Context: an optimization exercise on an open-source flow, tuned for small area and a short achievable clock period. The choices shown serve that exercise and are no tape-out recipe. Where RTL was checked, it was by simulation tests only, not by an equivalence proof against the original. Not every run is shown, and edits may drop behaviour that the tests do not exercise. The RTL of runs 2 to 7 was laid out without a check of its function.

===== design/flow/constraint.sdc =====
create_clock -name core_clock -period 15.0 [get_ports {clk}]
set_input_delay 3.0000 -clock core_clock [delete_from_list [all_inputs] [get_ports {clk}]]
set_output_delay 3.0000 -clock core_clock [all_outputs]
set_load 0.01 [all_outputs]

===== design/flow/design.v =====
`timescale 1ns/1ps
module cubic_fixed #(
    parameter int WID     = 16,    
    parameter int FBITS   = 8      
)(
    input  logic                        clk,
    input  logic                        rst,
    input  logic signed [WID-1:0]       x,
    input  logic signed [WID-1:0]       a0,
    input  logic signed [WID-1:0]       a1,
    input  logic signed [WID-1:0]       a2,
    output logic signed [WID-1:0]       y
);
    localparam int WID_ACC1 = 2*WID - FBITS + 2;
    localparam int WID_ACC = (WID_ACC1 > 32) ? WID_ACC1 : 32; 
    logic signed [WID-1:0] x_s0, a0_s0, a1_s0, a2_s0;
    logic signed [WID_ACC-1:0] a2_s1, x_s1, x2_s1, ax1_s1;
    logic signed [WID_ACC-1:0] x2_s1_next, ax1_s1_next;
    logic signed [WID_ACC-1:0] ax2, x3, yfull;
    function automatic logic signed [WID_ACC-1:0] sat (
        input logic signed [WID_ACC-1:0] in_val
    );
        localparam logic signed [WID_ACC-1:0] max_val = (1 << (WID - 1)) - 1;
        localparam logic signed [WID_ACC-1:0] min_val = -(1 << (WID - 1));
        begin
            if (in_val > max_val) begin
                sat = max_val;
            end else if (in_val < min_val) begin
                sat = min_val;
            end else begin
                sat = in_val;
            end
        end
    endfunction
    always_comb begin
     x2_s1_next  = sat( (x_s0*x_s0)>>>FBITS );
ax1_s1_next = sat( ((a1_s0*x_s0)>>>FBITS) + a0_s0 );
          ax2 = sat((a2_s1*x2_s1)>>>FBITS);
	  x3 = sat((x2_s1*x_s1)>>>FBITS);
	  yfull = ax2+x3+ax1_s1;
	  y  = sat(yfull);
    end
    always_ff @(posedge clk) begin
        if (rst) begin
            x_s0   <= '0;
            a0_s0  <= '0;
            a1_s0  <= '0;
            a2_s0  <= '0;
            a2_s1  <= '0;
            x_s1   <= '0;
            x2_s1  <= '0;
            ax1_s1 <= '0;
        end else begin
        	x_s0 <=x;
	    	a0_s0<=a0;
		a1_s0<=a1;
	        a2_s0<=a2;
	       a2_s1 <= a2_s0;  
       	       x_s1  <=	x_s0;  
	       x2_s1 <= x2_s1_next;
	       ax1_s1 <= ax1_s1_next;
        end
    end
endmodule

===== design/flow/config.mk =====
export PLATFORM = sky130hd
export DESIGN_NAME = cubic_fixed
export DESIGN_NICKNAME = cubic_fixed
export VERILOG_FILES = /design/flow/design.v
export SDC_FILE = /design/flow/constraint.sdc
export NUM_CORES = 4
export LEC_CHECK = 0
export CAP_MARGIN = 20
export CORE_MARGIN = 2
export CORE_UTILIZATION = 40
export SLEW_MARGIN = 20

===== design/flow/run.sh =====
#!/bin/bash
# synth_recipe.tcl (not shown) runs the flow's synth.tcl, then flattens the netlist and writes it again
# the make line also repeats each setting of config.mk as NAME=value (left out here)
make -C /OpenROAD-flow-scripts/flow DESIGN_CONFIG=/design/flow/config.mk WORK_HOME=/design/flow/orfs CLKGATE_MAP_FILE= SYNTH_SCRIPT=/design/flow/synth_recipe.tcl finish

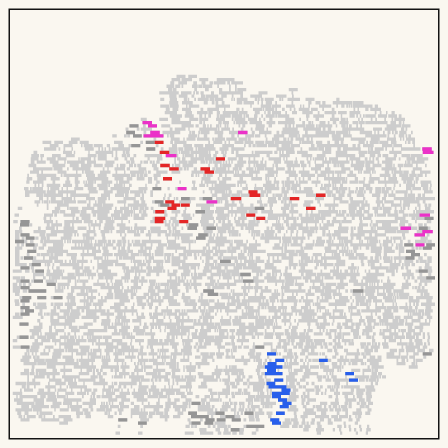
**Above:** run 1 (register map, names as in the netlist).
Key: blue = `ax1_s1` [flops 25]; magenta = `a2_s1` [flops 16]; red = `x2_s1` [flops 24]
Another 80 sequential cells are not coloured.

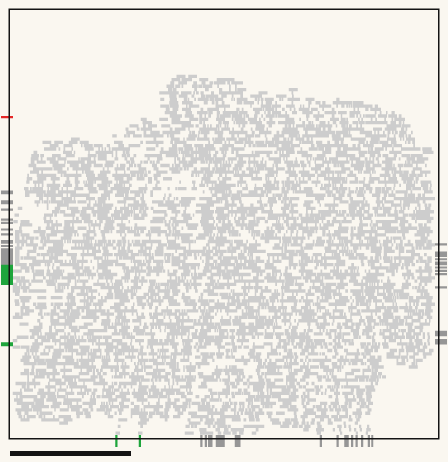
**Above:** run 1 (pin map).
Bar = 100 um. Pins as bars across the die edge, other pins in grey.
Key: red = `clk` [pins 1, direction input, edge left]; green = `a1` [pins 16, direction input, edge 14 left, 2 bottom]
All pins by edge: 37 left, 28 bottom, 17 right.
die extent in y: 352.5 um
Port-buffer cells: 81

==> run_summary.xml, run 1 <==
<?xml version="1.0" encoding="UTF-8"?>
<metrics>
  <group name="finish">
    <metric name="comb.multi_input.count" unit="">3658</metric>
    <metric name="nNonClkBuffers" unit="">206</metric>
    <metric name="utilization" unit="%">43.66</metric>
    <metric name="area_growth_syn_to_layout" unit="%">7.965</metric>
    <metric name="multi_input_area_share" unit="%">75.69</metric>
    <metric name="largest_class" unit="">multi-input combinational cells</metric>
    <metric name="layout.filler_cells" unit="">11970</metric>
    <metric name="numSequentialCells" unit="">145</metric>
    <metric name="regMostFlops" unit="">ax1_s1</metric>
    <metric name="antenna-diode-count" unit="">1</metric>
    <metric name="biggestRegsByFlops" unit="">ax1_s1 x25, x2_s1 x24</metric>
    <metric name="final_area" unit="um2">52440</metric>
    <metric name="multi_input_area" unit="um2">39690</metric>
    <metric name="most_common_library_cell_in_the_layout_ignoring_fill_and_taps" unit="">sky130_fd_sc_hd__inv_1</metric>
    <metric name="num-clock-buffers" unit="">20</metric>
    <metric name="largest_register_ffs" unit="">25</metric>
    <metric name="nNonClkInverters" unit="">1402</metric>
    <metric name="signal_buffer_area_fraction" unit="%">3.636</metric>
    <metric name="final_nets" unit="">7006</metric>
    <metric name="clk_share" unit="%">1.083</metric>
    <metric name="most_frequent_cells_in_the_layout" unit="">sky130_fd_sc_hd__inv_1, sky130_fd_sc_hd__fa_1, sky130_fd_sc_hd__nand2_1</metric>
    <metric name="layout-drive-gt1-share" unit="%">4.869</metric>
    <metric name="area.share.sequential" unit="%">5.707</metric>
    <metric name="sequential_area" unit="um2">2993</metric>
  </group>
  <group name="logic_synthesis">
    <metric name="fraction_of_the_mapped_netlist_area_in_compound_gates" unit="%">6.138</metric>
    <metric name="main_combinational_cell_family_by_area_after_synthesis" unit="">adder cells</metric>
    <metric name="synth_simple_gate_area_share" unit="%">15.43</metric>
    <metric name="synthDominantCellAreaShare" unit="%">46.24</metric>
    <metric name="number_of_distinct_library_cells_after_synthesis" unit="">81</metric>
    <metric name="synthesis.instances" unit="">5435</metric>
    <metric name="synth_seq_area_share" unit="%">5.976</metric>
    <metric name="synth.net_count" unit="">7011</metric>
    <metric name="synth_most_common_cell" unit="">sky130_fd_sc_hd__inv_1</metric>
    <metric name="yosys.area.top_type" unit="">sky130_fd_sc_hd__fa_1</metric>
    <metric name="yosysWarningCount" unit="">1</metric>
    <metric name="post_synth_main_area_contributors" unit="">sky130_fd_sc_hd__fa_1, sky130_fd_sc_hd__inv_1, sky130_fd_sc_hd__ha_1, sky130_fd_sc_hd__dfxtp_1, sky130_fd_sc_hd__and2_1</metric>
    <metric name="synth-edff-count" unit="">0</metric>
    <metric name="synth-seq-cells" unit="">145</metric>
    <metric name="synthesis.area" unit="um2">48570</metric>
    <metric name="ys.flop_type" unit="">sky130_fd_sc_hd__dfxtp_1</metric>
    <metric name="syn-mean-instance-area" unit="um2">8.937</metric>
    <metric name="synth_async_reset_ratio" unit="%">0</metric>
    <metric name="yosys-mux-area-fraction" unit="%">0.06440</metric>
    <metric name="synth_common_cells" unit="">sky130_fd_sc_hd__inv_1, sky130_fd_sc_hd__fa_1, sky130_fd_sc_hd__nand2_1</metric>
    <metric name="post_synth_xor_area_fraction" unit="%">3.480</metric>
    <metric name="synth-adder-area-share" unit="%">56.24</metric>
  </group>
  <group name="timing">
    <metric name="post-route-worst-setup-slack" unit="ns">0.3685</metric>
    <metric name="worst_slew_pin_slew" unit="ns">1.092</metric>
    <metric name="hold_ws" unit="ns">0.4366</metric>
    <metric name="final-setup-viol-count" unit="">0</metric>
    <metric name="maxClockFrequency" unit="MHz">68.35</metric>
    <metric name="skew" unit="ns">0.03549</metric>
    <metric name="fin_setup_tns" unit="ns">0</metric>
    <metric name="period_minus_slack" unit="ns">14.63</metric>
    <metric name="final_max_slew_viol_count" unit="">0</metric>
    <metric name="hold_violations" unit="">0</metric>
    <metric name="slew_headroom" unit="%">27.19</metric>
    <metric name="layout_worst_path_cycle_share" unit="%">97.54</metric>
  </group>
  <group name="min_path">
    <metric name="worstHoldStart" unit="">a2_s0[5]$_SDFF_PP0_</metric>
    <metric name="hold-path-endpoint" unit="">a2_s1[5]$_SDFF_PP0_</metric>
    <metric name="min_path_type" unit="">flip-flop to flip-flop</metric>
    <metric name="min_delay_path_depth" unit="">1</metric>
  </group>
  <group name="global_route">
    <metric name="grt.met1_usage" unit="%">27.68</metric>
    <metric name="first_global_vias" unit="">37810</metric>
    <metric name="grt_first_pass_wirelength" unit="um">202000</metric>
    <metric name="globalRouteOverflowTotal" unit="">0</metric>
    <metric name="use_met3" unit="%">2.432</metric>
    <metric name="grt_max_degree" unit="">82</metric>
    <metric name="grt_antenna_before_repair" unit="">2</metric>
  </group>
  <group name="worst_setup_path">
    <metric name="critical-path-top-delay-family" unit="">adder cells</metric>
    <metric name="crit_path_top_delay_cell" unit="">sky130_fd_sc_hd__fa_1</metric>
    <metric name="arrival" unit="ns">11.63</metric>
    <metric name="regToRegStartpoint" unit="">x_s0[5]$_SDFF_PP0_</metric>
    <metric name="critical_path_cell_count" unit="">42</metric>
    <metric name="worstSetupEndpointType" unit="">primary output</metric>
    <metric name="crit_path_max_incr_delay" unit="ns">0.54</metric>
    <metric name="crit_type" unit="">flip-flop to primary output</metric>
    <metric name="crit_end" unit="">y[1]</metric>
    <metric name="worst_setup_path_startpoint" unit="">x2_s1[7]$_SDFF_PP0_</metric>
    <metric name="cp_common_cell" unit="">sky130_fd_sc_hd__fa_1</metric>
    <metric name="timing.reg2reg.worst_path_depth" unit="">35</metric>
    <metric name="worst-path-buf-inv" unit="">10</metric>
    <metric name="critical_path.reg2reg.endpoint" unit="">ax1_s1[5]$_SDFF_PP0_</metric>
    <metric name="critPathRequiredTime" unit="ns">12.00</metric>
    <metric name="cp-start-kind" unit="">flip-flop</metric>
    <metric name="rrSetupSlack" unit="ns">3.58</metric>
    <metric name="largest_fanout_on_the_critical_path" unit="">16</metric>
  </group>
  <group name="clock_network">
    <metric name="ctsHoldBuffers" unit="">0</metric>
    <metric name="cts_max_level" unit="">4</metric>
    <metric name="cts_repair_resize_count" unit="">72</metric>
    <metric name="cts_root_buffer" unit="">sky130_fd_sc_hd__clkbuf_16</metric>
    <metric name="clock_latency" unit="ns">0.53</metric>
    <metric name="cts_post_setup_buffers_inserted" unit="">1</metric>
    <metric name="tritoncts" unit="">done</metric>
    <metric name="numClockSinks" unit="">145</metric>
    <metric name="cts_buffers" unit="">17</metric>
    <metric name="clk_path_buf_depth" unit="">2</metric>
    <metric name="worst_setup_hold_path_clk_slew" unit="ns">0.07</metric>
  </group>
  <group name="run_status">
    <metric name="outcome" unit="">complete, no violations</metric>
  </group>
  <group name="drt">
    <metric name="detail_route.wirelength.met1" unit="um">55060</metric>
    <metric name="drt_first_pass_iters" unit="">7</metric>
    <metric name="final_antenna_net_count" unit="">0</metric>
    <metric name="initial_drc_count" unit="">1821</metric>
    <metric name="remaining_drc_errors" unit="">0</metric>
    <metric name="met3_length" unit="um">5244</metric>
    <metric name="met2WireLength" unit="um">59980</metric>
    <metric name="vias" unit="">34820</metric>
    <metric name="post_drt_via_cell_ratio" unit="">4.935</metric>
    <metric name="routed.top_layer" unit="">met4</metric>
    <metric name="wire_per_inst" unit="um">17.57</metric>
  </group>
  <group name="placement">
    <metric name="dpl_worst_slack" unit="ns">-0.1562</metric>
    <metric name="dpl.hpwl" unit="um">101300</metric>
    <metric name="dpl-instance-area" unit="um2">51540</metric>
    <metric name="place.gp.congestion" unit="">0.8814</metric>
    <metric name="instance_count_after_placement_with_tap_cells_included" unit="">7012</metric>
  </group>
  <group name="floorplan">
    <metric name="num_rows" unit="">127</metric>
    <metric name="floorplan.initialDensity" unit="%">40.43</metric>
    <metric name="tapcell.inserted" unit="">1612</metric>
    <metric name="top_level_ports" unit="">82</metric>
    <metric name="placeableCoreArea" unit="um2">120100</metric>
  </group>
  <group name="job">
    <metric name="max_cap_viols" unit="">0</metric>
  </group>
</metrics>
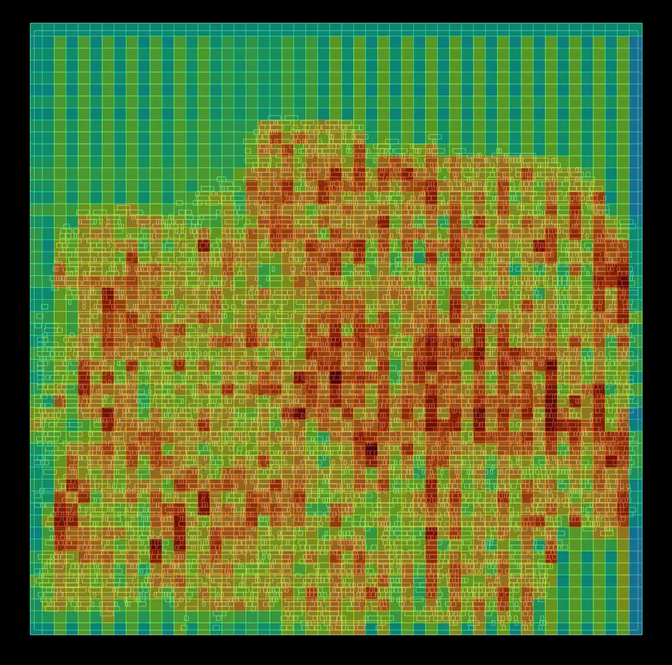
**Above:** run 1 (routing congestion map).
overall routing resource usage: 20.55%
met2 global-route usage: 34.64%
global routing's busiest layer: met2

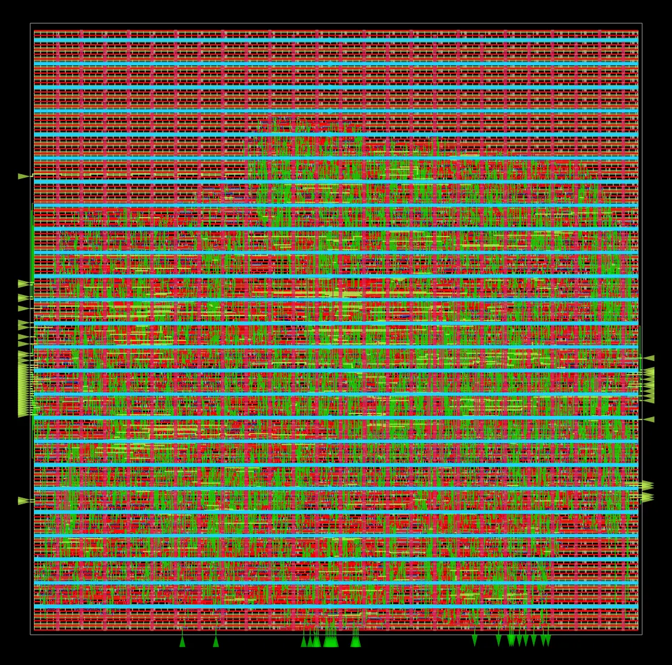
**Above:** run 1 (finished layout with every layer on).
routed wire length: 124,000 um
DIE AREA: 124,200 um2
Die Wd: 352.5 um
Final Non-Filler Cells: 7,056

--- run 2: outline of the changes from run 1 ---
design/flow/design.v: 64 -> 1277 lines; modules unchanged: 0
  cubic_fixed: edited, 63 -> 1276 lines
--- a/design/flow/config.mk
+++ b/design/flow/config.mk
@@ -6,6 +6,8 @@
 export NUM_CORES = 4
 export LEC_CHECK = 0
+export ABC_AREA = 1
 export CAP_MARGIN = 20
 export CORE_MARGIN = 2
 export CORE_UTILIZATION = 40
+export GPL_TIMING_DRIVEN = 0
 export SLEW_MARGIN = 20
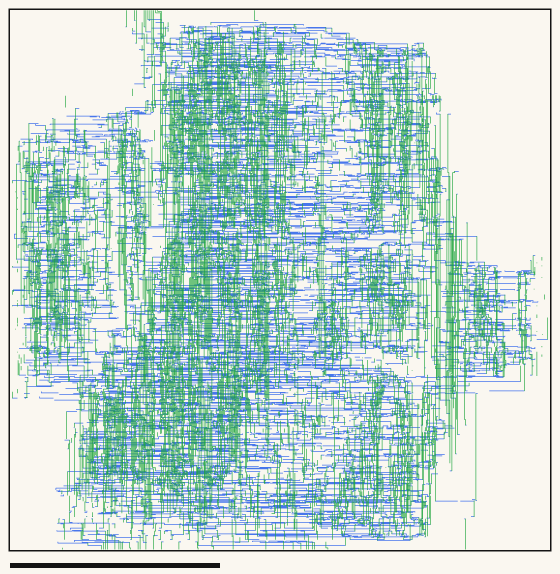
**Above:** run 2 (metal layers overlaid).
Bar = 100 um. Only two layers are drawn.
Key: blue = M1 [wire length 37.0 mm]; green = M2 [wire length 35.4 mm]

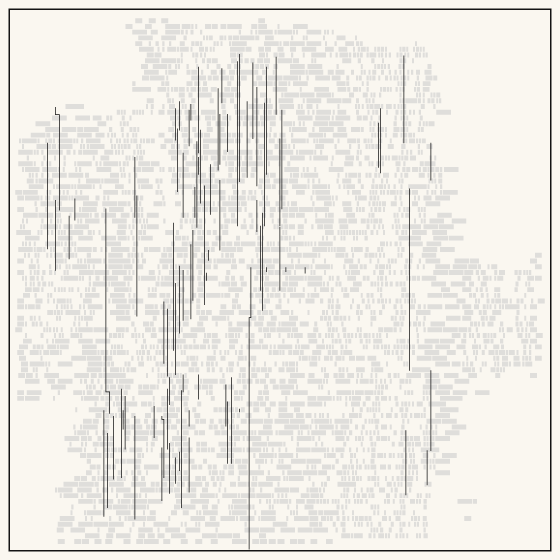
**Above:** run 2 (M4 wires).
Cells faint in the background.
The layer holds 3.3% of the routed length. The longest straight run is 110 um. The wires run mostly vertical. The layer carries 2,740 um of wire. 64 nets have wire on it.
vias post-DR: 23.37k
routed wire length: 84,270 um

==> run_summary.xml, run 2 <==
<?xml version="1.0" encoding="UTF-8"?>
<metrics>
  <group name="run_status">
    <metric name="outcome" unit="">complete, no violations</metric>
  </group>
  <group name="clock_network">
    <metric name="worst_setup_hold_path_clk_slew" unit="ns">0.06</metric>
    <metric name="cts_repair_resize_count" unit="">0</metric>
    <metric name="cts_max_level" unit="">4</metric>
    <metric name="tritoncts" unit="">done</metric>
    <metric name="ctsHoldBuffers" unit="">0</metric>
    <metric name="clock_latency" unit="ns">0.51</metric>
    <metric name="cts_root_buffer" unit="">sky130_fd_sc_hd__clkbuf_16</metric>
    <metric name="cts_buffers" unit="">17</metric>
  </group>
  <group name="drt">
    <metric name="drt_first_pass_iters" unit="">5</metric>
    <metric name="initial_drc_count" unit="">2187</metric>
    <metric name="met3_length" unit="um">9101</metric>
    <metric name="remaining_drc_errors" unit="">0</metric>
    <metric name="detail_route.wirelength.met1" unit="um">36990</metric>
    <metric name="post_drt_via_cell_ratio" unit="">5.312</metric>
  </group>
  <group name="job">
    <metric name="max_cap_viols" unit="">0</metric>
  </group>
  <group name="finish">
    <metric name="numSequentialCells" unit="">146</metric>
    <metric name="final_area" unit="um2">28080</metric>
    <metric name="area_growth_syn_to_layout" unit="%">9.960</metric>
    <metric name="utilization" unit="%">44.52</metric>
    <metric name="signal_buffer_area_fraction" unit="%">5.008</metric>
    <metric name="most_frequent_cells_in_the_layout" unit="">sky130_fd_sc_hd__inv_1, sky130_fd_sc_hd__nand2_1, sky130_fd_sc_hd__xor2_1</metric>
    <metric name="layout-drive-gt1-share" unit="%">4.109</metric>
    <metric name="clk_share" unit="%">2.286</metric>
    <metric name="nNonClkInverters" unit="">677</metric>
    <metric name="most_common_library_cell_in_the_layout_ignoring_fill_and_taps" unit="">sky130_fd_sc_hd__inv_1</metric>
  </group>
  <group name="global_route">
    <metric name="grt.met1_usage" unit="%">35.35</metric>
    <metric name="use_met3" unit="%">7.285</metric>
    <metric name="grt_antenna_before_repair" unit="">2</metric>
    <metric name="first_global_vias" unit="">22880</metric>
    <metric name="grt_first_pass_wirelength" unit="um">131000</metric>
    <metric name="use_met2" unit="%">38.36</metric>
    <metric name="groute.usage.overall" unit="%">25.72</metric>
  </group>
  <group name="timing">
    <metric name="period_minus_slack" unit="ns">7.498</metric>
    <metric name="post-route-worst-setup-slack" unit="ns">7.502</metric>
    <metric name="fin_setup_tns" unit="ns">0</metric>
    <metric name="slew_headroom" unit="%">14.65</metric>
    <metric name="worst_slew_pin_slew" unit="ns">1.280</metric>
    <metric name="skew" unit="ns">0.01727</metric>
    <metric name="layout_worst_path_cycle_share" unit="%">49.99</metric>
    <metric name="maxClockFrequency" unit="MHz">133.4</metric>
  </group>
  <group name="logic_synthesis">
    <metric name="yosys-mux-area-fraction" unit="%">0.08818</metric>
    <metric name="synthDominantCellAreaShare" unit="%">22.73</metric>
    <metric name="post_synth_main_area_contributors" unit="">sky130_fd_sc_hd__fa_1, sky130_fd_sc_hd__xor2_1, sky130_fd_sc_hd__dfxtp_1, sky130_fd_sc_hd__inv_1, sky130_fd_sc_hd__ha_1</metric>
    <metric name="main_combinational_cell_family_by_area_after_synthesis" unit="">adder cells</metric>
    <metric name="synth.net_count" unit="">3989</metric>
    <metric name="post_synth_xor_area_fraction" unit="%">13.59</metric>
    <metric name="synthesis.instances" unit="">3440</metric>
    <metric name="synth-seq-cells" unit="">146</metric>
    <metric name="synth_async_reset_ratio" unit="%">0</metric>
    <metric name="synth-edff-count" unit="">0</metric>
    <metric name="synthesis.area" unit="um2">25540</metric>
  </group>
  <group name="placement">
    <metric name="io_buffer_count" unit="">81</metric>
    <metric name="dpl_worst_slack" unit="ns">7.627</metric>
    <metric name="place.gp.congestion" unit="">0.9597</metric>
    <metric name="dpl-instance-area" unit="um2">27440</metric>
  </group>
  <group name="worst_setup_path">
    <metric name="critical_path.reg2reg.endpoint" unit="">ax2_s1[5]$_DFF_P_</metric>
    <metric name="critPathRequiredTime" unit="ns">15.38</metric>
    <metric name="rrSetupSlack" unit="ns">7.50</metric>
    <metric name="crit_type" unit="">flip-flop to flip-flop</metric>
    <metric name="crit_path_top_delay_cell" unit="">sky130_fd_sc_hd__clkbuf_1</metric>
    <metric name="critical_path_cell_count" unit="">31</metric>
    <metric name="worst-path-buf-inv" unit="">5</metric>
  </group>
  <group name="min_path">
    <metric name="hold-path-endpoint" unit="">rst_s1$_DFF_P_</metric>
    <metric name="min_delay_path_depth" unit="">1</metric>
    <metric name="min_path_type" unit="">flip-flop to flip-flop</metric>
    <metric name="worstHoldStart" unit="">rst_s0$_DFF_P_</metric>
  </group>
  <group name="floorplan">
    <metric name="design.die.area" unit="um2">65890</metric>
    <metric name="num_rows" unit="">92</metric>
    <metric name="die_y" unit="um">256.7</metric>
    <metric name="floorplan.initialDensity" unit="%">40.49</metric>
    <metric name="die_width" unit="um">256.7</metric>
  </group>
</metrics>
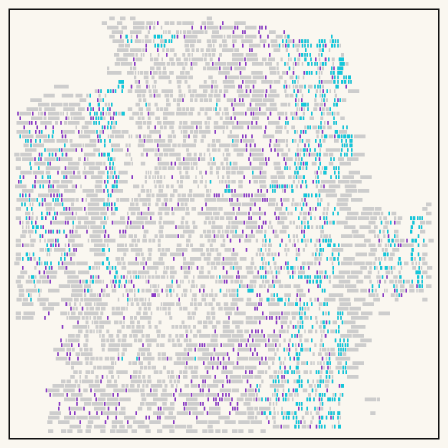
**Above:** run 2 (logic cells by family).
Key: purple = inv cells [cells 677, most used inv_1]; cyan = nand cells [cells 732, most used nand2_1, where widely spread]

==> run 3, diff against run 2 <==
==> design/flow/flow/run.sh (new file) <==
#!/bin/bash
# Standard ORFS layout (standard.sh) with two changes:
#  - port buffers use buf_4 instead of the default delay-buffer cell;
#  - timing repair (after floorplan, CTS and global routing) aims for
#    8 ns of setup slack at the 15 ns clock, so the resizer sizes the
#    critical paths.  The SDC (clock period, I/O delays, load) is unchanged.
# Each ORFS step writes its own log under orfs/logs/; make's output goes to
# standard.log.
set -euo pipefail
export BUFFER_PORTS_ARGS="-buffer_cell sky130_fd_sc_hd__buf_4"
export SETUP_SLACK_MARGIN=8
bash standard.sh > standard.log 2>&1
==> design/flow/standard.sh (new file) <==
#!/bin/bash
# synth_recipe.tcl (not shown) runs the flow's synth.tcl, then flattens the netlist and writes it again
# the make line also repeats each setting of config.mk as NAME=value (left out here)
make -C /OpenROAD-flow-scripts/flow DESIGN_CONFIG=/design/flow/config.mk WORK_HOME=/design/flow/orfs CLKGATE_MAP_FILE= SYNTH_SCRIPT=/design/flow/synth_recipe.tcl "${@:-finish}"
--- a/design/flow/config.mk
+++ b/design/flow/config.mk
@@ -9,5 +9,4 @@
 export CAP_MARGIN = 20
 export CORE_MARGIN = 2
 export CORE_UTILIZATION = 40
-export GPL_TIMING_DRIVEN = 0
 export SLEW_MARGIN = 20
removed: design/flow/run.sh
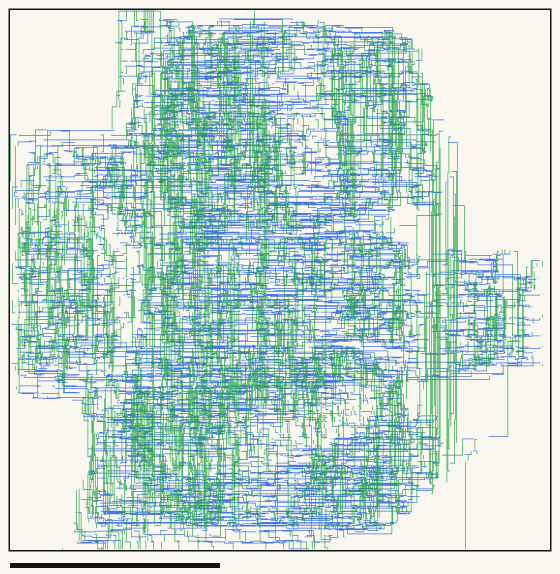
**Above:** run 3 (metal layers overlaid).
Bar = 100 um. Only two layers are drawn.
Key: blue = M1 [wire length 35.5 mm]; green = M2 [wire length 33.7 mm]

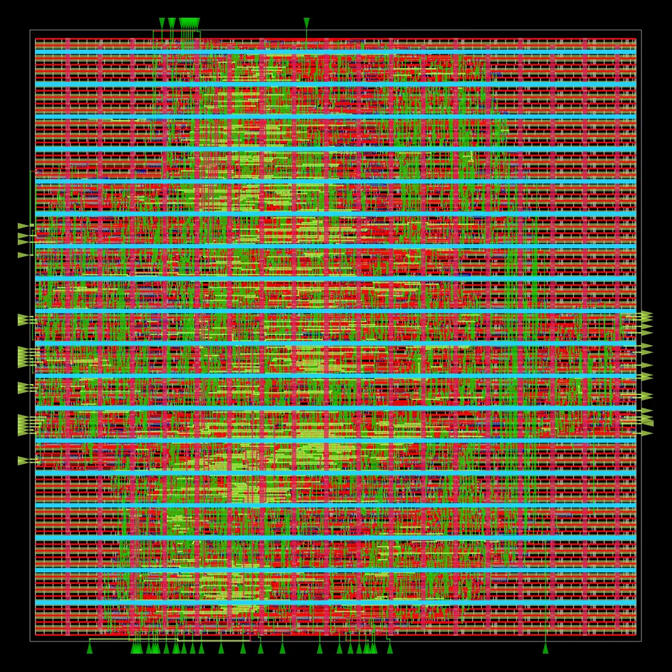
**Above:** run 3 (finished layout with every layer on).
area of all placed cells without fillers: 27,650 um2
DIE AREA: 65,890 um2
total number of placement rows: 92

==> run_summary.xml, run 3 <==
<?xml version="1.0" encoding="UTF-8"?>
<metrics>
  <group name="finish">
    <metric name="numSequentialCells" unit="">146</metric>
    <metric name="antenna-diode-count" unit="">0</metric>
    <metric name="fin_cells" unit="">4298</metric>
    <metric name="layout.filler_cells" unit="">6619</metric>
    <metric name="clk_share" unit="%">2.208</metric>
    <metric name="layout-drive-gt1-share" unit="%">7.300</metric>
    <metric name="multi_input_area_share" unit="%">70.98</metric>
    <metric name="sequential_area" unit="um2">2923</metric>
  </group>
  <group name="timing">
    <metric name="layout_worst_path_cycle_share" unit="%">44.47</metric>
    <metric name="post-route-worst-setup-slack" unit="ns">8.329</metric>
    <metric name="hold_violations" unit="">0</metric>
    <metric name="fin_setup_tns" unit="ns">0</metric>
    <metric name="worst_slew_pin_slew" unit="ns">1.112</metric>
  </group>
  <group name="clock_network">
    <metric name="numClockSinks" unit="">146</metric>
    <metric name="clk_path_buf_depth" unit="">2</metric>
    <metric name="cts_root_buffer" unit="">sky130_fd_sc_hd__clkbuf_16</metric>
    <metric name="clock_latency" unit="ns">0.50</metric>
    <metric name="tritoncts" unit="">done</metric>
    <metric name="cts_repair_resize_count" unit="">0</metric>
  </group>
  <group name="worst_setup_path">
    <metric name="critical_path_cell_count" unit="">28</metric>
    <metric name="arrival" unit="ns">7.09</metric>
    <metric name="timing.reg2reg.worst_path_depth" unit="">28</metric>
    <metric name="largest_fanout_on_the_critical_path" unit="">29</metric>
    <metric name="cp_common_cell" unit="">sky130_fd_sc_hd__nand2_1</metric>
    <metric name="crit_path_top_delay_cell" unit="">sky130_fd_sc_hd__nor2_4</metric>
  </group>
  <group name="logic_synthesis">
    <metric name="ys.flop_type" unit="">sky130_fd_sc_hd__dfxtp_1</metric>
    <metric name="synth_common_cells" unit="">sky130_fd_sc_hd__inv_1, sky130_fd_sc_hd__nand2_1, sky130_fd_sc_hd__xor2_1</metric>
    <metric name="synth_async_reset_ratio" unit="%">0</metric>
    <metric name="post_synth_main_area_contributors" unit="">sky130_fd_sc_hd__fa_1, sky130_fd_sc_hd__xor2_1, sky130_fd_sc_hd__dfxtp_1, sky130_fd_sc_hd__inv_1, sky130_fd_sc_hd__ha_1</metric>
    <metric name="synth.net_count" unit="">3989</metric>
    <metric name="post_synth_xor_area_fraction" unit="%">13.59</metric>
    <metric name="fraction_of_the_mapped_netlist_area_in_compound_gates" unit="%">14.20</metric>
    <metric name="syn-mean-instance-area" unit="um2">7.424</metric>
    <metric name="main_combinational_cell_family_by_area_after_synthesis" unit="">adder cells</metric>
    <metric name="yosysWarningCount" unit="">1</metric>
    <metric name="synth_seq_area_share" unit="%">11.44</metric>
    <metric name="yosys.area.top_type" unit="">sky130_fd_sc_hd__fa_1</metric>
    <metric name="synthDominantCellAreaShare" unit="%">22.73</metric>
    <metric name="synth-adder-area-share" unit="%">32.19</metric>
    <metric name="synthesis.instances" unit="">3440</metric>
  </group>
  <group name="global_route">
    <metric name="grt.met1_usage" unit="%">33.86</metric>
    <metric name="first_global_vias" unit="">21980</metric>
    <metric name="use_met3" unit="%">5.417</metric>
    <metric name="groute.usage.overall" unit="%">23.79</metric>
  </group>
  <group name="min_path">
    <metric name="hold-path-endpoint" unit="">rst_s1$_DFF_P_</metric>
    <metric name="min_delay_path_depth" unit="">1</metric>
  </group>
  <group name="floorplan">
    <metric name="die_y" unit="um">256.7</metric>
    <metric name="floorplan.initialDensity" unit="%">40.49</metric>
    <metric name="top_level_ports" unit="">82</metric>
    <metric name="placeableCoreArea" unit="um2">63080</metric>
    <metric name="die_width" unit="um">256.7</metric>
  </group>
  <group name="drt">
    <metric name="final_antenna_net_count" unit="">0</metric>
    <metric name="finalWirelength" unit="um">77910</metric>
    <metric name="routed.top_layer" unit="">met4</metric>
    <metric name="met2WireLength" unit="um">33700</metric>
    <metric name="wire_per_inst" unit="um">18.13</metric>
  </group>
  <group name="run_status">
    <metric name="outcome" unit="">complete, no violations</metric>
  </group>
  <group name="placement">
    <metric name="instance_count_after_placement_with_tap_cells_included" unit="">4262</metric>
    <metric name="dpl_worst_slack" unit="ns">8.178</metric>
    <metric name="dpl-instance-area" unit="um2">26900</metric>
  </group>
  <group name="job">
    <metric name="max_cap_viols" unit="">0</metric>
  </group>
</metrics>
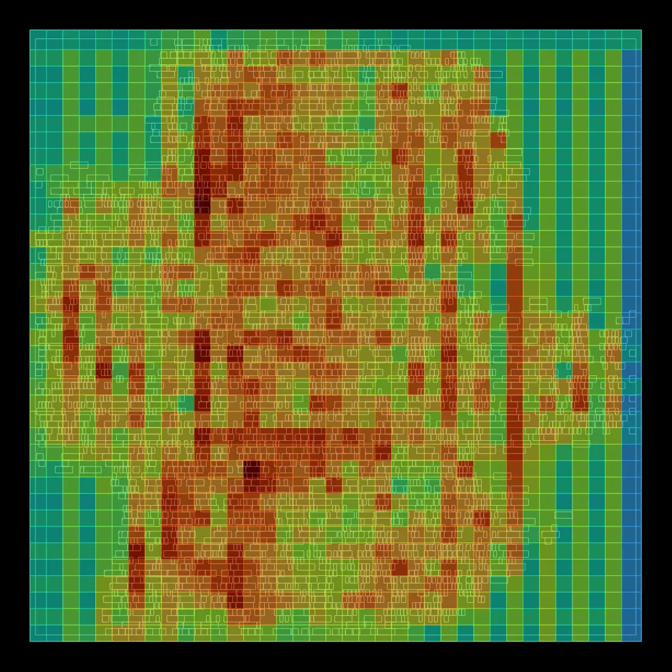
**Above:** run 3 (routing congestion map).
met2 global-route usage: 36.10%
Layout Utilization: 43.84%

==> run 4, diff against run 3 <==
==> design/flow/flow/run.sh (replaced) <==
#!/bin/bash
# Standard ORFS layout (standard.sh) with two changes:
#  - port buffers use buf_4 instead of the default delay-buffer cell;
#  - timing repair (after floorplan, CTS and global routing) aims for
#    9 ns of setup slack at the 15 ns clock, so the resizer sizes the
#    critical paths.  The SDC (clock period, I/O delays, load) is unchanged.
# Each ORFS step writes its own log under orfs/logs/; make's output goes to
# standard.log.
set -euo pipefail
export BUFFER_PORTS_ARGS="-buffer_cell sky130_fd_sc_hd__buf_4"
export SETUP_SLACK_MARGIN=9
bash standard.sh > standard.log 2>&1
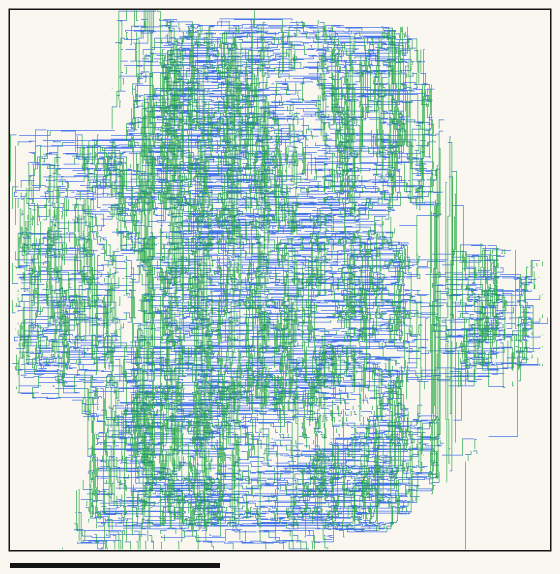
**Above:** run 4 (metal layers overlaid).
Bar = 100 um. Only two layers are drawn.
Key: blue = M1 [wire length 36.5 mm]; green = M2 [wire length 35.7 mm]

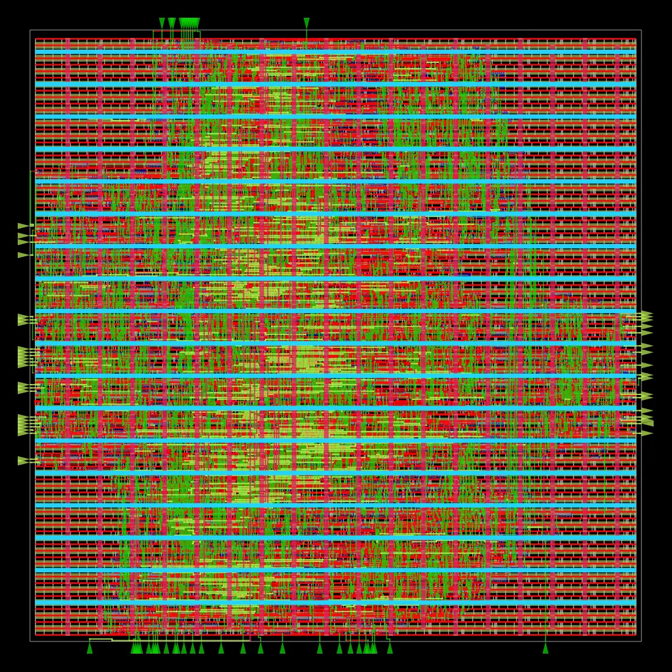
**Above:** run 4 (finished layout with every layer on).
area of all placed cells without fillers: 29,880 um2
Top-Level Pins: 82
die extent in y: 256.7 um

==> run_summary.xml, run 4 <==
<?xml version="1.0" encoding="UTF-8"?>
<metrics>
  <group name="run_status">
    <metric name="outcome" unit="">complete, no violations</metric>
  </group>
  <group name="finish">
    <metric name="signal_buffer_area_fraction" unit="%">5.062</metric>
    <metric name="sequential_area" unit="um2">2965</metric>
    <metric name="most_frequent_cells_in_the_layout" unit="">sky130_fd_sc_hd__inv_1, sky130_fd_sc_hd__nand2_1, sky130_fd_sc_hd__xor2_1</metric>
    <metric name="area.share.sequential" unit="%">9.923</metric>
    <metric name="comb.multi_input.count" unit="">2487</metric>
    <metric name="antenna-diode-count" unit="">0</metric>
    <metric name="numSequentialCells" unit="">146</metric>
    <metric name="nNonClkInverters" unit="">679</metric>
    <metric name="area_growth_syn_to_layout" unit="%">17.01</metric>
    <metric name="clk_share" unit="%">2.043</metric>
    <metric name="multi_input_area" unit="um2">21100</metric>
    <metric name="most_common_library_cell_in_the_layout_ignoring_fill_and_taps" unit="">sky130_fd_sc_hd__inv_1</metric>
    <metric name="nNonClkBuffers" unit="">183</metric>
    <metric name="largest_class" unit="">multi-input combinational cells</metric>
    <metric name="multi_input_area_share" unit="%">70.60</metric>
  </group>
  <group name="logic_synthesis">
    <metric name="synthesis.area" unit="um2">25540</metric>
    <metric name="number_of_distinct_library_cells_after_synthesis" unit="">56</metric>
    <metric name="post_synth_xor_area_fraction" unit="%">13.59</metric>
    <metric name="fraction_of_the_mapped_netlist_area_in_compound_gates" unit="%">14.20</metric>
    <metric name="synth.net_count" unit="">3989</metric>
    <metric name="synth-edff-count" unit="">0</metric>
    <metric name="main_combinational_cell_family_by_area_after_synthesis" unit="">adder cells</metric>
    <metric name="synth-seq-cells" unit="">146</metric>
    <metric name="yosysWarningCount" unit="">1</metric>
    <metric name="synth_common_cells" unit="">sky130_fd_sc_hd__inv_1, sky130_fd_sc_hd__nand2_1, sky130_fd_sc_hd__xor2_1</metric>
    <metric name="syn-mean-instance-area" unit="um2">7.424</metric>
  </group>
  <group name="clock_network">
    <metric name="clock_latency" unit="ns">0.51</metric>
    <metric name="tritoncts" unit="">done</metric>
    <metric name="cts_root_buffer" unit="">sky130_fd_sc_hd__clkbuf_16</metric>
    <metric name="cts_buffers" unit="">17</metric>
    <metric name="ctsHoldBuffers" unit="">0</metric>
    <metric name="cts_post_setup_buffers_inserted" unit="">25</metric>
  </group>
  <group name="drt">
    <metric name="detail_route.wirelength.met1" unit="um">36450</metric>
    <metric name="routed.top_layer" unit="">met4</metric>
    <metric name="vias" unit="">23150</metric>
    <metric name="met2WireLength" unit="um">35690</metric>
    <metric name="finalWirelength" unit="um">81990</metric>
    <metric name="remaining_drc_errors" unit="">0</metric>
  </group>
  <group name="global_route">
    <metric name="grt_antenna_before_repair" unit="">0</metric>
    <metric name="grt.met1_usage" unit="%">34.43</metric>
    <metric name="globalRouteOverflowTotal" unit="">0</metric>
    <metric name="first_global_vias" unit="">22500</metric>
    <metric name="use_met3" unit="%">5.842</metric>
    <metric name="grt_first_pass_wirelength" unit="um">127200</metric>
    <metric name="grt_max_degree" unit="">30</metric>
  </group>
  <group name="timing">
    <metric name="hold_violations" unit="">0</metric>
    <metric name="skew" unit="ns">0.03144</metric>
    <metric name="hold_ws" unit="ns">0.4136</metric>
    <metric name="period_minus_slack" unit="ns">6.183</metric>
    <metric name="fin_setup_tns" unit="ns">0</metric>
    <metric name="final_max_slew_viol_count" unit="">0</metric>
    <metric name="final-setup-viol-count" unit="">0</metric>
    <metric name="post-route-worst-setup-slack" unit="ns">8.817</metric>
  </group>
  <group name="placement">
    <metric name="dpl_worst_slack" unit="ns">8.178</metric>
    <metric name="dpl.hpwl" unit="um">60200</metric>
    <metric name="dpl-instance-area" unit="um2">26900</metric>
    <metric name="io_buffer_count" unit="">81</metric>
  </group>
  <group name="worst_setup_path">
    <metric name="critPathRequiredTime" unit="ns">12.00</metric>
    <metric name="crit_path_max_incr_delay" unit="ns">0.58</metric>
    <metric name="critical_path.reg2reg.endpoint" unit="">ax2_s1[1]$_DFF_P_</metric>
    <metric name="crit_path_top_delay_cell" unit="">sky130_fd_sc_hd__fa_1</metric>
    <metric name="timing.reg2reg.worst_path_depth" unit="">33</metric>
    <metric name="worst_setup_path_startpoint" unit="">x3_s1[1]$_DFF_P_</metric>
    <metric name="rrSetupSlack" unit="ns">8.96</metric>
    <metric name="critical-path-top-delay-family" unit="">adder cells</metric>
    <metric name="crit_type" unit="">flip-flop to primary output</metric>
    <metric name="largest_fanout_on_the_critical_path" unit="">6</metric>
    <metric name="regToRegStartpoint" unit="">sqa_s0[0]$_DFF_P_</metric>
    <metric name="cp-start-kind" unit="">flip-flop</metric>
    <metric name="cp_common_cell" unit="">sky130_fd_sc_hd__nand2_2</metric>
  </group>
  <group name="min_path">
    <metric name="worstHoldStart" unit="">rst_s0$_DFF_P_</metric>
    <metric name="hold-path-endpoint" unit="">rst_s1$_DFF_P_</metric>
  </group>
  <group name="floorplan">
    <metric name="floorplan.initialDensity" unit="%">40.49</metric>
    <metric name="placeableCoreArea" unit="um2">63080</metric>
    <metric name="num_rows" unit="">92</metric>
  </group>
</metrics>
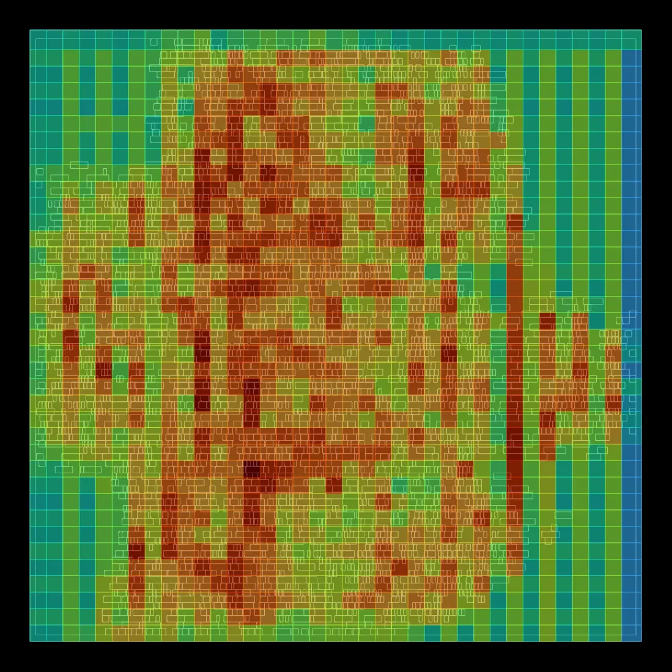
**Above:** run 4 (routing congestion map).
met2 global-route usage: 37.38%
overall routing resource usage: 24.51%

==> run 5, diff against run 4 <==
--- a/design/flow/design.v
+++ b/design/flow/design.v
@@ -70,8 +70,7 @@
     wire sq_s52, sq_c52;
     wire sq_s53, sq_c53;
     wire sq_s54, sq_c54;
-    wire [8:0] sq_lo;
-    wire [14:0] sqa_in, sqb_in;
+    wire [22:0] sq_in;
     assign sq_s0 = x[6] ^ (x[0] & x[11]);
     assign sq_c0 = x[6] & (x[0] & x[11]);
     assign sq_s1 = 1'b1 ^ ~((x[12] & x[0])) ^ (x[1] & x[11]);
@@ -182,9 +181,7 @@
     assign sq_c53 = (~((x[12] & x[8])) & (x[9] & x[11])) | (~((x[12] & x[8])) & sq_c35) | ((x[9] & x[11]) & sq_c35);
     assign sq_s54 = x[11] ^ ~((x[12] & x[9])) ^ (x[10] & x[11]);
     assign sq_c54 = (x[11] & ~((x[12] & x[9]))) | (x[11] & (x[10] & x[11])) | (~((x[12] & x[9])) & (x[10] & x[11]));
-    assign sq_lo = {1'b0, sq_c38, sq_c37, sq_c36, sq_s36, (x[0] & x[2]), x[1], 1'b0, x[0]} + {1'b0, sq_s39, sq_s38, sq_s37, (x[1] & x[2]), 1'b0, (x[0] & x[1]), 1'b0, 1'b0};
-    assign sqa_in = {sq_c53, sq_c52, sq_c51, sq_c50, sq_c49, sq_c48, sq_c47, sq_c46, sq_c45, sq_c44, sq_c43, sq_c42, sq_c41, sq_c40, sq_c39};
-    assign sqb_in = {sq_s54, sq_s53, sq_s52, sq_s51, sq_s50, sq_s49, sq_s48, sq_s47, sq_s46, sq_s45, sq_s44, sq_s43, sq_s42, sq_s41, sq_s40};
+    assign sq_in = {sq_c53, sq_c52, sq_c51, sq_c50, sq_c49, sq_c48, sq_c47, sq_c46, sq_c45, sq_c44, sq_c43, sq_c42, sq_c41, sq_c40, sq_c39, sq_c38, sq_c37, sq_c36, sq_s36, (x[0] & x[2]), x[1], 1'b0, x[0]} + {sq_s54, sq_s53, sq_s52, sq_s51, sq_s50, sq_s49, sq_s48, sq_s47, sq_s46, sq_s45, sq_s44, sq_s43, sq_s42, sq_s41, sq_s40, sq_s39, sq_s38, sq_s37, (x[1] & x[2]), 1'b0, (x[0] & x[1]), 1'b0, 1'b0};
     logic               x3sat_s0, rst_s0, rst_s1;
     logic signed [15:0] x_s0, a0_s0, a1_s0, a2_s0;
     always_ff @(posedge clk) begin
@@ -196,16 +193,10 @@
         rst_s0   <= rst;
     end
     logic [14:0] x2;
-    logic [14:0] sqa_s0, sqb_s0;
-    logic        sqc_s0;
-    always_ff @(posedge clk) begin
-        sqa_s0   <= sqa_in | {15{x2sat_in}};
-        sqb_s0   <= sqb_in & ~{15{x2sat_in}};
-        sqc_s0   <= sq_lo[8] & ~x2sat_in;
-    end
-    logic [15:0] x2sum;
-    assign x2sum = {sqa_s0, sqc_s0} + {sqb_s0, sqc_s0};
-    assign x2 = x2sum[15:1];
+    logic [14:0] x2_s0;
+    always_ff @(posedge clk)
+        x2_s0 <= x2sat_in ? 15'h7fff : sq_in[22:8];
+    assign x2 = x2_s0;
     wire bx_one0, bx_two0, bx_neg0;
     wire bx_one1, bx_two1, bx_neg1;
     wire bx_one2, bx_two2, bx_neg2;
@@ -1207,69 +1198,17 @@
     assign ax1_n = (&p1[31:23] | ~|p1[31:23]) ? p1[23:8] : {p1[31], {15{~p1[31]}}};
     assign ax2_n = (&p2[30:23] | ~|p2[30:23]) ? p2[23:8] : {p2[30], {15{~p2[30]}}};
     assign x3_n  = x3sat_s0 ? {x_s0[15], {15{~x_s0[15]}}} : p3[23:8];
-    logic signed [15:0] ax1_s1, ax2_s1, x3_s1;
+    wire [15:0] cs_s = ax1_n ^ ax2_n ^ x3_n;
+    wire [16:1] cs_c = (ax1_n & ax2_n) | (ax1_n & x3_n) | (ax2_n & x3_n);
+    logic [15:0] cs_s_s1;
+    logic [16:1] cs_c_s1;
     always_ff @(posedge clk) begin
-        ax1_s1 <= ax1_n;
-        ax2_s1 <= ax2_n;
-        x3_s1  <= x3_n;
-        rst_s1 <= rst | rst_s0;
+        cs_s_s1 <= cs_s;
+        cs_c_s1 <= cs_c;
+        rst_s1  <= rst | rst_s0;
     end
-    wire fs_s364, fs_c364;
-    wire fs_s365, fs_c365;
-    wire fs_s366, fs_c366;
-    wire fs_s367, fs_c367;
-    wire fs_s368, fs_c368;
-    wire fs_s369, fs_c369;
-    wire fs_s370, fs_c370;
-    wire fs_s371, fs_c371;
-    wire fs_s372, fs_c372;
-    wire fs_s373, fs_c373;
-    wire fs_s374, fs_c374;
-    wire fs_s375, fs_c375;
-    wire fs_s376, fs_c376;
-    wire fs_s377, fs_c377;
-    wire fs_s378, fs_c378;
-    wire fs_s379, fs_c379;
-    wire fs_s380, fs_c380;
-    wire fs_s381, fs_c381;
-    wire [17:0] sum;
-    assign fs_s364 = ax1_s1[0] ^ ax2_s1[0];
-    assign fs_c364 = ax1_s1[0] & ax2_s1[0];
-    assign fs_s365 = ax1_s1[1] ^ ax2_s1[1] ^ x3_s1[1];
-    assign fs_c365 = (ax1_s1[1] & ax2_s1[1]) | (ax1_s1[1] & x3_s1[1]) | (ax2_s1[1] & x3_s1[1]);
-    assign fs_s366 = ax1_s1[2] ^ ax2_s1[2] ^ x3_s1[2];
-    assign fs_c366 = (ax1_s1[2] & ax2_s1[2]) | (ax1_s1[2] & x3_s1[2]) | (ax2_s1[2] & x3_s1[2]);
-    assign fs_s367 = ax1_s1[3] ^ ax2_s1[3] ^ x3_s1[3];
-    assign fs_c367 = (ax1_s1[3] & ax2_s1[3]) | (ax1_s1[3] & x3_s1[3]) | (ax2_s1[3] & x3_s1[3]);
-    assign fs_s368 = ax1_s1[4] ^ ax2_s1[4] ^ x3_s1[4];
-    assign fs_c368 = (ax1_s1[4] & ax2_s1[4]) | (ax1_s1[4] & x3_s1[4]) | (ax2_s1[4] & x3_s1[4]);
-    assign fs_s369 = ax1_s1[5] ^ ax2_s1[5] ^ x3_s1[5];
-    assign fs_c369 = (ax1_s1[5] & ax2_s1[5]) | (ax1_s1[5] & x3_s1[5]) | (ax2_s1[5] & x3_s1[5]);
-    assign fs_s370 = ax1_s1[6] ^ ax2_s1[6] ^ x3_s1[6];
-    assign fs_c370 = (ax1_s1[6] & ax2_s1[6]) | (ax1_s1[6] & x3_s1[6]) | (ax2_s1[6] & x3_s1[6]);
-    assign fs_s371 = ax1_s1[7] ^ ax2_s1[7] ^ x3_s1[7];
-    assign fs_c371 = (ax1_s1[7] & ax2_s1[7]) | (ax1_s1[7] & x3_s1[7]) | (ax2_s1[7] & x3_s1[7]);
-    assign fs_s372 = ax1_s1[8] ^ ax2_s1[8] ^ x3_s1[8];
-    assign fs_c372 = (ax1_s1[8] & ax2_s1[8]) | (ax1_s1[8] & x3_s1[8]) | (ax2_s1[8] & x3_s1[8]);
-    assign fs_s373 = ax1_s1[9] ^ ax2_s1[9] ^ x3_s1[9];
-    assign fs_c373 = (ax1_s1[9] & ax2_s1[9]) | (ax1_s1[9] & x3_s1[9]) | (ax2_s1[9] & x3_s1[9]);
-    assign fs_s374 = ax1_s1[10] ^ ax2_s1[10] ^ x3_s1[10];
-    assign fs_c374 = (ax1_s1[10] & ax2_s1[10]) | (ax1_s1[10] & x3_s1[10]) | (ax2_s1[10] & x3_s1[10]);
-    assign fs_s375 = ax1_s1[11] ^ ax2_s1[11] ^ x3_s1[11];
-    assign fs_c375 = (ax1_s1[11] & ax2_s1[11]) | (ax1_s1[11] & x3_s1[11]) | (ax2_s1[11] & x3_s1[11]);
-    assign fs_s376 = ax1_s1[12] ^ ax2_s1[12] ^ x3_s1[12];
-    assign fs_c376 = (ax1_s1[12] & ax2_s1[12]) | (ax1_s1[12] & x3_s1[12]) | (ax2_s1[12] & x3_s1[12]);
-    assign fs_s377 = ax1_s1[13] ^ ax2_s1[13] ^ x3_s1[13];
-    assign fs_c377 = (ax1_s1[13] & ax2_s1[13]) | (ax1_s1[13] & x3_s1[13]) | (ax2_s1[13] & x3_s1[13]);
-    assign fs_s378 = ax1_s1[14] ^ ax2_s1[14] ^ x3_s1[14];
-    assign fs_c378 = (ax1_s1[14] & ax2_s1[14]) | (ax1_s1[14] & x3_s1[14]) | (ax2_s1[14] & x3_s1[14]);
-    assign fs_s379 = ax1_s1[15] ^ ax2_s1[15] ^ x3_s1[15];
-    assign fs_c379 = (ax1_s1[15] & ax2_s1[15]) | (ax1_s1[15] & x3_s1[15]) | (ax2_s1[15] & x3_s1[15]);
-    assign fs_s380 = ax1_s1[15] ^ ax2_s1[15] ^ x3_s1[15];
-    assign fs_c380 = (ax1_s1[15] & ax2_s1[15]) | (ax1_s1[15] & x3_s1[15]) | (ax2_s1[15] & x3_s1[15]);
-    assign fs_s381 = ax1_s1[15] ^ ax2_s1[15] ^ x3_s1[15];
-    assign fs_c381 = (ax1_s1[15] & ax2_s1[15]) | (ax1_s1[15] & x3_s1[15]) | (ax2_s1[15] & x3_s1[15]);
-    assign sum = {fs_c380, fs_c379, fs_c378, fs_c377, fs_c376, fs_c375, fs_c374, fs_c373, fs_c372, fs_c371, fs_c370, fs_c369, fs_c368, fs_c367, fs_c366, fs_c365, fs_c364, fs_s364} + {fs_s381, fs_s380, fs_s379, fs_s378, fs_s377, fs_s376, fs_s375, fs_s374, fs_s373, fs_s372, fs_s371, fs_s370, fs_s369, fs_s368, fs_s367, fs_s366, fs_s365, x3_s1[0]};
+    logic [17:0] sum;
+    assign sum = {{2{cs_s_s1[15]}}, cs_s_s1} + {cs_c_s1[16], cs_c_s1, 1'b0};
     wire pos = ~sum[17] & (sum[16] | sum[15]);
     wire neg =  sum[17] & ~(sum[16] & sum[15]);
     assign y[15]   = ~rst_s1 & (neg | (~pos & sum[15]));
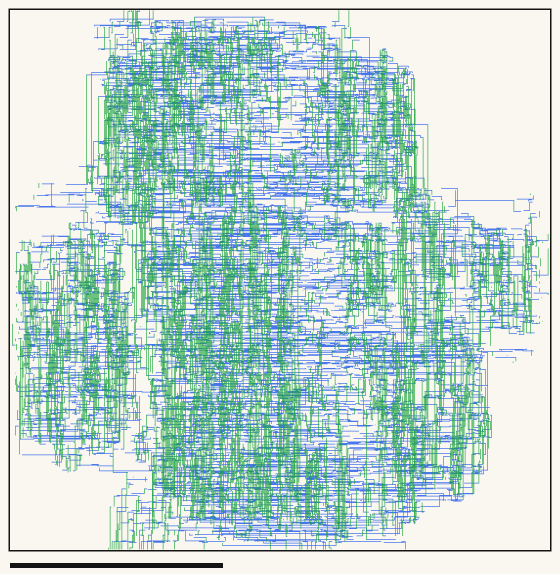
**Above:** run 5 (metal layers overlaid).
Bar = 100 um. Only two layers are drawn.
Key: blue = M1 [wire length 37.3 mm]; green = M2 [wire length 36.4 mm]

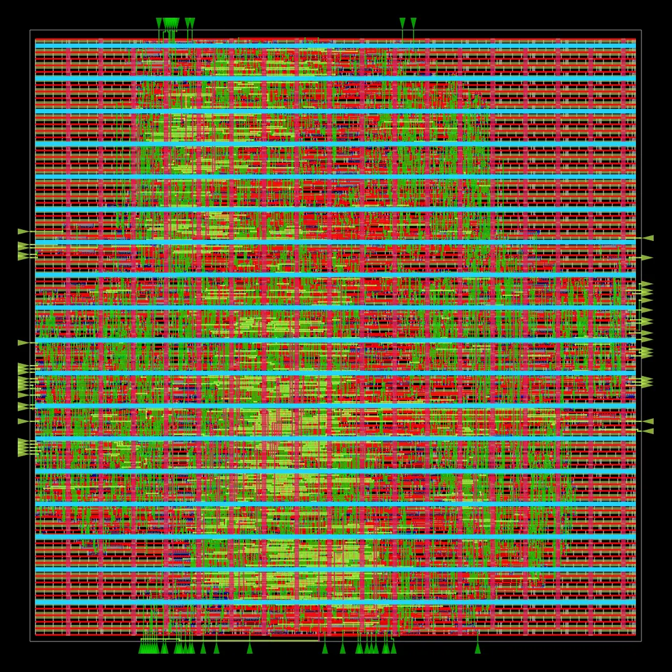
**Above:** run 5 (finished layout with every layer on).
die extent in y: 254.1 um
DIE AREA: 64,550 um2
Final Non-Filler Cells: 4,498

==> run_summary.xml, run 5 <==
<?xml version="1.0" encoding="UTF-8"?>
<metrics>
  <group name="worst_setup_path">
    <metric name="critPathRequiredTime" unit="ns">15.34</metric>
    <metric name="rrSetupSlack" unit="ns">9.12</metric>
    <metric name="largest_fanout_on_the_critical_path" unit="">6</metric>
    <metric name="critical_path.reg2reg.endpoint" unit="">cs_s_s1[12]$_DFF_P_</metric>
    <metric name="crit_path_max_incr_delay" unit="ns">0.51</metric>
    <metric name="timing.reg2reg.worst_path_depth" unit="">30</metric>
    <metric name="crit_path_top_delay_cell" unit="">sky130_fd_sc_hd__fa_1</metric>
    <metric name="worst-path-buf-inv" unit="">5</metric>
  </group>
  <group name="clock_network">
    <metric name="cts_max_level" unit="">4</metric>
    <metric name="cts_repair_resize_count" unit="">137</metric>
    <metric name="cts_post_setup_buffers_inserted" unit="">34</metric>
    <metric name="cts_root_buffer" unit="">sky130_fd_sc_hd__clkbuf_16</metric>
    <metric name="clock_latency" unit="ns">0.50</metric>
    <metric name="worst_setup_hold_path_clk_slew" unit="ns">0.06</metric>
    <metric name="tritoncts" unit="">done</metric>
  </group>
  <group name="placement">
    <metric name="dpl-instance-area" unit="um2">26480</metric>
    <metric name="instance_count_after_placement_with_tap_cells_included" unit="">4315</metric>
    <metric name="dpl.hpwl" unit="um">61510</metric>
  </group>
  <group name="logic_synthesis">
    <metric name="synth_seq_area_share" unit="%">9.123</metric>
    <metric name="synthDominantCellAreaShare" unit="%">23.21</metric>
    <metric name="synth.net_count" unit="">4051</metric>
    <metric name="ys.flop_type" unit="">sky130_fd_sc_hd__dfxtp_1</metric>
    <metric name="synth_async_reset_ratio" unit="%">0</metric>
    <metric name="yosys.area.top_type" unit="">sky130_fd_sc_hd__fa_1</metric>
    <metric name="post_synth_xor_area_fraction" unit="%">13.69</metric>
    <metric name="fraction_of_the_mapped_netlist_area_in_compound_gates" unit="%">13.66</metric>
    <metric name="post_synth_main_area_contributors" unit="">sky130_fd_sc_hd__fa_1, sky130_fd_sc_hd__xor2_1, sky130_fd_sc_hd__inv_1, sky130_fd_sc_hd__nand2_1, sky130_fd_sc_hd__ha_1</metric>
    <metric name="main_combinational_cell_family_by_area_after_synthesis" unit="">adder cells</metric>
    <metric name="synth-edff-count" unit="">0</metric>
    <metric name="synthesis.instances" unit="">3504</metric>
    <metric name="synth_most_common_cell" unit="">sky130_fd_sc_hd__inv_1</metric>
    <metric name="synth-adder-area-share" unit="%">32.76</metric>
    <metric name="synth_simple_gate_area_share" unit="%">17.03</metric>
  </group>
  <group name="timing">
    <metric name="layout_worst_path_cycle_share" unit="%">40.00</metric>
    <metric name="worst_slew_pin_slew" unit="ns">0.7236</metric>
    <metric name="post-route-worst-setup-slack" unit="ns">9.000</metric>
    <metric name="maxClockFrequency" unit="MHz">166.7</metric>
    <metric name="fin_setup_tns" unit="ns">0</metric>
    <metric name="skew" unit="ns">0.02433</metric>
  </group>
  <group name="finish">
    <metric name="num-clock-buffers" unit="">17</metric>
    <metric name="area_growth_syn_to_layout" unit="%">21.49</metric>
    <metric name="nNonClkBuffers" unit="">253</metric>
    <metric name="layout.filler_cells" unit="">6097</metric>
    <metric name="layout-drive-gt1-share" unit="%">18.74</metric>
    <metric name="numSequentialCells" unit="">114</metric>
    <metric name="antenna-diode-count" unit="">0</metric>
    <metric name="clk_share" unit="%">1.927</metric>
    <metric name="largest_class" unit="">multi-input combinational cells</metric>
    <metric name="area.share.sequential" unit="%">7.600</metric>
    <metric name="most_common_library_cell_in_the_layout_ignoring_fill_and_taps" unit="">sky130_fd_sc_hd__inv_1</metric>
    <metric name="multi_input_area" unit="um2">20950</metric>
    <metric name="most_frequent_cells_in_the_layout" unit="">sky130_fd_sc_hd__inv_1, sky130_fd_sc_hd__nand2_1, sky130_fd_sc_hd__xor2_1</metric>
    <metric name="final_nets" unit="">4195</metric>
  </group>
  <group name="min_path">
    <metric name="worstHoldStart" unit="">rst_s0$_DFF_P_</metric>
    <metric name="min_delay_path_depth" unit="">1</metric>
    <metric name="hold-path-endpoint" unit="">rst_s1$_DFF_P_</metric>
    <metric name="min_path_type" unit="">flip-flop to flip-flop</metric>
  </group>
  <group name="drt">
    <metric name="final_antenna_net_count" unit="">0</metric>
    <metric name="remaining_drc_errors" unit="">0</metric>
    <metric name="post_drt_via_cell_ratio" unit="">5.267</metric>
    <metric name="finalWirelength" unit="um">84130</metric>
    <metric name="initial_drc_count" unit="">2416</metric>
    <metric name="vias" unit="">23690</metric>
    <metric name="met2WireLength" unit="um">36400</metric>
    <metric name="met3_length" unit="um">7822</metric>
  </group>
  <group name="floorplan">
    <metric name="floorplan.initialDensity" unit="%">40.54</metric>
    <metric name="top_level_ports" unit="">82</metric>
    <metric name="num_rows" unit="">91</metric>
    <metric name="tapcell.inserted" unit="">837</metric>
  </group>
  <group name="global_route">
    <metric name="grt_first_pass_wirelength" unit="um">127800</metric>
    <metric name="groute.usage.overall" unit="%">25.47</metric>
    <metric name="grt_busiest_layer" unit="">met2</metric>
    <metric name="globalRouteOverflowTotal" unit="">0</metric>
    <metric name="grt.met1_usage" unit="%">36.54</metric>
    <metric name="use_met2" unit="%">37.78</metric>
    <metric name="grt_max_degree" unit="">29</metric>
    <metric name="first_global_vias" unit="">22800</metric>
    <metric name="grt_antenna_before_repair" unit="">0</metric>
  </group>
  <group name="run_status">
    <metric name="outcome" unit="">complete, no violations</metric>
  </group>
</metrics>
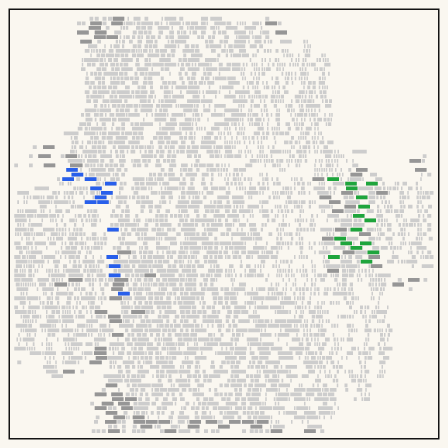
**Above:** run 5 (register map, names as in the netlist).
Key: green = `cs_s_s1` [flops 16, where right middle]; blue = `x2_s0` [flops 15, where left middle]
Sequential Area: 2310 um2

==> run 6, diff against run 5 <==
==> design/flow/flow/run.sh (replaced) <==
#!/bin/bash
# Standard ORFS layout (standard.sh) with two changes:
#  - port buffers use buf_4 instead of the default delay-buffer cell;
#  - timing repair (after floorplan, CTS and global routing) aims for
#    0 ns of setup slack at the 15 ns clock, so the resizer sizes the
#    critical paths.  The SDC (clock period, I/O delays, load) is unchanged.
# Each ORFS step writes its own log under orfs/logs/; make's output goes to
# standard.log.
set -euo pipefail
export BUFFER_PORTS_ARGS="-buffer_cell sky130_fd_sc_hd__buf_4"
export SETUP_SLACK_MARGIN=0
bash standard.sh > standard.log 2>&1
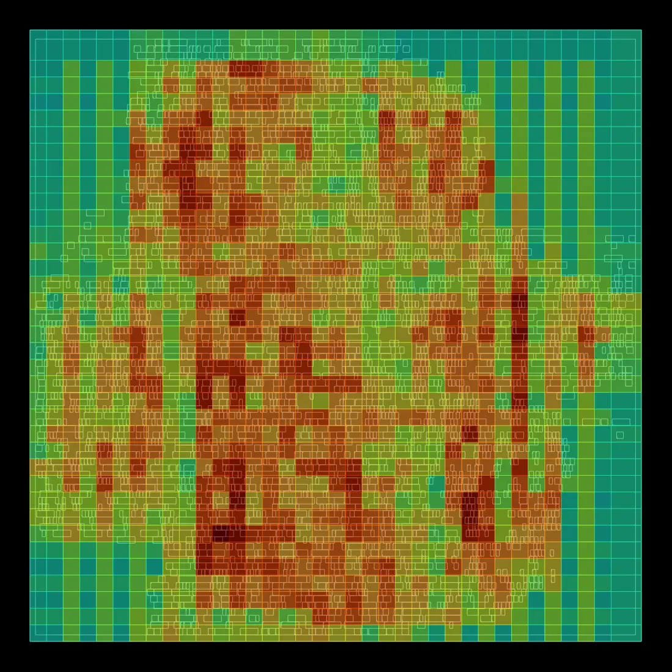
**Above:** run 6 (routing congestion map).
met2 global-route usage: 37.63%
met1 Usage GRT: 35.24%

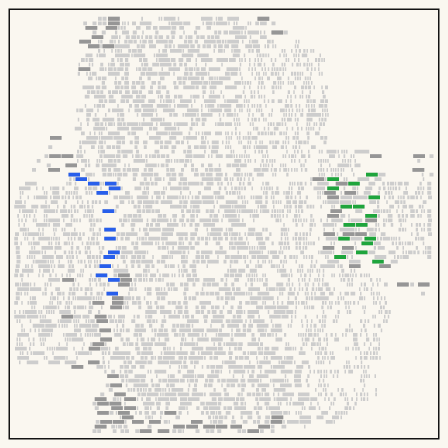
**Above:** run 6 (register map, names as in the netlist).
Key: blue = `x2_s0` [flops 15, where left middle]; green = `cs_s_s1` [flops 16, where right middle]
Another 83 sequential cells are not coloured.

==> run_summary.xml, run 6 <==
<?xml version="1.0" encoding="UTF-8"?>
<metrics>
  <group name="run_status">
    <metric name="outcome" unit="">complete, no violations</metric>
  </group>
  <group name="timing">
    <metric name="post-route-worst-setup-slack" unit="ns">7.944</metric>
    <metric name="final_max_slew_viol_count" unit="">0</metric>
    <metric name="final-setup-viol-count" unit="">0</metric>
    <metric name="period_minus_slack" unit="ns">7.056</metric>
  </group>
  <group name="finish">
    <metric name="layout.filler_cells" unit="">6556</metric>
    <metric name="final_nets" unit="">4042</metric>
    <metric name="multi_input_area" unit="um2">19350</metric>
    <metric name="most_frequent_cells_in_the_layout" unit="">sky130_fd_sc_hd__inv_1, sky130_fd_sc_hd__nand2_1, sky130_fd_sc_hd__xor2_1</metric>
    <metric name="comb.multi_input.count" unit="">2494</metric>
    <metric name="num-clock-buffers" unit="">17</metric>
    <metric name="numSequentialCells" unit="">114</metric>
    <metric name="area_growth_syn_to_layout" unit="%">7.718</metric>
    <metric name="final_area" unit="um2">26950</metric>
    <metric name="sequential_area" unit="um2">2282</metric>
    <metric name="most_common_library_cell_in_the_layout_ignoring_fill_and_taps" unit="">sky130_fd_sc_hd__inv_1</metric>
    <metric name="multi_input_area_share" unit="%">71.82</metric>
    <metric name="nNonClkBuffers" unit="">111</metric>
    <metric name="largest_class" unit="">multi-input combinational cells</metric>
  </group>
  <group name="worst_setup_path">
    <metric name="arrival" unit="ns">7.40</metric>
    <metric name="critical-path-top-delay-family" unit="">adder cells</metric>
    <metric name="critical_path.reg2reg.endpoint" unit="">cs_s_s1[4]$_DFF_P_</metric>
    <metric name="cp-start-kind" unit="">flip-flop</metric>
    <metric name="worst-path-buf-inv" unit="">3</metric>
    <metric name="largest_fanout_on_the_critical_path" unit="">18</metric>
    <metric name="critPathRequiredTime" unit="ns">15.34</metric>
    <metric name="crit_end" unit="">cs_s_s1[4]$_DFF_P_</metric>
    <metric name="timing.reg2reg.worst_path_depth" unit="">24</metric>
    <metric name="worst_setup_path_startpoint" unit="">x_s0[9]$_DFF_P_</metric>
    <metric name="regToRegStartpoint" unit="">x_s0[9]$_DFF_P_</metric>
    <metric name="worstSetupEndpointType" unit="">flip-flop</metric>
    <metric name="crit_type" unit="">flip-flop to flip-flop</metric>
    <metric name="rrSetupSlack" unit="ns">7.94</metric>
  </group>
  <group name="placement">
    <metric name="instance_count_after_placement_with_tap_cells_included" unit="">4313</metric>
    <metric name="dpl.hpwl" unit="um">60480</metric>
    <metric name="dpl-instance-area" unit="um2">26350</metric>
  </group>
  <group name="clock_network">
    <metric name="cts_max_level" unit="">4</metric>
    <metric name="cts_post_setup_buffers_inserted" unit="">0</metric>
    <metric name="numClockSinks" unit="">114</metric>
    <metric name="cts_repair_resize_count" unit="">0</metric>
    <metric name="tritoncts" unit="">done</metric>
    <metric name="ctsHoldBuffers" unit="">0</metric>
    <metric name="worst_setup_hold_path_clk_slew" unit="ns">0.07</metric>
    <metric name="cts_root_buffer" unit="">sky130_fd_sc_hd__clkbuf_16</metric>
    <metric name="clk_path_buf_depth" unit="">2</metric>
  </group>
  <group name="logic_synthesis">
    <metric name="post_synth_main_area_contributors" unit="">sky130_fd_sc_hd__fa_1, sky130_fd_sc_hd__xor2_1, sky130_fd_sc_hd__inv_1, sky130_fd_sc_hd__nand2_1, sky130_fd_sc_hd__ha_1</metric>
    <metric name="synth.net_count" unit="">4051</metric>
    <metric name="synth_async_reset_ratio" unit="%">0</metric>
    <metric name="ys.flop_type" unit="">sky130_fd_sc_hd__dfxtp_1</metric>
    <metric name="syn-mean-instance-area" unit="um2">7.139</metric>
    <metric name="synthesis.instances" unit="">3504</metric>
    <metric name="fraction_of_the_mapped_netlist_area_in_compound_gates" unit="%">13.66</metric>
    <metric name="synthDominantCellAreaShare" unit="%">23.21</metric>
    <metric name="synth_simple_gate_area_share" unit="%">17.03</metric>
    <metric name="yosysWarningCount" unit="">1</metric>
    <metric name="synth_common_cells" unit="">sky130_fd_sc_hd__inv_1, sky130_fd_sc_hd__nand2_1, sky130_fd_sc_hd__xor2_1</metric>
  </group>
  <group name="job">
    <metric name="max_cap_viols" unit="">0</metric>
  </group>
  <group name="drt">
    <metric name="wire_per_inst" unit="um">18.09</metric>
    <metric name="met3_length" unit="um">7245</metric>
    <metric name="initial_drc_count" unit="">1939</metric>
    <metric name="finalWirelength" unit="um">78590</metric>
    <metric name="post_drt_via_cell_ratio" unit="">5.176</metric>
    <metric name="drt_first_pass_iters" unit="">6</metric>
  </group>
  <group name="floorplan">
    <metric name="design.die.area" unit="um2">64550</metric>
    <metric name="num_rows" unit="">91</metric>
  </group>
  <group name="global_route">
    <metric name="grt_antenna_before_repair" unit="">0</metric>
    <metric name="groute.usage.overall" unit="%">24.89</metric>
    <metric name="globalRouteOverflowTotal" unit="">0</metric>
    <metric name="grt_max_degree" unit="">32</metric>
  </group>
  <group name="min_path">
    <metric name="worstHoldStart" unit="">rst_s0$_DFF_P_</metric>
  </group>
</metrics>
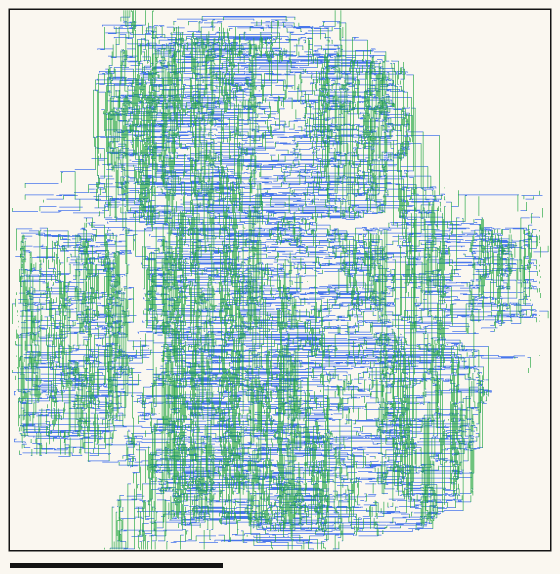
**Above:** run 6 (metal layers overlaid).
Bar = 100 um. Only two layers are drawn.
Key: green = M2 [wire length 33.6 mm]; blue = M1 [wire length 35.9 mm]

==> run 7, diff against run 6 <==
==> design/flow/flow/run.sh (replaced) <==
#!/bin/bash
# Standard ORFS layout (standard.sh) with two changes:
#  - port buffers use buf_4 instead of the default delay-buffer cell;
#  - timing repair (after floorplan, CTS and global routing) aims for
#    8 ns of setup slack at the 15 ns clock, so the resizer sizes the
#    critical paths.  The SDC (clock period, I/O delays, load) is unchanged.
# Each ORFS step writes its own log under orfs/logs/; make's output goes to
# standard.log.
set -euo pipefail
export BUFFER_PORTS_ARGS="-buffer_cell sky130_fd_sc_hd__buf_4"
export SETUP_SLACK_MARGIN=8
bash standard.sh > standard.log 2>&1
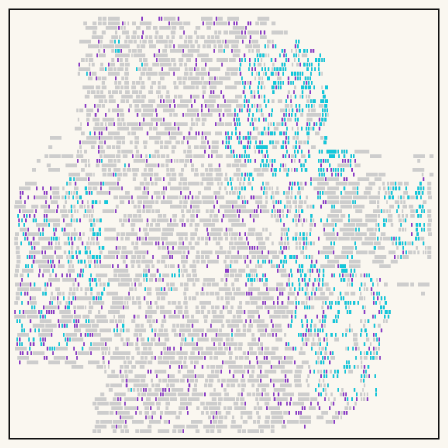
**Above:** run 7 (logic cells by family).
Key: cyan = nand cells [cells 814, most used nand2_1]; purple = inv cells [cells 757, most used inv_1, where widely spread]

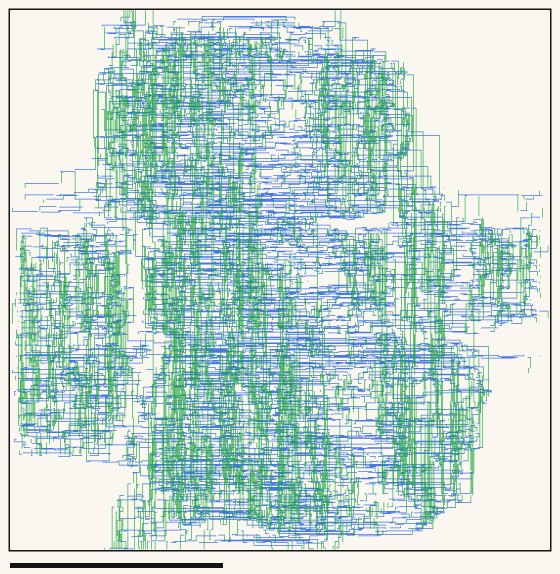
**Above:** run 7 (metal layers overlaid).
Bar = 100 um. Only two layers are drawn.
Key: green = M2 [wire length 33.8 mm]; blue = M1 [wire length 35.9 mm]
routed length per placed instance: 18.06 um
overall routing resource usage: 24.89%

==> run_summary.xml, run 7 <==
<?xml version="1.0" encoding="UTF-8"?>
<metrics>
  <group name="worst_setup_path">
    <metric name="crit_path_max_incr_delay" unit="ns">0.51</metric>
    <metric name="regToRegStartpoint" unit="">x_s0[1]$_DFF_P_</metric>
    <metric name="rrSetupSlack" unit="ns">8.43</metric>
    <metric name="crit_path_top_delay_cell" unit="">sky130_fd_sc_hd__fa_1</metric>
    <metric name="critical-path-top-delay-family" unit="">adder cells</metric>
    <metric name="worst-path-buf-inv" unit="">6</metric>
    <metric name="critical_path.reg2reg.endpoint" unit="">cs_s_s1[4]$_DFF_P_</metric>
    <metric name="cp-start-kind" unit="">flip-flop</metric>
    <metric name="largest_fanout_on_the_critical_path" unit="">31</metric>
    <metric name="worst_setup_path_startpoint" unit="">x_s0[1]$_DFF_P_</metric>
    <metric name="arrival" unit="ns">6.91</metric>
    <metric name="crit_type" unit="">flip-flop to flip-flop</metric>
    <metric name="critPathRequiredTime" unit="ns">15.34</metric>
    <metric name="critical_path_cell_count" unit="">29</metric>
    <metric name="cp_common_cell" unit="">sky130_fd_sc_hd__nand2_1</metric>
    <metric name="timing.reg2reg.worst_path_depth" unit="">29</metric>
    <metric name="worstSetupEndpointType" unit="">flip-flop</metric>
    <metric name="crit_end" unit="">cs_s_s1[4]$_DFF_P_</metric>
  </group>
  <group name="finish">
    <metric name="clk_share" unit="%">2.176</metric>
    <metric name="most_common_library_cell_in_the_layout_ignoring_fill_and_taps" unit="">sky130_fd_sc_hd__inv_1</metric>
    <metric name="comb.multi_input.count" unit="">2494</metric>
    <metric name="utilization" unit="%">43.80</metric>
    <metric name="most_frequent_cells_in_the_layout" unit="">sky130_fd_sc_hd__inv_1, sky130_fd_sc_hd__nand2_1, sky130_fd_sc_hd__xor2_1</metric>
    <metric name="signal_buffer_area_fraction" unit="%">3.296</metric>
    <metric name="area_growth_syn_to_layout" unit="%">8.053</metric>
    <metric name="multi_input_area_share" unit="%">71.68</metric>
    <metric name="sequential_area" unit="um2">2282</metric>
    <metric name="antenna-diode-count" unit="">0</metric>
    <metric name="numSequentialCells" unit="">114</metric>
    <metric name="nNonClkBuffers" unit="">117</metric>
    <metric name="num-clock-buffers" unit="">17</metric>
    <metric name="largest_class" unit="">multi-input combinational cells</metric>
    <metric name="layout-drive-gt1-share" unit="%">6.545</metric>
    <metric name="multi_input_area" unit="um2">19380</metric>
    <metric name="final_nets" unit="">4048</metric>
    <metric name="layout.filler_cells" unit="">6549</metric>
    <metric name="area.share.sequential" unit="%">8.443</metric>
    <metric name="nNonClkInverters" unit="">757</metric>
  </group>
  <group name="logic_synthesis">
    <metric name="fraction_of_the_mapped_netlist_area_in_compound_gates" unit="%">13.66</metric>
    <metric name="yosys.area.top_type" unit="">sky130_fd_sc_hd__fa_1</metric>
    <metric name="synth-seq-cells" unit="">114</metric>
    <metric name="synth_async_reset_ratio" unit="%">0</metric>
    <metric name="yosys-mux-area-fraction" unit="%">0.1350</metric>
    <metric name="post_synth_main_area_contributors" unit="">sky130_fd_sc_hd__fa_1, sky130_fd_sc_hd__xor2_1, sky130_fd_sc_hd__inv_1, sky130_fd_sc_hd__nand2_1, sky130_fd_sc_hd__ha_1</metric>
    <metric name="synthDominantCellAreaShare" unit="%">23.21</metric>
    <metric name="synth_most_common_cell" unit="">sky130_fd_sc_hd__inv_1</metric>
    <metric name="synth.net_count" unit="">4051</metric>
    <metric name="main_combinational_cell_family_by_area_after_synthesis" unit="">adder cells</metric>
    <metric name="yosysWarningCount" unit="">1</metric>
    <metric name="synth-edff-count" unit="">0</metric>
    <metric name="synth-adder-area-share" unit="%">32.76</metric>
    <metric name="synthesis.area" unit="um2">25020</metric>
    <metric name="synth_seq_area_share" unit="%">9.123</metric>
    <metric name="post_synth_xor_area_fraction" unit="%">13.69</metric>
    <metric name="ys.flop_type" unit="">sky130_fd_sc_hd__dfxtp_1</metric>
    <metric name="number_of_distinct_library_cells_after_synthesis" unit="">51</metric>
    <metric name="synth_simple_gate_area_share" unit="%">17.03</metric>
    <metric name="synth_common_cells" unit="">sky130_fd_sc_hd__inv_1, sky130_fd_sc_hd__nand2_1, sky130_fd_sc_hd__xor2_1</metric>
    <metric name="synthesis.instances" unit="">3504</metric>
    <metric name="syn-mean-instance-area" unit="um2">7.139</metric>
  </group>
  <group name="floorplan">
    <metric name="top_level_ports" unit="">82</metric>
    <metric name="tapcell.inserted" unit="">837</metric>
    <metric name="floorplan.initialDensity" unit="%">40.54</metric>
    <metric name="design.die.area" unit="um2">64550</metric>
    <metric name="placeableCoreArea" unit="um2">61710</metric>
  </group>
  <group name="timing">
    <metric name="worst_slew_pin_slew" unit="ns">1.125</metric>
    <metric name="fin_setup_tns" unit="ns">0</metric>
    <metric name="maxClockFrequency" unit="MHz">152.3</metric>
    <metric name="layout_worst_path_cycle_share" unit="%">43.77</metric>
    <metric name="slew_headroom" unit="%">24.91</metric>
    <metric name="hold_violations" unit="">0</metric>
    <metric name="hold_ws" unit="ns">0.4167</metric>
    <metric name="final-setup-viol-count" unit="">0</metric>
    <metric name="period_minus_slack" unit="ns">6.566</metric>
    <metric name="rsz0062_at_grt" unit="">false</metric>
    <metric name="final_max_slew_viol_count" unit="">0</metric>
    <metric name="post-route-worst-setup-slack" unit="ns">8.434</metric>
    <metric name="skew" unit="ns">0.01616</metric>
  </group>
  <group name="clock_network">
    <metric name="cts_buffers" unit="">17</metric>
    <metric name="cts_post_setup_buffers_inserted" unit="">0</metric>
    <metric name="clk_path_buf_depth" unit="">2</metric>
    <metric name="numClockSinks" unit="">114</metric>
    <metric name="worst_setup_hold_path_clk_slew" unit="ns">0.07</metric>
    <metric name="tritoncts" unit="">done</metric>
    <metric name="cts_root_buffer" unit="">sky130_fd_sc_hd__clkbuf_16</metric>
    <metric name="ctsHoldBuffers" unit="">0</metric>
    <metric name="cts_repair_resize_count" unit="">0</metric>
    <metric name="clock_latency" unit="ns">0.48</metric>
    <metric name="cts_max_level" unit="">4</metric>
  </group>
  <group name="global_route">
    <metric name="grt_antenna_before_repair" unit="">0</metric>
    <metric name="first_global_vias" unit="">22150</metric>
    <metric name="use_met2" unit="%">37.63</metric>
    <metric name="grt_first_pass_wirelength" unit="um">124700</metric>
    <metric name="grt_busiest_layer" unit="">met2</metric>
    <metric name="grt_max_degree" unit="">32</metric>
    <metric name="use_met3" unit="%">5.695</metric>
    <metric name="globalRouteOverflowTotal" unit="">0</metric>
    <metric name="grt.met1_usage" unit="%">35.24</metric>
  </group>
  <group name="drt">
    <metric name="remaining_drc_errors" unit="">0</metric>
    <metric name="initial_drc_count" unit="">2020</metric>
    <metric name="detail_route.wirelength.met1" unit="um">35910</metric>
    <metric name="met3_length" unit="um">6959</metric>
    <metric name="drt_first_pass_iters" unit="">6</metric>
    <metric name="vias" unit="">22480</metric>
    <metric name="final_antenna_net_count" unit="">0</metric>
    <metric name="routed.top_layer" unit="">met4</metric>
    <metric name="met2WireLength" unit="um">33750</metric>
    <metric name="post_drt_via_cell_ratio" unit="">5.167</metric>
  </group>
  <group name="run_status">
    <metric name="outcome" unit="">complete, no violations</metric>
  </group>
  <group name="placement">
    <metric name="io_buffer_count" unit="">81</metric>
    <metric name="instance_count_after_placement_with_tap_cells_included" unit="">4313</metric>
    <metric name="place.gp.congestion" unit="">0.9467</metric>
    <metric name="dpl.hpwl" unit="um">60480</metric>
    <metric name="dpl_worst_slack" unit="ns">7.990</metric>
    <metric name="dpl-instance-area" unit="um2">26350</metric>
  </group>
  <group name="job">
    <metric name="max_cap_viols" unit="">0</metric>
  </group>
  <group name="min_path">
    <metric name="worstHoldStart" unit="">rst_s0$_DFF_P_</metric>
    <metric name="hold-path-endpoint" unit="">rst_s1$_DFF_P_</metric>
    <metric name="min_delay_path_depth" unit="">1</metric>
    <metric name="min_path_type" unit="">flip-flop to flip-flop</metric>
  </group>
</metrics>
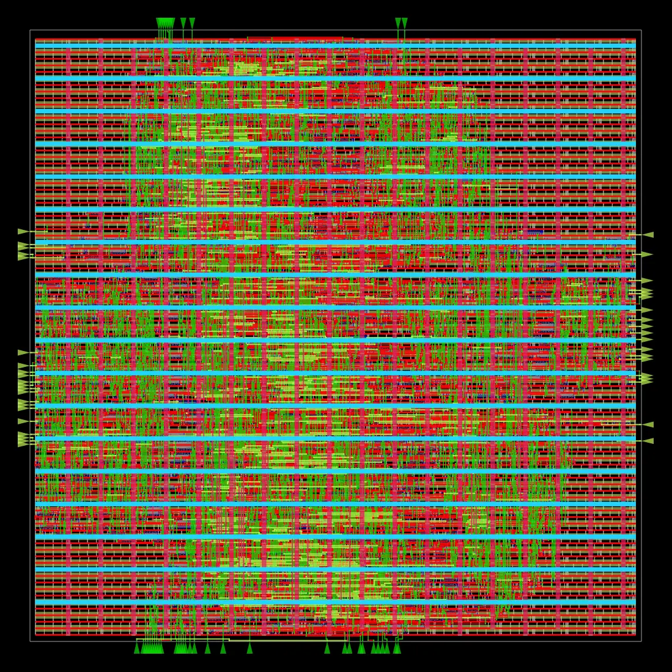
**Above:** run 7 (finished layout with every layer on).
area of all placed cells without fillers: 27,030 um2
Final Non-Filler Cells: 4,351
routed wire length: 78,560 um
total number of placement rows: 91
Die Wd: 254.1 um

## Run 8: large edit since run 7, in outline
design/flow/design.v: 1216 -> 888 lines; modules unchanged: 0
  cubic_fixed: edited, 1215 -> 873 lines
  cubic_fa: new, 7 lines
  cubic_ha: new, 7 lines
==> module cubic_ha as of run 8 <==
module cubic_ha (
    input  logic a, b,
    output logic s, co
);
    assign s  = a ^ b;
    assign co = a & b;
endmodule
==> module cubic_fa as of run 8 <==
module cubic_fa (
    input  logic a, b, c,
    output logic s, co
);
    assign s  = a ^ b ^ c;
    assign co = (a & b) | (a & c) | (b & c);
endmodule
==> design/flow/flow/run.sh (replaced) <==
#!/bin/bash
# Standard ORFS layout (standard.sh) with two changes:
#  - port buffers use buf_4 instead of the default delay-buffer cell;
#  - timing repair (after floorplan, CTS and global routing) aims for
#    8.5 ns of setup slack at the 15 ns clock, so the resizer sizes the
#    critical paths.  The SDC (clock period, I/O delays, load) is unchanged.
# Each ORFS step writes its own log under orfs/logs/; make's output goes to
# standard.log.
set -euo pipefail
export BUFFER_PORTS_ARGS="-buffer_cell sky130_fd_sc_hd__buf_4"
export SETUP_SLACK_MARGIN=8.5
bash standard.sh > standard.log 2>&1
--- a/design/flow/config.mk
+++ b/design/flow/config.mk
@@ -11,2 +11,3 @@
 export CORE_UTILIZATION = 40
 export SLEW_MARGIN = 20
+export SYNTH_HIERARCHICAL = 1
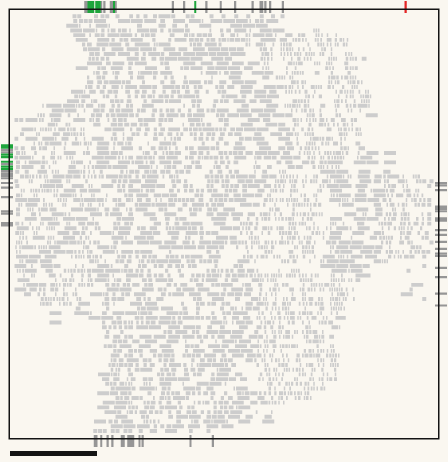
**Above:** run 8 (pin map).
Bar = 50 um. Pins as bars across the die edge, other pins in grey.
Key: green = `a1` [pins 16, direction input, edge 9 top, 7 left]; red = `clk` [pins 1, direction input, edge top]
All pins by edge: 28 top, 21 left, 18 right, 15 bottom.
Die Wd: 247.1 um
die extent in y: 247.1 um

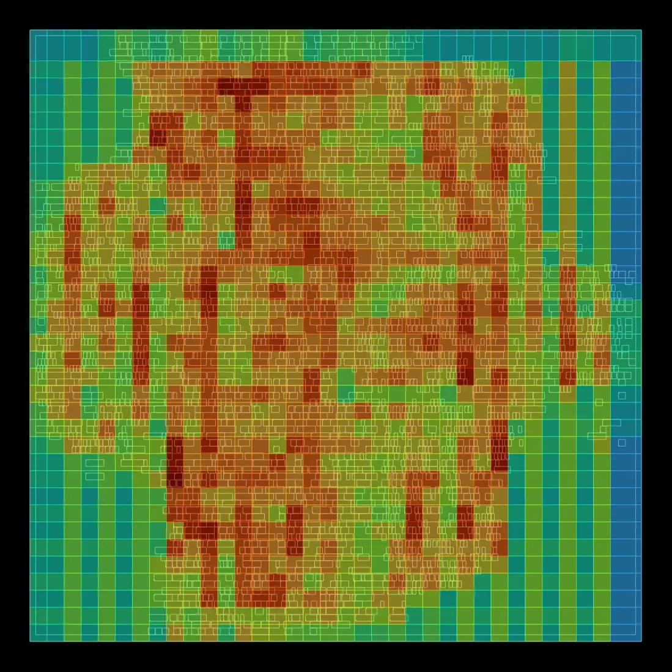
**Above:** run 8 (routing congestion map).
Global Route met3 Usage: 5.633%
met1 Usage GRT: 35.64%
met2 global-route usage: 36.50%

==> run_summary.xml, run 8 <==
<?xml version="1.0" encoding="UTF-8"?>
<metrics>
  <group name="finish">
    <metric name="area.share.sequential" unit="%">8.834</metric>
    <metric name="nNonClkInverters" unit="">378</metric>
    <metric name="numSequentialCells" unit="">114</metric>
    <metric name="comb.multi_input.count" unit="">2444</metric>
    <metric name="area_growth_syn_to_layout" unit="%">9.603</metric>
    <metric name="layout-drive-gt1-share" unit="%">9.308</metric>
    <metric name="nNonClkBuffers" unit="">127</metric>
    <metric name="fin_cells" unit="">3867</metric>
    <metric name="multi_input_area" unit="um2">19630</metric>
    <metric name="sequential_area" unit="um2">2288</metric>
    <metric name="antenna-diode-count" unit="">0</metric>
    <metric name="clk_share" unit="%">2.091</metric>
    <metric name="multi_input_area_share" unit="%">75.76</metric>
    <metric name="largest_class" unit="">multi-input combinational cells</metric>
    <metric name="final_area" unit="um2">25900</metric>
    <metric name="most_frequent_cells_in_the_layout" unit="">sky130_fd_sc_hd__nand2_1, sky130_fd_sc_hd__xor2_1, sky130_fd_sc_hd__inv_1</metric>
    <metric name="final_nets" unit="">3638</metric>
    <metric name="layout.filler_cells" unit="">5917</metric>
    <metric name="most_common_library_cell_in_the_layout_ignoring_fill_and_taps" unit="">sky130_fd_sc_hd__nand2_1</metric>
    <metric name="signal_buffer_area_fraction" unit="%">3.883</metric>
    <metric name="num-clock-buffers" unit="">18</metric>
    <metric name="utilization" unit="%">44.14</metric>
  </group>
  <group name="clock_network">
    <metric name="cts_root_buffer" unit="">sky130_fd_sc_hd__clkbuf_16</metric>
    <metric name="clk_path_buf_depth" unit="">2</metric>
    <metric name="cts_buffers" unit="">17</metric>
    <metric name="numClockSinks" unit="">114</metric>
    <metric name="cts_max_level" unit="">4</metric>
    <metric name="tritoncts" unit="">done</metric>
    <metric name="cts_post_setup_buffers_inserted" unit="">2</metric>
    <metric name="clock_latency" unit="ns">0.48</metric>
    <metric name="cts_repair_resize_count" unit="">9</metric>
    <metric name="ctsHoldBuffers" unit="">0</metric>
    <metric name="worst_setup_hold_path_clk_slew" unit="ns">0.06</metric>
  </group>
  <group name="placement">
    <metric name="instance_count_after_placement_with_tap_cells_included" unit="">3805</metric>
    <metric name="dpl_worst_slack" unit="ns">7.614</metric>
    <metric name="dpl.hpwl" unit="um">57050</metric>
    <metric name="dpl-instance-area" unit="um2">24850</metric>
    <metric name="io_buffer_count" unit="">81</metric>
    <metric name="place.gp.congestion" unit="">0.9192</metric>
  </group>
  <group name="timing">
    <metric name="rsz0062_at_grt" unit="">false</metric>
    <metric name="slew_headroom" unit="%">48.24</metric>
    <metric name="hold_ws" unit="ns">0.4100</metric>
    <metric name="period_minus_slack" unit="ns">6.295</metric>
    <metric name="post-route-worst-setup-slack" unit="ns">8.705</metric>
    <metric name="final_max_slew_viol_count" unit="">0</metric>
    <metric name="skew" unit="ns">0.01940</metric>
    <metric name="maxClockFrequency" unit="MHz">158.9</metric>
    <metric name="layout_worst_path_cycle_share" unit="%">41.97</metric>
    <metric name="final-setup-viol-count" unit="">0</metric>
    <metric name="fin_setup_tns" unit="ns">0</metric>
    <metric name="hold_violations" unit="">0</metric>
    <metric name="worst_slew_pin_slew" unit="ns">0.7755</metric>
  </group>
  <group name="worst_setup_path">
    <metric name="critical-path-top-delay-family" unit="">adder cells</metric>
    <metric name="worstSetupEndpointType" unit="">flip-flop</metric>
    <metric name="worstPathCellList" unit="">buf_4, nand2_1, fa_1, fa_1, fa_1, fa_1, ha_1, a21oi_1, o21ai_0, a21oi_1, nand2_1, a31o_2, or2_2, nand3_1</metric>
    <metric name="crit_path_max_incr_delay" unit="ns">0.51</metric>
    <metric name="critical_path_cell_count" unit="">14</metric>
    <metric name="cp_common_cell" unit="">sky130_fd_sc_hd__fa_1</metric>
    <metric name="crit_end" unit="">x2_s0[12]$_SDFF_PP1_</metric>
    <metric name="critPathRequiredTime" unit="ns">15.39</metric>
    <metric name="critical_path.reg2reg.endpoint" unit="">cs_s_s1[5]$_DFF_P_</metric>
    <metric name="regToRegStartpoint" unit="">x_s0[7]$_DFF_P_</metric>
    <metric name="rrSetupSlack" unit="ns">8.84</metric>
    <metric name="timing.reg2reg.worst_path_depth" unit="">26</metric>
    <metric name="worst-path-buf-inv" unit="">1</metric>
    <metric name="arrival" unit="ns">6.68</metric>
    <metric name="crit_path_top_delay_cell" unit="">sky130_fd_sc_hd__fa_1</metric>
    <metric name="cp-start-kind" unit="">primary input</metric>
    <metric name="largest_fanout_on_the_critical_path" unit="">14</metric>
    <metric name="crit_type" unit="">primary input to flip-flop</metric>
    <metric name="worst_setup_path_startpoint" unit="">x[1]</metric>
  </group>
  <group name="global_route">
    <metric name="first_global_vias" unit="">20130</metric>
    <metric name="grt_antenna_before_repair" unit="">0</metric>
    <metric name="globalRouteOverflowTotal" unit="">0</metric>
    <metric name="groute.usage.overall" unit="%">24.47</metric>
    <metric name="grt_max_degree" unit="">33</metric>
    <metric name="grt_busiest_layer" unit="">met2</metric>
    <metric name="grt_first_pass_wirelength" unit="um">115700</metric>
  </group>
  <group name="floorplan">
    <metric name="placeableCoreArea" unit="um2">58690</metric>
    <metric name="design.die.area" unit="um2">61050</metric>
    <metric name="top_level_ports" unit="">82</metric>
    <metric name="floorplan.initialDensity" unit="%">40.27</metric>
    <metric name="num_rows" unit="">89</metric>
    <metric name="tapcell.inserted" unit="">773</metric>
  </group>
  <group name="min_path">
    <metric name="min_path_type" unit="">flip-flop to flip-flop</metric>
    <metric name="worstHoldStart" unit="">rst_s0$_DFF_P_</metric>
    <metric name="min_delay_path_depth" unit="">1</metric>
    <metric name="hold-path-endpoint" unit="">rst_s1$_DFF_P_</metric>
  </group>
  <group name="logic_synthesis">
    <metric name="synthesis.instances" unit="">3068</metric>
    <metric name="synth_simple_gate_area_share" unit="%">16.79</metric>
    <metric name="main_combinational_cell_family_by_area_after_synthesis" unit="">adder cells</metric>
    <metric name="synth-seq-cells" unit="">114</metric>
    <metric name="yosys-mux-area-fraction" unit="%">0</metric>
    <metric name="post_synth_xor_area_fraction" unit="%">14.42</metric>
    <metric name="synthesis.area" unit="um2">23630</metric>
    <metric name="number_of_distinct_library_cells_after_synthesis" unit="">54</metric>
    <metric name="synth_most_common_cell" unit="">sky130_fd_sc_hd__nand2_1</metric>
    <metric name="synth_async_reset_ratio" unit="%">0</metric>
    <metric name="synth.net_count" unit="">3624</metric>
    <metric name="yosys.area.top_type" unit="">sky130_fd_sc_hd__fa_1</metric>
    <metric name="synth_common_cells" unit="">sky130_fd_sc_hd__nand2_1, sky130_fd_sc_hd__inv_1, sky130_fd_sc_hd__xor2_1</metric>
    <metric name="post_synth_main_area_contributors" unit="">sky130_fd_sc_hd__fa_1, sky130_fd_sc_hd__xor2_1, sky130_fd_sc_hd__ha_1, sky130_fd_sc_hd__dfxtp_1, sky130_fd_sc_hd__nand2_1</metric>
    <metric name="syn-mean-instance-area" unit="um2">7.703</metric>
    <metric name="yosysWarningCount" unit="">7</metric>
    <metric name="synth-edff-count" unit="">0</metric>
    <metric name="synth_seq_area_share" unit="%">9.656</metric>
    <metric name="synthDominantCellAreaShare" unit="%">25.67</metric>
    <metric name="fraction_of_the_mapped_netlist_area_in_compound_gates" unit="%">15.15</metric>
    <metric name="ys.flop_type" unit="">sky130_fd_sc_hd__dfxtp_1</metric>
    <metric name="synth-adder-area-share" unit="%">35.57</metric>
  </group>
  <group name="drt">
    <metric name="post_drt_via_cell_ratio" unit="">5.499</metric>
    <metric name="remaining_drc_errors" unit="">0</metric>
    <metric name="final_antenna_net_count" unit="">0</metric>
    <metric name="drt_first_pass_iters" unit="">5</metric>
    <metric name="routed.top_layer" unit="">met4</metric>
    <metric name="finalWirelength" unit="um">75160</metric>
    <metric name="met3_length" unit="um">6694</metric>
    <metric name="vias" unit="">21270</metric>
    <metric name="initial_drc_count" unit="">1962</metric>
    <metric name="wire_per_inst" unit="um">19.44</metric>
    <metric name="detail_route.wirelength.met1" unit="um">34530</metric>
    <metric name="met2WireLength" unit="um">32640</metric>
  </group>
  <group name="run_status">
    <metric name="outcome" unit="">complete, no violations</metric>
  </group>
  <group name="job">
    <metric name="max_cap_viols" unit="">0</metric>
  </group>
</metrics>
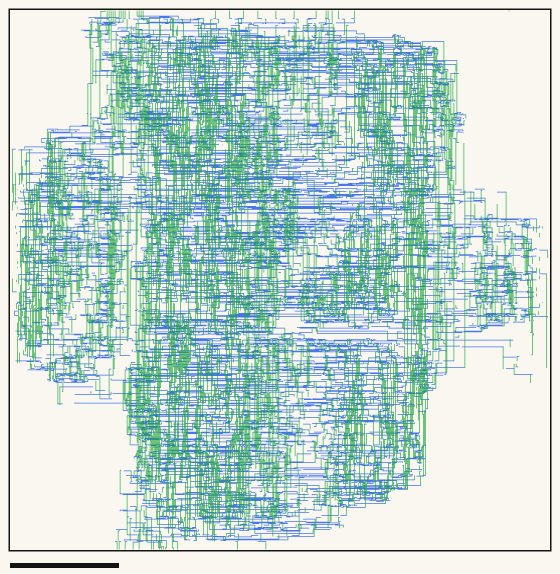
**Above:** run 8 (metal layers overlaid).
Bar = 50 um. Only two layers are drawn.
Key: green = M2 [wire length 32.6 mm]; blue = M1 [wire length 34.5 mm]

==> run 9, diff against run 8 <==
--- a/design/flow/config.mk
+++ b/design/flow/config.mk
@@ -8,6 +8,7 @@
 export ABC_AREA = 1
 export CAP_MARGIN = 20
 export CORE_MARGIN = 2
-export CORE_UTILIZATION = 40
+export CORE_UTILIZATION = 60
+export PLACE_DENSITY = 0.7
 export SLEW_MARGIN = 20
 export SYNTH_HIERARCHICAL = 1
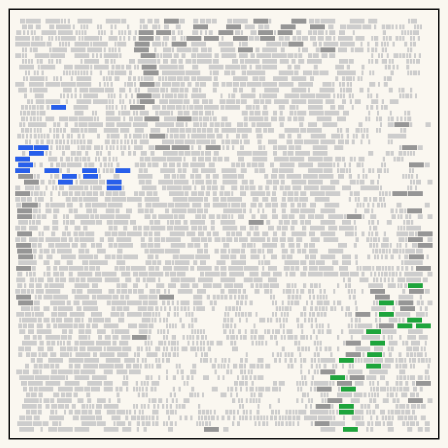
**Above:** run 9 (register map, names as in the netlist).
Key: green = `cs_s_s1` [flops 16, where bottom right]; blue = `x2_s0` [flops 15]
Another 83 sequential cells are not coloured.

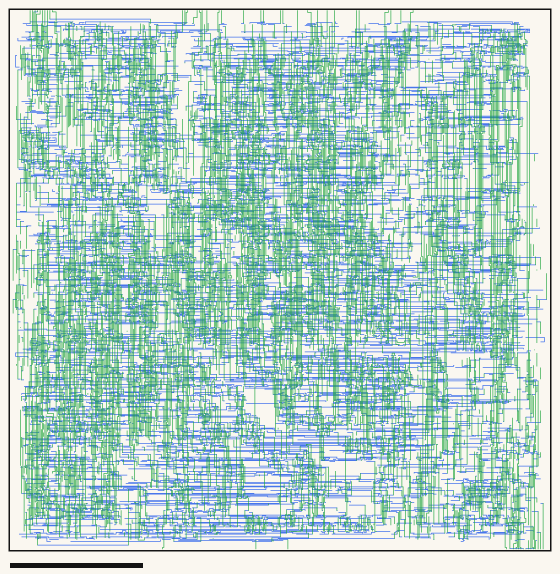
**Above:** run 9 (metal layers overlaid).
Bar = 50 um. Only two layers are drawn.
Key: blue = M1 [wire length 30.9 mm]; green = M2 [wire length 35.3 mm]

==> run_summary.xml, run 9 <==
<?xml version="1.0" encoding="UTF-8"?>
<metrics>
  <group name="finish">
    <metric name="final_nets" unit="">3625</metric>
    <metric name="utilization" unit="%">66.03</metric>
    <metric name="layout.filler_cells" unit="">3403</metric>
    <metric name="clk_share" unit="%">2.333</metric>
    <metric name="final_area" unit="um2">25580</metric>
    <metric name="layout-drive-gt1-share" unit="%">9.053</metric>
    <metric name="num-clock-buffers" unit="">25</metric>
    <metric name="nNonClkInverters" unit="">374</metric>
    <metric name="antenna-diode-count" unit="">0</metric>
    <metric name="nNonClkBuffers" unit="">116</metric>
    <metric name="largest_class" unit="">multi-input combinational cells</metric>
    <metric name="numSequentialCells" unit="">114</metric>
    <metric name="most_common_library_cell_in_the_layout_ignoring_fill_and_taps" unit="">sky130_fd_sc_hd__nand2_1</metric>
    <metric name="fin_cells" unit="">3600</metric>
    <metric name="signal_buffer_area_fraction" unit="%">3.590</metric>
  </group>
  <group name="worst_setup_path">
    <metric name="worst-path-buf-inv" unit="">2</metric>
    <metric name="worstPathCellList" unit="">ha_1, inv_6, o22ai_1, xor2_1, fa_1, fa_1, fa_1, fa_1, ha_1, nand2_1, o21bai_1, nand2_1, nand2_1, a21oi_1, nand2_1, nand2_1, nand2_1, nand2_1, nor2_1, nand2_1, o21ai_4, buf_12, nand2_1, fa_1</metric>
    <metric name="critical_path.reg2reg.endpoint" unit="">cs_s_s1[6]$_DFF_P_</metric>
    <metric name="critPathRequiredTime" unit="ns">15.35</metric>
    <metric name="cp-start-kind" unit="">flip-flop</metric>
    <metric name="crit_type" unit="">flip-flop to flip-flop</metric>
    <metric name="critical-path-top-delay-family" unit="">adder cells</metric>
    <metric name="cp_common_cell" unit="">sky130_fd_sc_hd__nand2_1</metric>
    <metric name="crit_path_max_incr_delay" unit="ns">0.54</metric>
    <metric name="regToRegStartpoint" unit="">x_s0[7]$_DFF_P_</metric>
    <metric name="rrSetupSlack" unit="ns">8.77</metric>
  </group>
  <group name="min_path">
    <metric name="hold-path-endpoint" unit="">rst_s1$_DFF_P_</metric>
    <metric name="worstHoldStart" unit="">rst_s0$_DFF_P_</metric>
    <metric name="min_path_type" unit="">flip-flop to flip-flop</metric>
  </group>
  <group name="global_route">
    <metric name="grt.met1_usage" unit="%">49.49</metric>
    <metric name="groute.usage.overall" unit="%">37.92</metric>
    <metric name="globalRouteOverflowTotal" unit="">0</metric>
    <metric name="grt_max_degree" unit="">33</metric>
  </group>
  <group name="logic_synthesis">
    <metric name="synth-seq-cells" unit="">114</metric>
    <metric name="synth-adder-area-share" unit="%">35.57</metric>
    <metric name="synth_common_cells" unit="">sky130_fd_sc_hd__nand2_1, sky130_fd_sc_hd__inv_1, sky130_fd_sc_hd__xor2_1</metric>
    <metric name="synthesis.instances" unit="">3068</metric>
    <metric name="yosysWarningCount" unit="">7</metric>
    <metric name="ys.flop_type" unit="">sky130_fd_sc_hd__dfxtp_1</metric>
    <metric name="post_synth_xor_area_fraction" unit="%">14.42</metric>
    <metric name="syn-mean-instance-area" unit="um2">7.703</metric>
    <metric name="yosys.area.top_type" unit="">sky130_fd_sc_hd__fa_1</metric>
  </group>
  <group name="timing">
    <metric name="maxClockFrequency" unit="MHz">160.6</metric>
    <metric name="rsz0062_at_grt" unit="">true</metric>
    <metric name="fin_setup_tns" unit="ns">0</metric>
    <metric name="post-route-worst-setup-slack" unit="ns">8.771</metric>
    <metric name="final_max_slew_viol_count" unit="">0</metric>
  </group>
  <group name="placement">
    <metric name="instance_count_after_placement_with_tap_cells_included" unit="">3544</metric>
    <metric name="place.gp.congestion" unit="">0.9876</metric>
    <metric name="dpl_worst_slack" unit="ns">7.491</metric>
    <metric name="io_buffer_count" unit="">81</metric>
    <metric name="dpl-instance-area" unit="um2">24480</metric>
  </group>
  <group name="drt">
    <metric name="finalWirelength" unit="um">77830</metric>
    <metric name="initial_drc_count" unit="">2333</metric>
    <metric name="drt_first_pass_iters" unit="">5</metric>
    <metric name="detail_route.wirelength.met1" unit="um">30940</metric>
    <metric name="remaining_drc_errors" unit="">0</metric>
  </group>
  <group name="clock_network">
    <metric name="cts_max_level" unit="">4</metric>
    <metric name="cts_repair_resize_count" unit="">18</metric>
    <metric name="cts_root_buffer" unit="">sky130_fd_sc_hd__clkbuf_16</metric>
    <metric name="tritoncts" unit="">done</metric>
    <metric name="clock_latency" unit="ns">0.48</metric>
    <metric name="numClockSinks" unit="">114</metric>
  </group>
  <group name="floorplan">
    <metric name="floorplan.initialDensity" unit="%">61.01</metric>
    <metric name="placeableCoreArea" unit="um2">38740</metric>
  </group>
  <group name="run_status">
    <metric name="outcome" unit="">complete, no violations</metric>
  </group>
  <group name="job">
    <metric name="max_cap_viols" unit="">0</metric>
  </group>
</metrics>
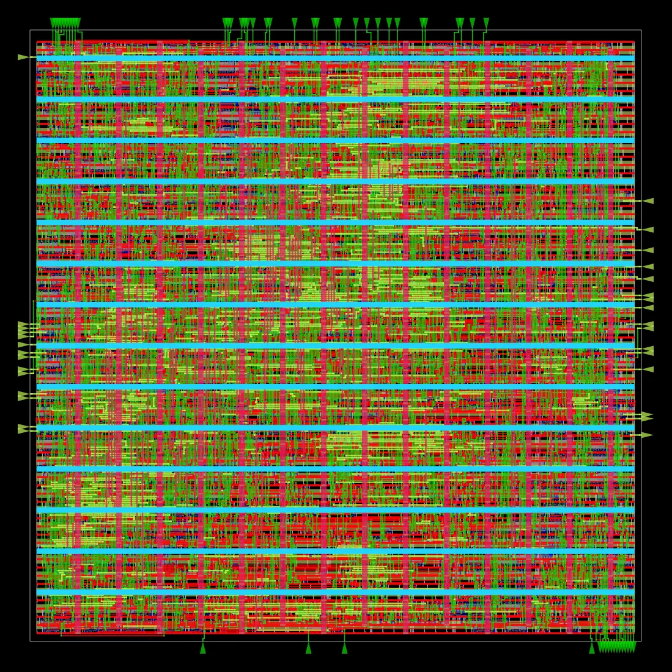
**Above:** run 9 (finished layout with every layer on).
total number of placement rows: 72
die extent in y: 202.5 um
Die Wd: 202.5 um
DIE AREA: 40,990 um2

==> run 10, diff against run 9 <==
==> design/flow/flow/run.sh (replaced) <==
#!/bin/bash
# Standard ORFS layout (standard.sh) with two changes:
#  - port buffers use buf_4 instead of the default delay-buffer cell;
#  - timing repair (after floorplan, CTS and global routing) aims for
#    9 ns of setup slack at the 15 ns clock, so the resizer sizes the
#    critical paths.  The SDC (clock period, I/O delays, load) is unchanged.
# Each ORFS step writes its own log under orfs/logs/; make's output goes to
# standard.log.
set -euo pipefail
export BUFFER_PORTS_ARGS="-buffer_cell sky130_fd_sc_hd__buf_4"
export SETUP_SLACK_MARGIN=9
bash standard.sh > standard.log 2>&1
--- a/design/flow/config.mk
+++ b/design/flow/config.mk
@@ -8,7 +8,6 @@
 export ABC_AREA = 1
 export CAP_MARGIN = 20
 export CORE_MARGIN = 2
-export CORE_UTILIZATION = 60
-export PLACE_DENSITY = 0.7
+export CORE_UTILIZATION = 40
 export SLEW_MARGIN = 20
 export SYNTH_HIERARCHICAL = 1
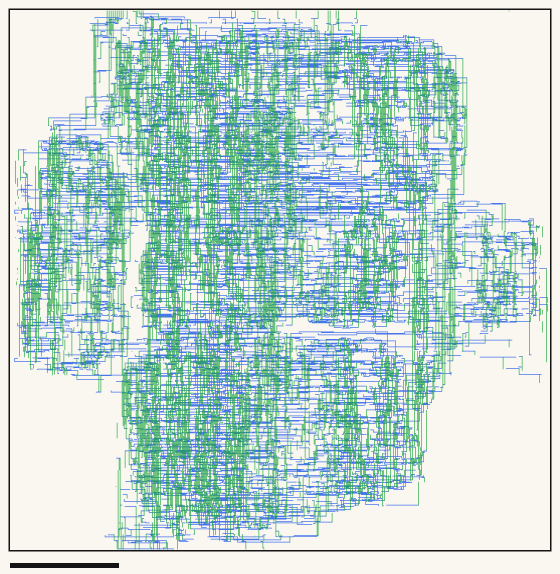
**Above:** run 10 (metal layers overlaid).
Bar = 50 um. Only two layers are drawn.
Key: blue = M1 [wire length 34.7 mm]; green = M2 [wire length 33.7 mm]
vias post-DR: 21.90k
overall routing resource usage: 25.34%
routed wire length: 78,130 um
routed length per placed instance: 19.81 um

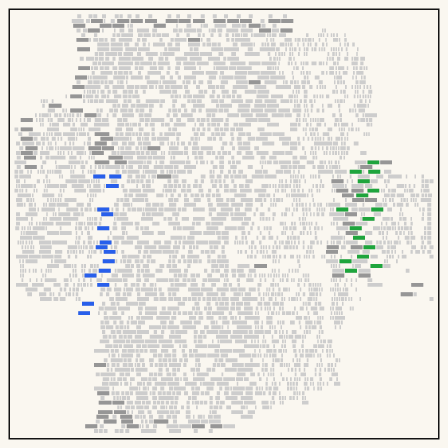
**Above:** run 10 (register map, names as in the netlist).
Key: green = `cs_s_s1` [flops 16, where right middle]; blue = `x2_s0` [flops 15, where left middle]
Another 83 sequential cells are not coloured.
Seq area share: 8.338%
Sequential Area: 2318 um2
Layout Utilization: 47.38%

==> run_summary.xml, run 10 <==
<?xml version="1.0" encoding="UTF-8"?>
<metrics>
  <group name="logic_synthesis">
    <metric name="synth_simple_gate_area_share" unit="%">16.79</metric>
    <metric name="synth-edff-count" unit="">0</metric>
    <metric name="post_synth_xor_area_fraction" unit="%">14.42</metric>
    <metric name="synth.net_count" unit="">3624</metric>
    <metric name="synthDominantCellAreaShare" unit="%">25.67</metric>
    <metric name="ys.flop_type" unit="">sky130_fd_sc_hd__dfxtp_1</metric>
    <metric name="synth_async_reset_ratio" unit="%">0</metric>
    <metric name="synth_most_common_cell" unit="">sky130_fd_sc_hd__nand2_1</metric>
    <metric name="yosys-mux-area-fraction" unit="%">0</metric>
    <metric name="fraction_of_the_mapped_netlist_area_in_compound_gates" unit="%">15.15</metric>
    <metric name="synthesis.instances" unit="">3068</metric>
    <metric name="synthesis.area" unit="um2">23630</metric>
    <metric name="yosysWarningCount" unit="">7</metric>
    <metric name="synth-seq-cells" unit="">114</metric>
    <metric name="synth-adder-area-share" unit="%">35.57</metric>
    <metric name="main_combinational_cell_family_by_area_after_synthesis" unit="">adder cells</metric>
    <metric name="synth_seq_area_share" unit="%">9.656</metric>
    <metric name="syn-mean-instance-area" unit="um2">7.703</metric>
    <metric name="post_synth_main_area_contributors" unit="">sky130_fd_sc_hd__fa_1, sky130_fd_sc_hd__xor2_1, sky130_fd_sc_hd__ha_1, sky130_fd_sc_hd__dfxtp_1, sky130_fd_sc_hd__nand2_1</metric>
    <metric name="synth_common_cells" unit="">sky130_fd_sc_hd__nand2_1, sky130_fd_sc_hd__inv_1, sky130_fd_sc_hd__xor2_1</metric>
    <metric name="yosys.area.top_type" unit="">sky130_fd_sc_hd__fa_1</metric>
  </group>
  <group name="clock_network">
    <metric name="cts_post_setup_buffers_inserted" unit="">34</metric>
    <metric name="clk_path_buf_depth" unit="">2</metric>
    <metric name="ctsHoldBuffers" unit="">0</metric>
    <metric name="cts_buffers" unit="">17</metric>
    <metric name="numClockSinks" unit="">114</metric>
    <metric name="worst_setup_hold_path_clk_slew" unit="ns">0.06</metric>
    <metric name="tritoncts" unit="">done</metric>
    <metric name="cts_max_level" unit="">4</metric>
    <metric name="clock_latency" unit="ns">0.49</metric>
    <metric name="cts_repair_resize_count" unit="">98</metric>
    <metric name="cts_root_buffer" unit="">sky130_fd_sc_hd__clkbuf_16</metric>
  </group>
  <group name="worst_setup_path">
    <metric name="largest_fanout_on_the_critical_path" unit="">17</metric>
    <metric name="worst-path-buf-inv" unit="">3</metric>
    <metric name="critPathRequiredTime" unit="ns">15.35</metric>
    <metric name="timing.reg2reg.worst_path_depth" unit="">24</metric>
    <metric name="crit_type" unit="">flip-flop to flip-flop</metric>
    <metric name="rrSetupSlack" unit="ns">9.11</metric>
    <metric name="arrival" unit="ns">6.24</metric>
    <metric name="critical_path_cell_count" unit="">24</metric>
    <metric name="critical-path-top-delay-family" unit="">adder cells</metric>
    <metric name="critical_path.reg2reg.endpoint" unit="">cs_s_s1[7]$_DFF_P_</metric>
    <metric name="regToRegStartpoint" unit="">x_s0[7]$_DFF_P_</metric>
    <metric name="worst_setup_path_startpoint" unit="">x_s0[7]$_DFF_P_</metric>
    <metric name="crit_path_top_delay_cell" unit="">sky130_fd_sc_hd__fa_2</metric>
    <metric name="crit_end" unit="">cs_s_s1[7]$_DFF_P_</metric>
    <metric name="crit_path_max_incr_delay" unit="ns">0.59</metric>
    <metric name="worstPathCellList" unit="">inv_1, o21bai_2, nand2_2, buf_4, o22ai_1, xor2_1, fa_1, fa_2, fa_1, fa_1, ha_4, a21oi_1, o21ai_0, o21bai_1, a21oi_1, nand2_1, nand2_1, nand2_1, nor2_1, nand2_1, o21ai_4, buf_12, nand2_1, fa_1</metric>
    <metric name="cp_common_cell" unit="">sky130_fd_sc_hd__nand2_1</metric>
    <metric name="cp-start-kind" unit="">flip-flop</metric>
    <metric name="worstSetupEndpointType" unit="">flip-flop</metric>
  </group>
  <group name="floorplan">
    <metric name="die_y" unit="um">247.1</metric>
    <metric name="die_width" unit="um">247.1</metric>
    <metric name="floorplan.initialDensity" unit="%">40.27</metric>
    <metric name="tapcell.inserted" unit="">773</metric>
    <metric name="design.die.area" unit="um2">61050</metric>
    <metric name="num_rows" unit="">89</metric>
    <metric name="top_level_ports" unit="">82</metric>
    <metric name="placeableCoreArea" unit="um2">58690</metric>
  </group>
  <group name="finish">
    <metric name="layout-drive-gt1-share" unit="%">17.03</metric>
    <metric name="nNonClkInverters" unit="">380</metric>
    <metric name="final_nets" unit="">3714</metric>
    <metric name="multi_input_area" unit="um2">20660</metric>
    <metric name="fin_cells" unit="">3944</metric>
    <metric name="final_area" unit="um2">27810</metric>
    <metric name="area_growth_syn_to_layout" unit="%">17.65</metric>
    <metric name="largest_class" unit="">multi-input combinational cells</metric>
    <metric name="clk_share" unit="%">2.088</metric>
    <metric name="layout.filler_cells" unit="">5766</metric>
    <metric name="numSequentialCells" unit="">114</metric>
    <metric name="multi_input_area_share" unit="%">74.32</metric>
    <metric name="most_common_library_cell_in_the_layout_ignoring_fill_and_taps" unit="">sky130_fd_sc_hd__nand2_1</metric>
    <metric name="comb.multi_input.count" unit="">2448</metric>
    <metric name="num-clock-buffers" unit="">18</metric>
    <metric name="most_frequent_cells_in_the_layout" unit="">sky130_fd_sc_hd__nand2_1, sky130_fd_sc_hd__xor2_1, sky130_fd_sc_hd__inv_1</metric>
    <metric name="nNonClkBuffers" unit="">197</metric>
    <metric name="antenna-diode-count" unit="">0</metric>
    <metric name="signal_buffer_area_fraction" unit="%">6.147</metric>
  </group>
  <group name="global_route">
    <metric name="grt_first_pass_wirelength" unit="um">119900</metric>
    <metric name="use_met2" unit="%">37.92</metric>
    <metric name="first_global_vias" unit="">21310</metric>
    <metric name="grt_max_degree" unit="">33</metric>
    <metric name="globalRouteOverflowTotal" unit="">0</metric>
    <metric name="use_met3" unit="%">6.935</metric>
    <metric name="grt.met1_usage" unit="%">35.23</metric>
    <metric name="grt_busiest_layer" unit="">met2</metric>
    <metric name="grt_antenna_before_repair" unit="">0</metric>
  </group>
  <group name="placement">
    <metric name="instance_count_after_placement_with_tap_cells_included" unit="">3805</metric>
    <metric name="dpl.hpwl" unit="um">57000</metric>
    <metric name="place.gp.congestion" unit="">0.9281</metric>
    <metric name="dpl-instance-area" unit="um2">24920</metric>
    <metric name="io_buffer_count" unit="">81</metric>
    <metric name="dpl_worst_slack" unit="ns">7.757</metric>
  </group>
  <group name="drt">
    <metric name="drt_first_pass_iters" unit="">5</metric>
    <metric name="detail_route.wirelength.met1" unit="um">34720</metric>
    <metric name="post_drt_via_cell_ratio" unit="">5.552</metric>
    <metric name="remaining_drc_errors" unit="">0</metric>
    <metric name="met2WireLength" unit="um">33710</metric>
    <metric name="routed.top_layer" unit="">met4</metric>
    <metric name="met3_length" unit="um">7602</metric>
    <metric name="final_antenna_net_count" unit="">0</metric>
    <metric name="initial_drc_count" unit="">2006</metric>
  </group>
  <group name="min_path">
    <metric name="min_delay_path_depth" unit="">1</metric>
    <metric name="min_path_type" unit="">flip-flop to flip-flop</metric>
    <metric name="worstHoldStart" unit="">rst_s0$_DFF_P_</metric>
    <metric name="hold-path-endpoint" unit="">rst_s1$_DFF_P_</metric>
  </group>
  <group name="run_status">
    <metric name="outcome" unit="">complete, no violations</metric>
  </group>
  <group name="timing">
    <metric name="period_minus_slack" unit="ns">5.892</metric>
    <metric name="slew_headroom" unit="%">48.29</metric>
    <metric name="final_max_slew_viol_count" unit="">0</metric>
    <metric name="fin_setup_tns" unit="ns">0</metric>
    <metric name="final-setup-viol-count" unit="">0</metric>
    <metric name="worst_slew_pin_slew" unit="ns">0.7748</metric>
    <metric name="post-route-worst-setup-slack" unit="ns">9.108</metric>
    <metric name="rsz0062_at_grt" unit="">true</metric>
    <metric name="layout_worst_path_cycle_share" unit="%">39.28</metric>
    <metric name="maxClockFrequency" unit="MHz">169.7</metric>
    <metric name="skew" unit="ns">0.01720</metric>
    <metric name="hold_violations" unit="">0</metric>
  </group>
  <group name="job">
    <metric name="max_cap_viols" unit="">0</metric>
  </group>
</metrics>
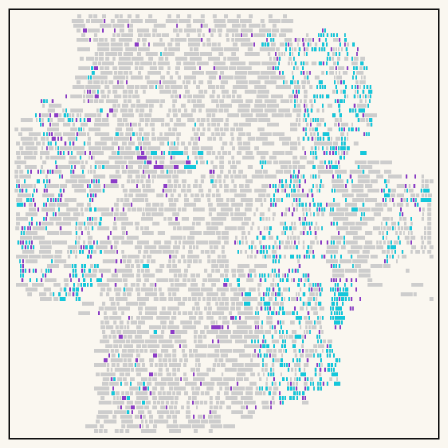
**Above:** run 10 (logic cells by family).
Key: cyan = nand cells [cells 737, most used nand2_1, where widely spread]; purple = inv cells [cells 380, most used inv_1, where widely spread]

==> run 11, diff against run 10 <==
==> design/flow/flow/run.sh (replaced) <==
#!/bin/bash
# Standard ORFS layout (standard.sh) with two changes:
#  - port buffers use buf_4 instead of the default delay-buffer cell;
#  - timing repair (after floorplan, CTS and global routing) aims for
#    8 ns of setup slack at the 15 ns clock, so the resizer sizes the
#    critical paths.  The SDC (clock period, I/O delays, load) is unchanged.
# Each ORFS step writes its own log under orfs/logs/; make's output goes to
# standard.log.
set -euo pipefail
export BUFFER_PORTS_ARGS="-buffer_cell sky130_fd_sc_hd__buf_4"
export SETUP_SLACK_MARGIN=8
bash standard.sh > standard.log 2>&1
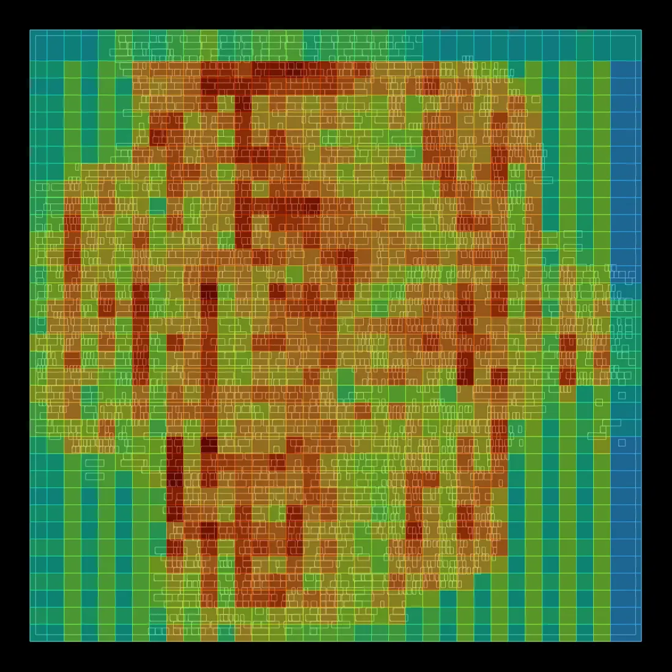
**Above:** run 11 (routing congestion map).
routed length per placed instance: 19.29 um
Layout Utilization: 43.52%
met2 global-route usage: 36.60%

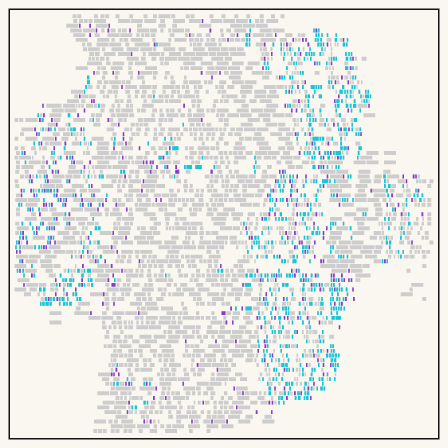
**Above:** run 11 (logic cells by family).
Key: cyan = nand cells [cells 731, most used nand2_1, where widely spread]; purple = inv cells [cells 374, most used inv_1, where widely spread]
fraction of area in multi-input gates: 76.13%
Final Non-Filler Cells: 3,848
most common library cell in the layout ignoring fill and taps: sky130_fd_sc_hd__nand2_1

==> run_summary.xml, run 11 <==
<?xml version="1.0" encoding="UTF-8"?>
<metrics>
  <group name="run_status">
    <metric name="outcome" unit="">complete, no violations</metric>
  </group>
  <group name="clock_network">
    <metric name="cts_repair_resize_count" unit="">3</metric>
    <metric name="clk_path_buf_depth" unit="">2</metric>
    <metric name="cts_buffers" unit="">17</metric>
    <metric name="numClockSinks" unit="">114</metric>
    <metric name="clock_latency" unit="ns">0.48</metric>
    <metric name="worst_setup_hold_path_clk_slew" unit="ns">0.06</metric>
    <metric name="cts_post_setup_buffers_inserted" unit="">0</metric>
    <metric name="tritoncts" unit="">done</metric>
    <metric name="ctsHoldBuffers" unit="">0</metric>
    <metric name="cts_max_level" unit="">4</metric>
  </group>
  <group name="global_route">
    <metric name="grt.met1_usage" unit="%">35.49</metric>
    <metric name="globalRouteOverflowTotal" unit="">0</metric>
    <metric name="grt_antenna_before_repair" unit="">0</metric>
    <metric name="grt_busiest_layer" unit="">met2</metric>
    <metric name="first_global_vias" unit="">20130</metric>
    <metric name="grt_max_degree" unit="">35</metric>
    <metric name="grt_first_pass_wirelength" unit="um">115600</metric>
    <metric name="groute.usage.overall" unit="%">24.46</metric>
  </group>
  <group name="finish">
    <metric name="final_area" unit="um2">25540</metric>
    <metric name="area.share.sequential" unit="%">8.956</metric>
    <metric name="comb.multi_input.count" unit="">2441</metric>
    <metric name="multi_input_area" unit="um2">19440</metric>
    <metric name="layout.filler_cells" unit="">5941</metric>
    <metric name="layout-drive-gt1-share" unit="%">7.350</metric>
    <metric name="largest_class" unit="">multi-input combinational cells</metric>
    <metric name="sequential_area" unit="um2">2287</metric>
    <metric name="numSequentialCells" unit="">114</metric>
    <metric name="final_nets" unit="">3619</metric>
    <metric name="nNonClkBuffers" unit="">115</metric>
    <metric name="most_frequent_cells_in_the_layout" unit="">sky130_fd_sc_hd__nand2_1, sky130_fd_sc_hd__xor2_1, sky130_fd_sc_hd__inv_1</metric>
    <metric name="antenna-diode-count" unit="">0</metric>
    <metric name="num-clock-buffers" unit="">18</metric>
    <metric name="signal_buffer_area_fraction" unit="%">3.459</metric>
  </group>
  <group name="drt">
    <metric name="vias" unit="">21100</metric>
    <metric name="met2WireLength" unit="um">32260</metric>
    <metric name="final_antenna_net_count" unit="">0</metric>
    <metric name="detail_route.wirelength.met1" unit="um">34050</metric>
    <metric name="remaining_drc_errors" unit="">0</metric>
    <metric name="routed.top_layer" unit="">met4</metric>
    <metric name="drt_first_pass_iters" unit="">5</metric>
    <metric name="finalWirelength" unit="um">74210</metric>
    <metric name="met3_length" unit="um">6806</metric>
  </group>
  <group name="placement">
    <metric name="io_buffer_count" unit="">81</metric>
    <metric name="dpl-instance-area" unit="um2">24850</metric>
    <metric name="dpl.hpwl" unit="um">57050</metric>
    <metric name="dpl_worst_slack" unit="ns">7.614</metric>
    <metric name="instance_count_after_placement_with_tap_cells_included" unit="">3805</metric>
  </group>
  <group name="logic_synthesis">
    <metric name="main_combinational_cell_family_by_area_after_synthesis" unit="">adder cells</metric>
    <metric name="synthesis.instances" unit="">3068</metric>
    <metric name="fraction_of_the_mapped_netlist_area_in_compound_gates" unit="%">15.15</metric>
    <metric name="yosysWarningCount" unit="">7</metric>
    <metric name="synth_most_common_cell" unit="">sky130_fd_sc_hd__nand2_1</metric>
    <metric name="yosys-mux-area-fraction" unit="%">0</metric>
    <metric name="ys.flop_type" unit="">sky130_fd_sc_hd__dfxtp_1</metric>
    <metric name="yosys.area.top_type" unit="">sky130_fd_sc_hd__fa_1</metric>
    <metric name="syn-mean-instance-area" unit="um2">7.703</metric>
    <metric name="synth-edff-count" unit="">0</metric>
    <metric name="synthesis.area" unit="um2">23630</metric>
    <metric name="synth_common_cells" unit="">sky130_fd_sc_hd__nand2_1, sky130_fd_sc_hd__inv_1, sky130_fd_sc_hd__xor2_1</metric>
    <metric name="synthDominantCellAreaShare" unit="%">25.67</metric>
    <metric name="synth-adder-area-share" unit="%">35.57</metric>
    <metric name="synth_seq_area_share" unit="%">9.656</metric>
    <metric name="synth-seq-cells" unit="">114</metric>
    <metric name="post_synth_xor_area_fraction" unit="%">14.42</metric>
  </group>
  <group name="worst_setup_path">
    <metric name="rrSetupSlack" unit="ns">8.45</metric>
    <metric name="crit_type" unit="">flip-flop to flip-flop</metric>
    <metric name="largest_fanout_on_the_critical_path" unit="">28</metric>
    <metric name="crit_end" unit="">cs_s_s1[11]$_DFF_P_</metric>
    <metric name="crit_path_max_incr_delay" unit="ns">0.53</metric>
    <metric name="worst-path-buf-inv" unit="">3</metric>
    <metric name="regToRegStartpoint" unit="">x_s0[1]$_DFF_P_</metric>
    <metric name="worst_setup_path_startpoint" unit="">x_s0[1]$_DFF_P_</metric>
    <metric name="worstSetupEndpointType" unit="">flip-flop</metric>
    <metric name="timing.reg2reg.worst_path_depth" unit="">26</metric>
    <metric name="cp-start-kind" unit="">flip-flop</metric>
    <metric name="arrival" unit="ns">6.89</metric>
    <metric name="critPathRequiredTime" unit="ns">15.35</metric>
  </group>
  <group name="floorplan">
    <metric name="top_level_ports" unit="">82</metric>
    <metric name="die_y" unit="um">247.1</metric>
    <metric name="placeableCoreArea" unit="um2">58690</metric>
    <metric name="num_rows" unit="">89</metric>
    <metric name="design.die.area" unit="um2">61050</metric>
    <metric name="floorplan.initialDensity" unit="%">40.27</metric>
  </group>
  <group name="min_path">
    <metric name="hold-path-endpoint" unit="">rst_s1$_DFF_P_</metric>
    <metric name="worstHoldStart" unit="">rst_s0$_DFF_P_</metric>
    <metric name="min_delay_path_depth" unit="">1</metric>
  </group>
  <group name="timing">
    <metric name="hold_ws" unit="ns">0.4100</metric>
    <metric name="hold_violations" unit="">0</metric>
    <metric name="maxClockFrequency" unit="MHz">152.8</metric>
    <metric name="skew" unit="ns">0.02013</metric>
    <metric name="layout_worst_path_cycle_share" unit="%">43.64</metric>
    <metric name="post-route-worst-setup-slack" unit="ns">8.454</metric>
    <metric name="slew_headroom" unit="%">34.96</metric>
    <metric name="worst_slew_pin_slew" unit="ns">0.9746</metric>
    <metric name="period_minus_slack" unit="ns">6.546</metric>
  </group>
</metrics>
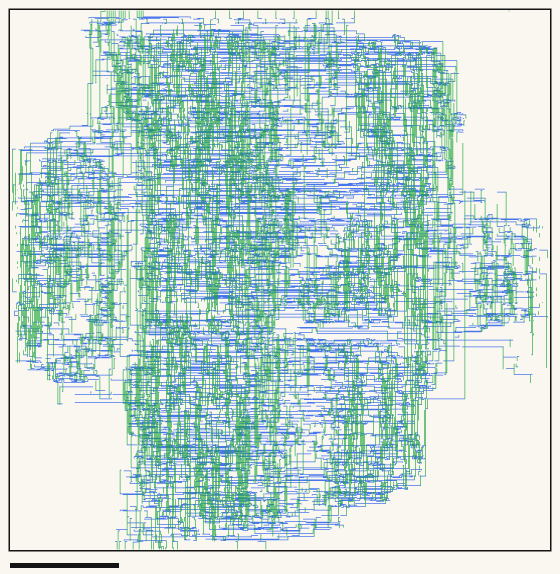
**Above:** run 11 (metal layers overlaid).
Bar = 50 um. Only two layers are drawn.
Key: green = M2 [wire length 32.3 mm]; blue = M1 [wire length 34.0 mm]

[static timing again, ports no longer ideal]
The results above use ideal ports. As a check the final layouts listed here were re-extracted and re-timed, cells and wires unchanged. Step 1 assumes that a clkbuf_16 drives the clock port and a buf_2 every other input. Step 2 moves the port delays by t, midway between the first and last clock arrival at a register: inputs arrive t later, outputs are due t later. That takes back most of the time a late clock gives input paths. Slacks: ideal ports / drivers / drivers and shift; pairs: ideal ports / drivers.
run	shift t [ns]	setup slack, ns	hold slack, ns	worst setup path at the end	cell pins on the clock port's net
run 1	0.585	0.368 / 0.299 / 0.884	0.437 / 0.437 / 0.437	register to output	1
run 2	0.554	7.502 / 7.502 / 7.502	0.436 / 0.436 / 0.436	register to register	1
run 3	0.546	8.329 / 8.329 / 8.329	0.413 / 0.413 / 0.413	register to register	1
run 4	0.549	8.817 / 8.759 / 8.962	0.414 / 0.414 / 0.414	register to register	1
run 5	0.544	9.000 / 8.974 / 8.429	0.416 / 0.416 / 0.416	input to register	1
run 6	0.530	7.944 / 7.944 / 7.944	0.417 / 0.417 / 0.417	register to register	1
run 7	0.529	8.434 / 8.434 / 7.991	0.417 / 0.417 / 0.417	input to register	1
run 8	0.532	8.705 / 8.740 / 8.208	0.410 / 0.410 / 0.410	input to register	1
run 9	0.531	8.771 / 8.771 / 8.288	0.419 / 0.419 / 0.419	input to register	1
run 10	0.539	9.108 / 9.108 / 8.574	0.413 / 0.413 / 0.413	input to register	1
run 11	0.532	8.454 / 8.454 / 8.211	0.410 / 0.410 / 0.410	input to register	1
After both steps every run listed still meets setup and hold. For run 5, which loses most, drivers alone change the setup slack by -0.026 ns; drivers and shift together by -0.571 ns.
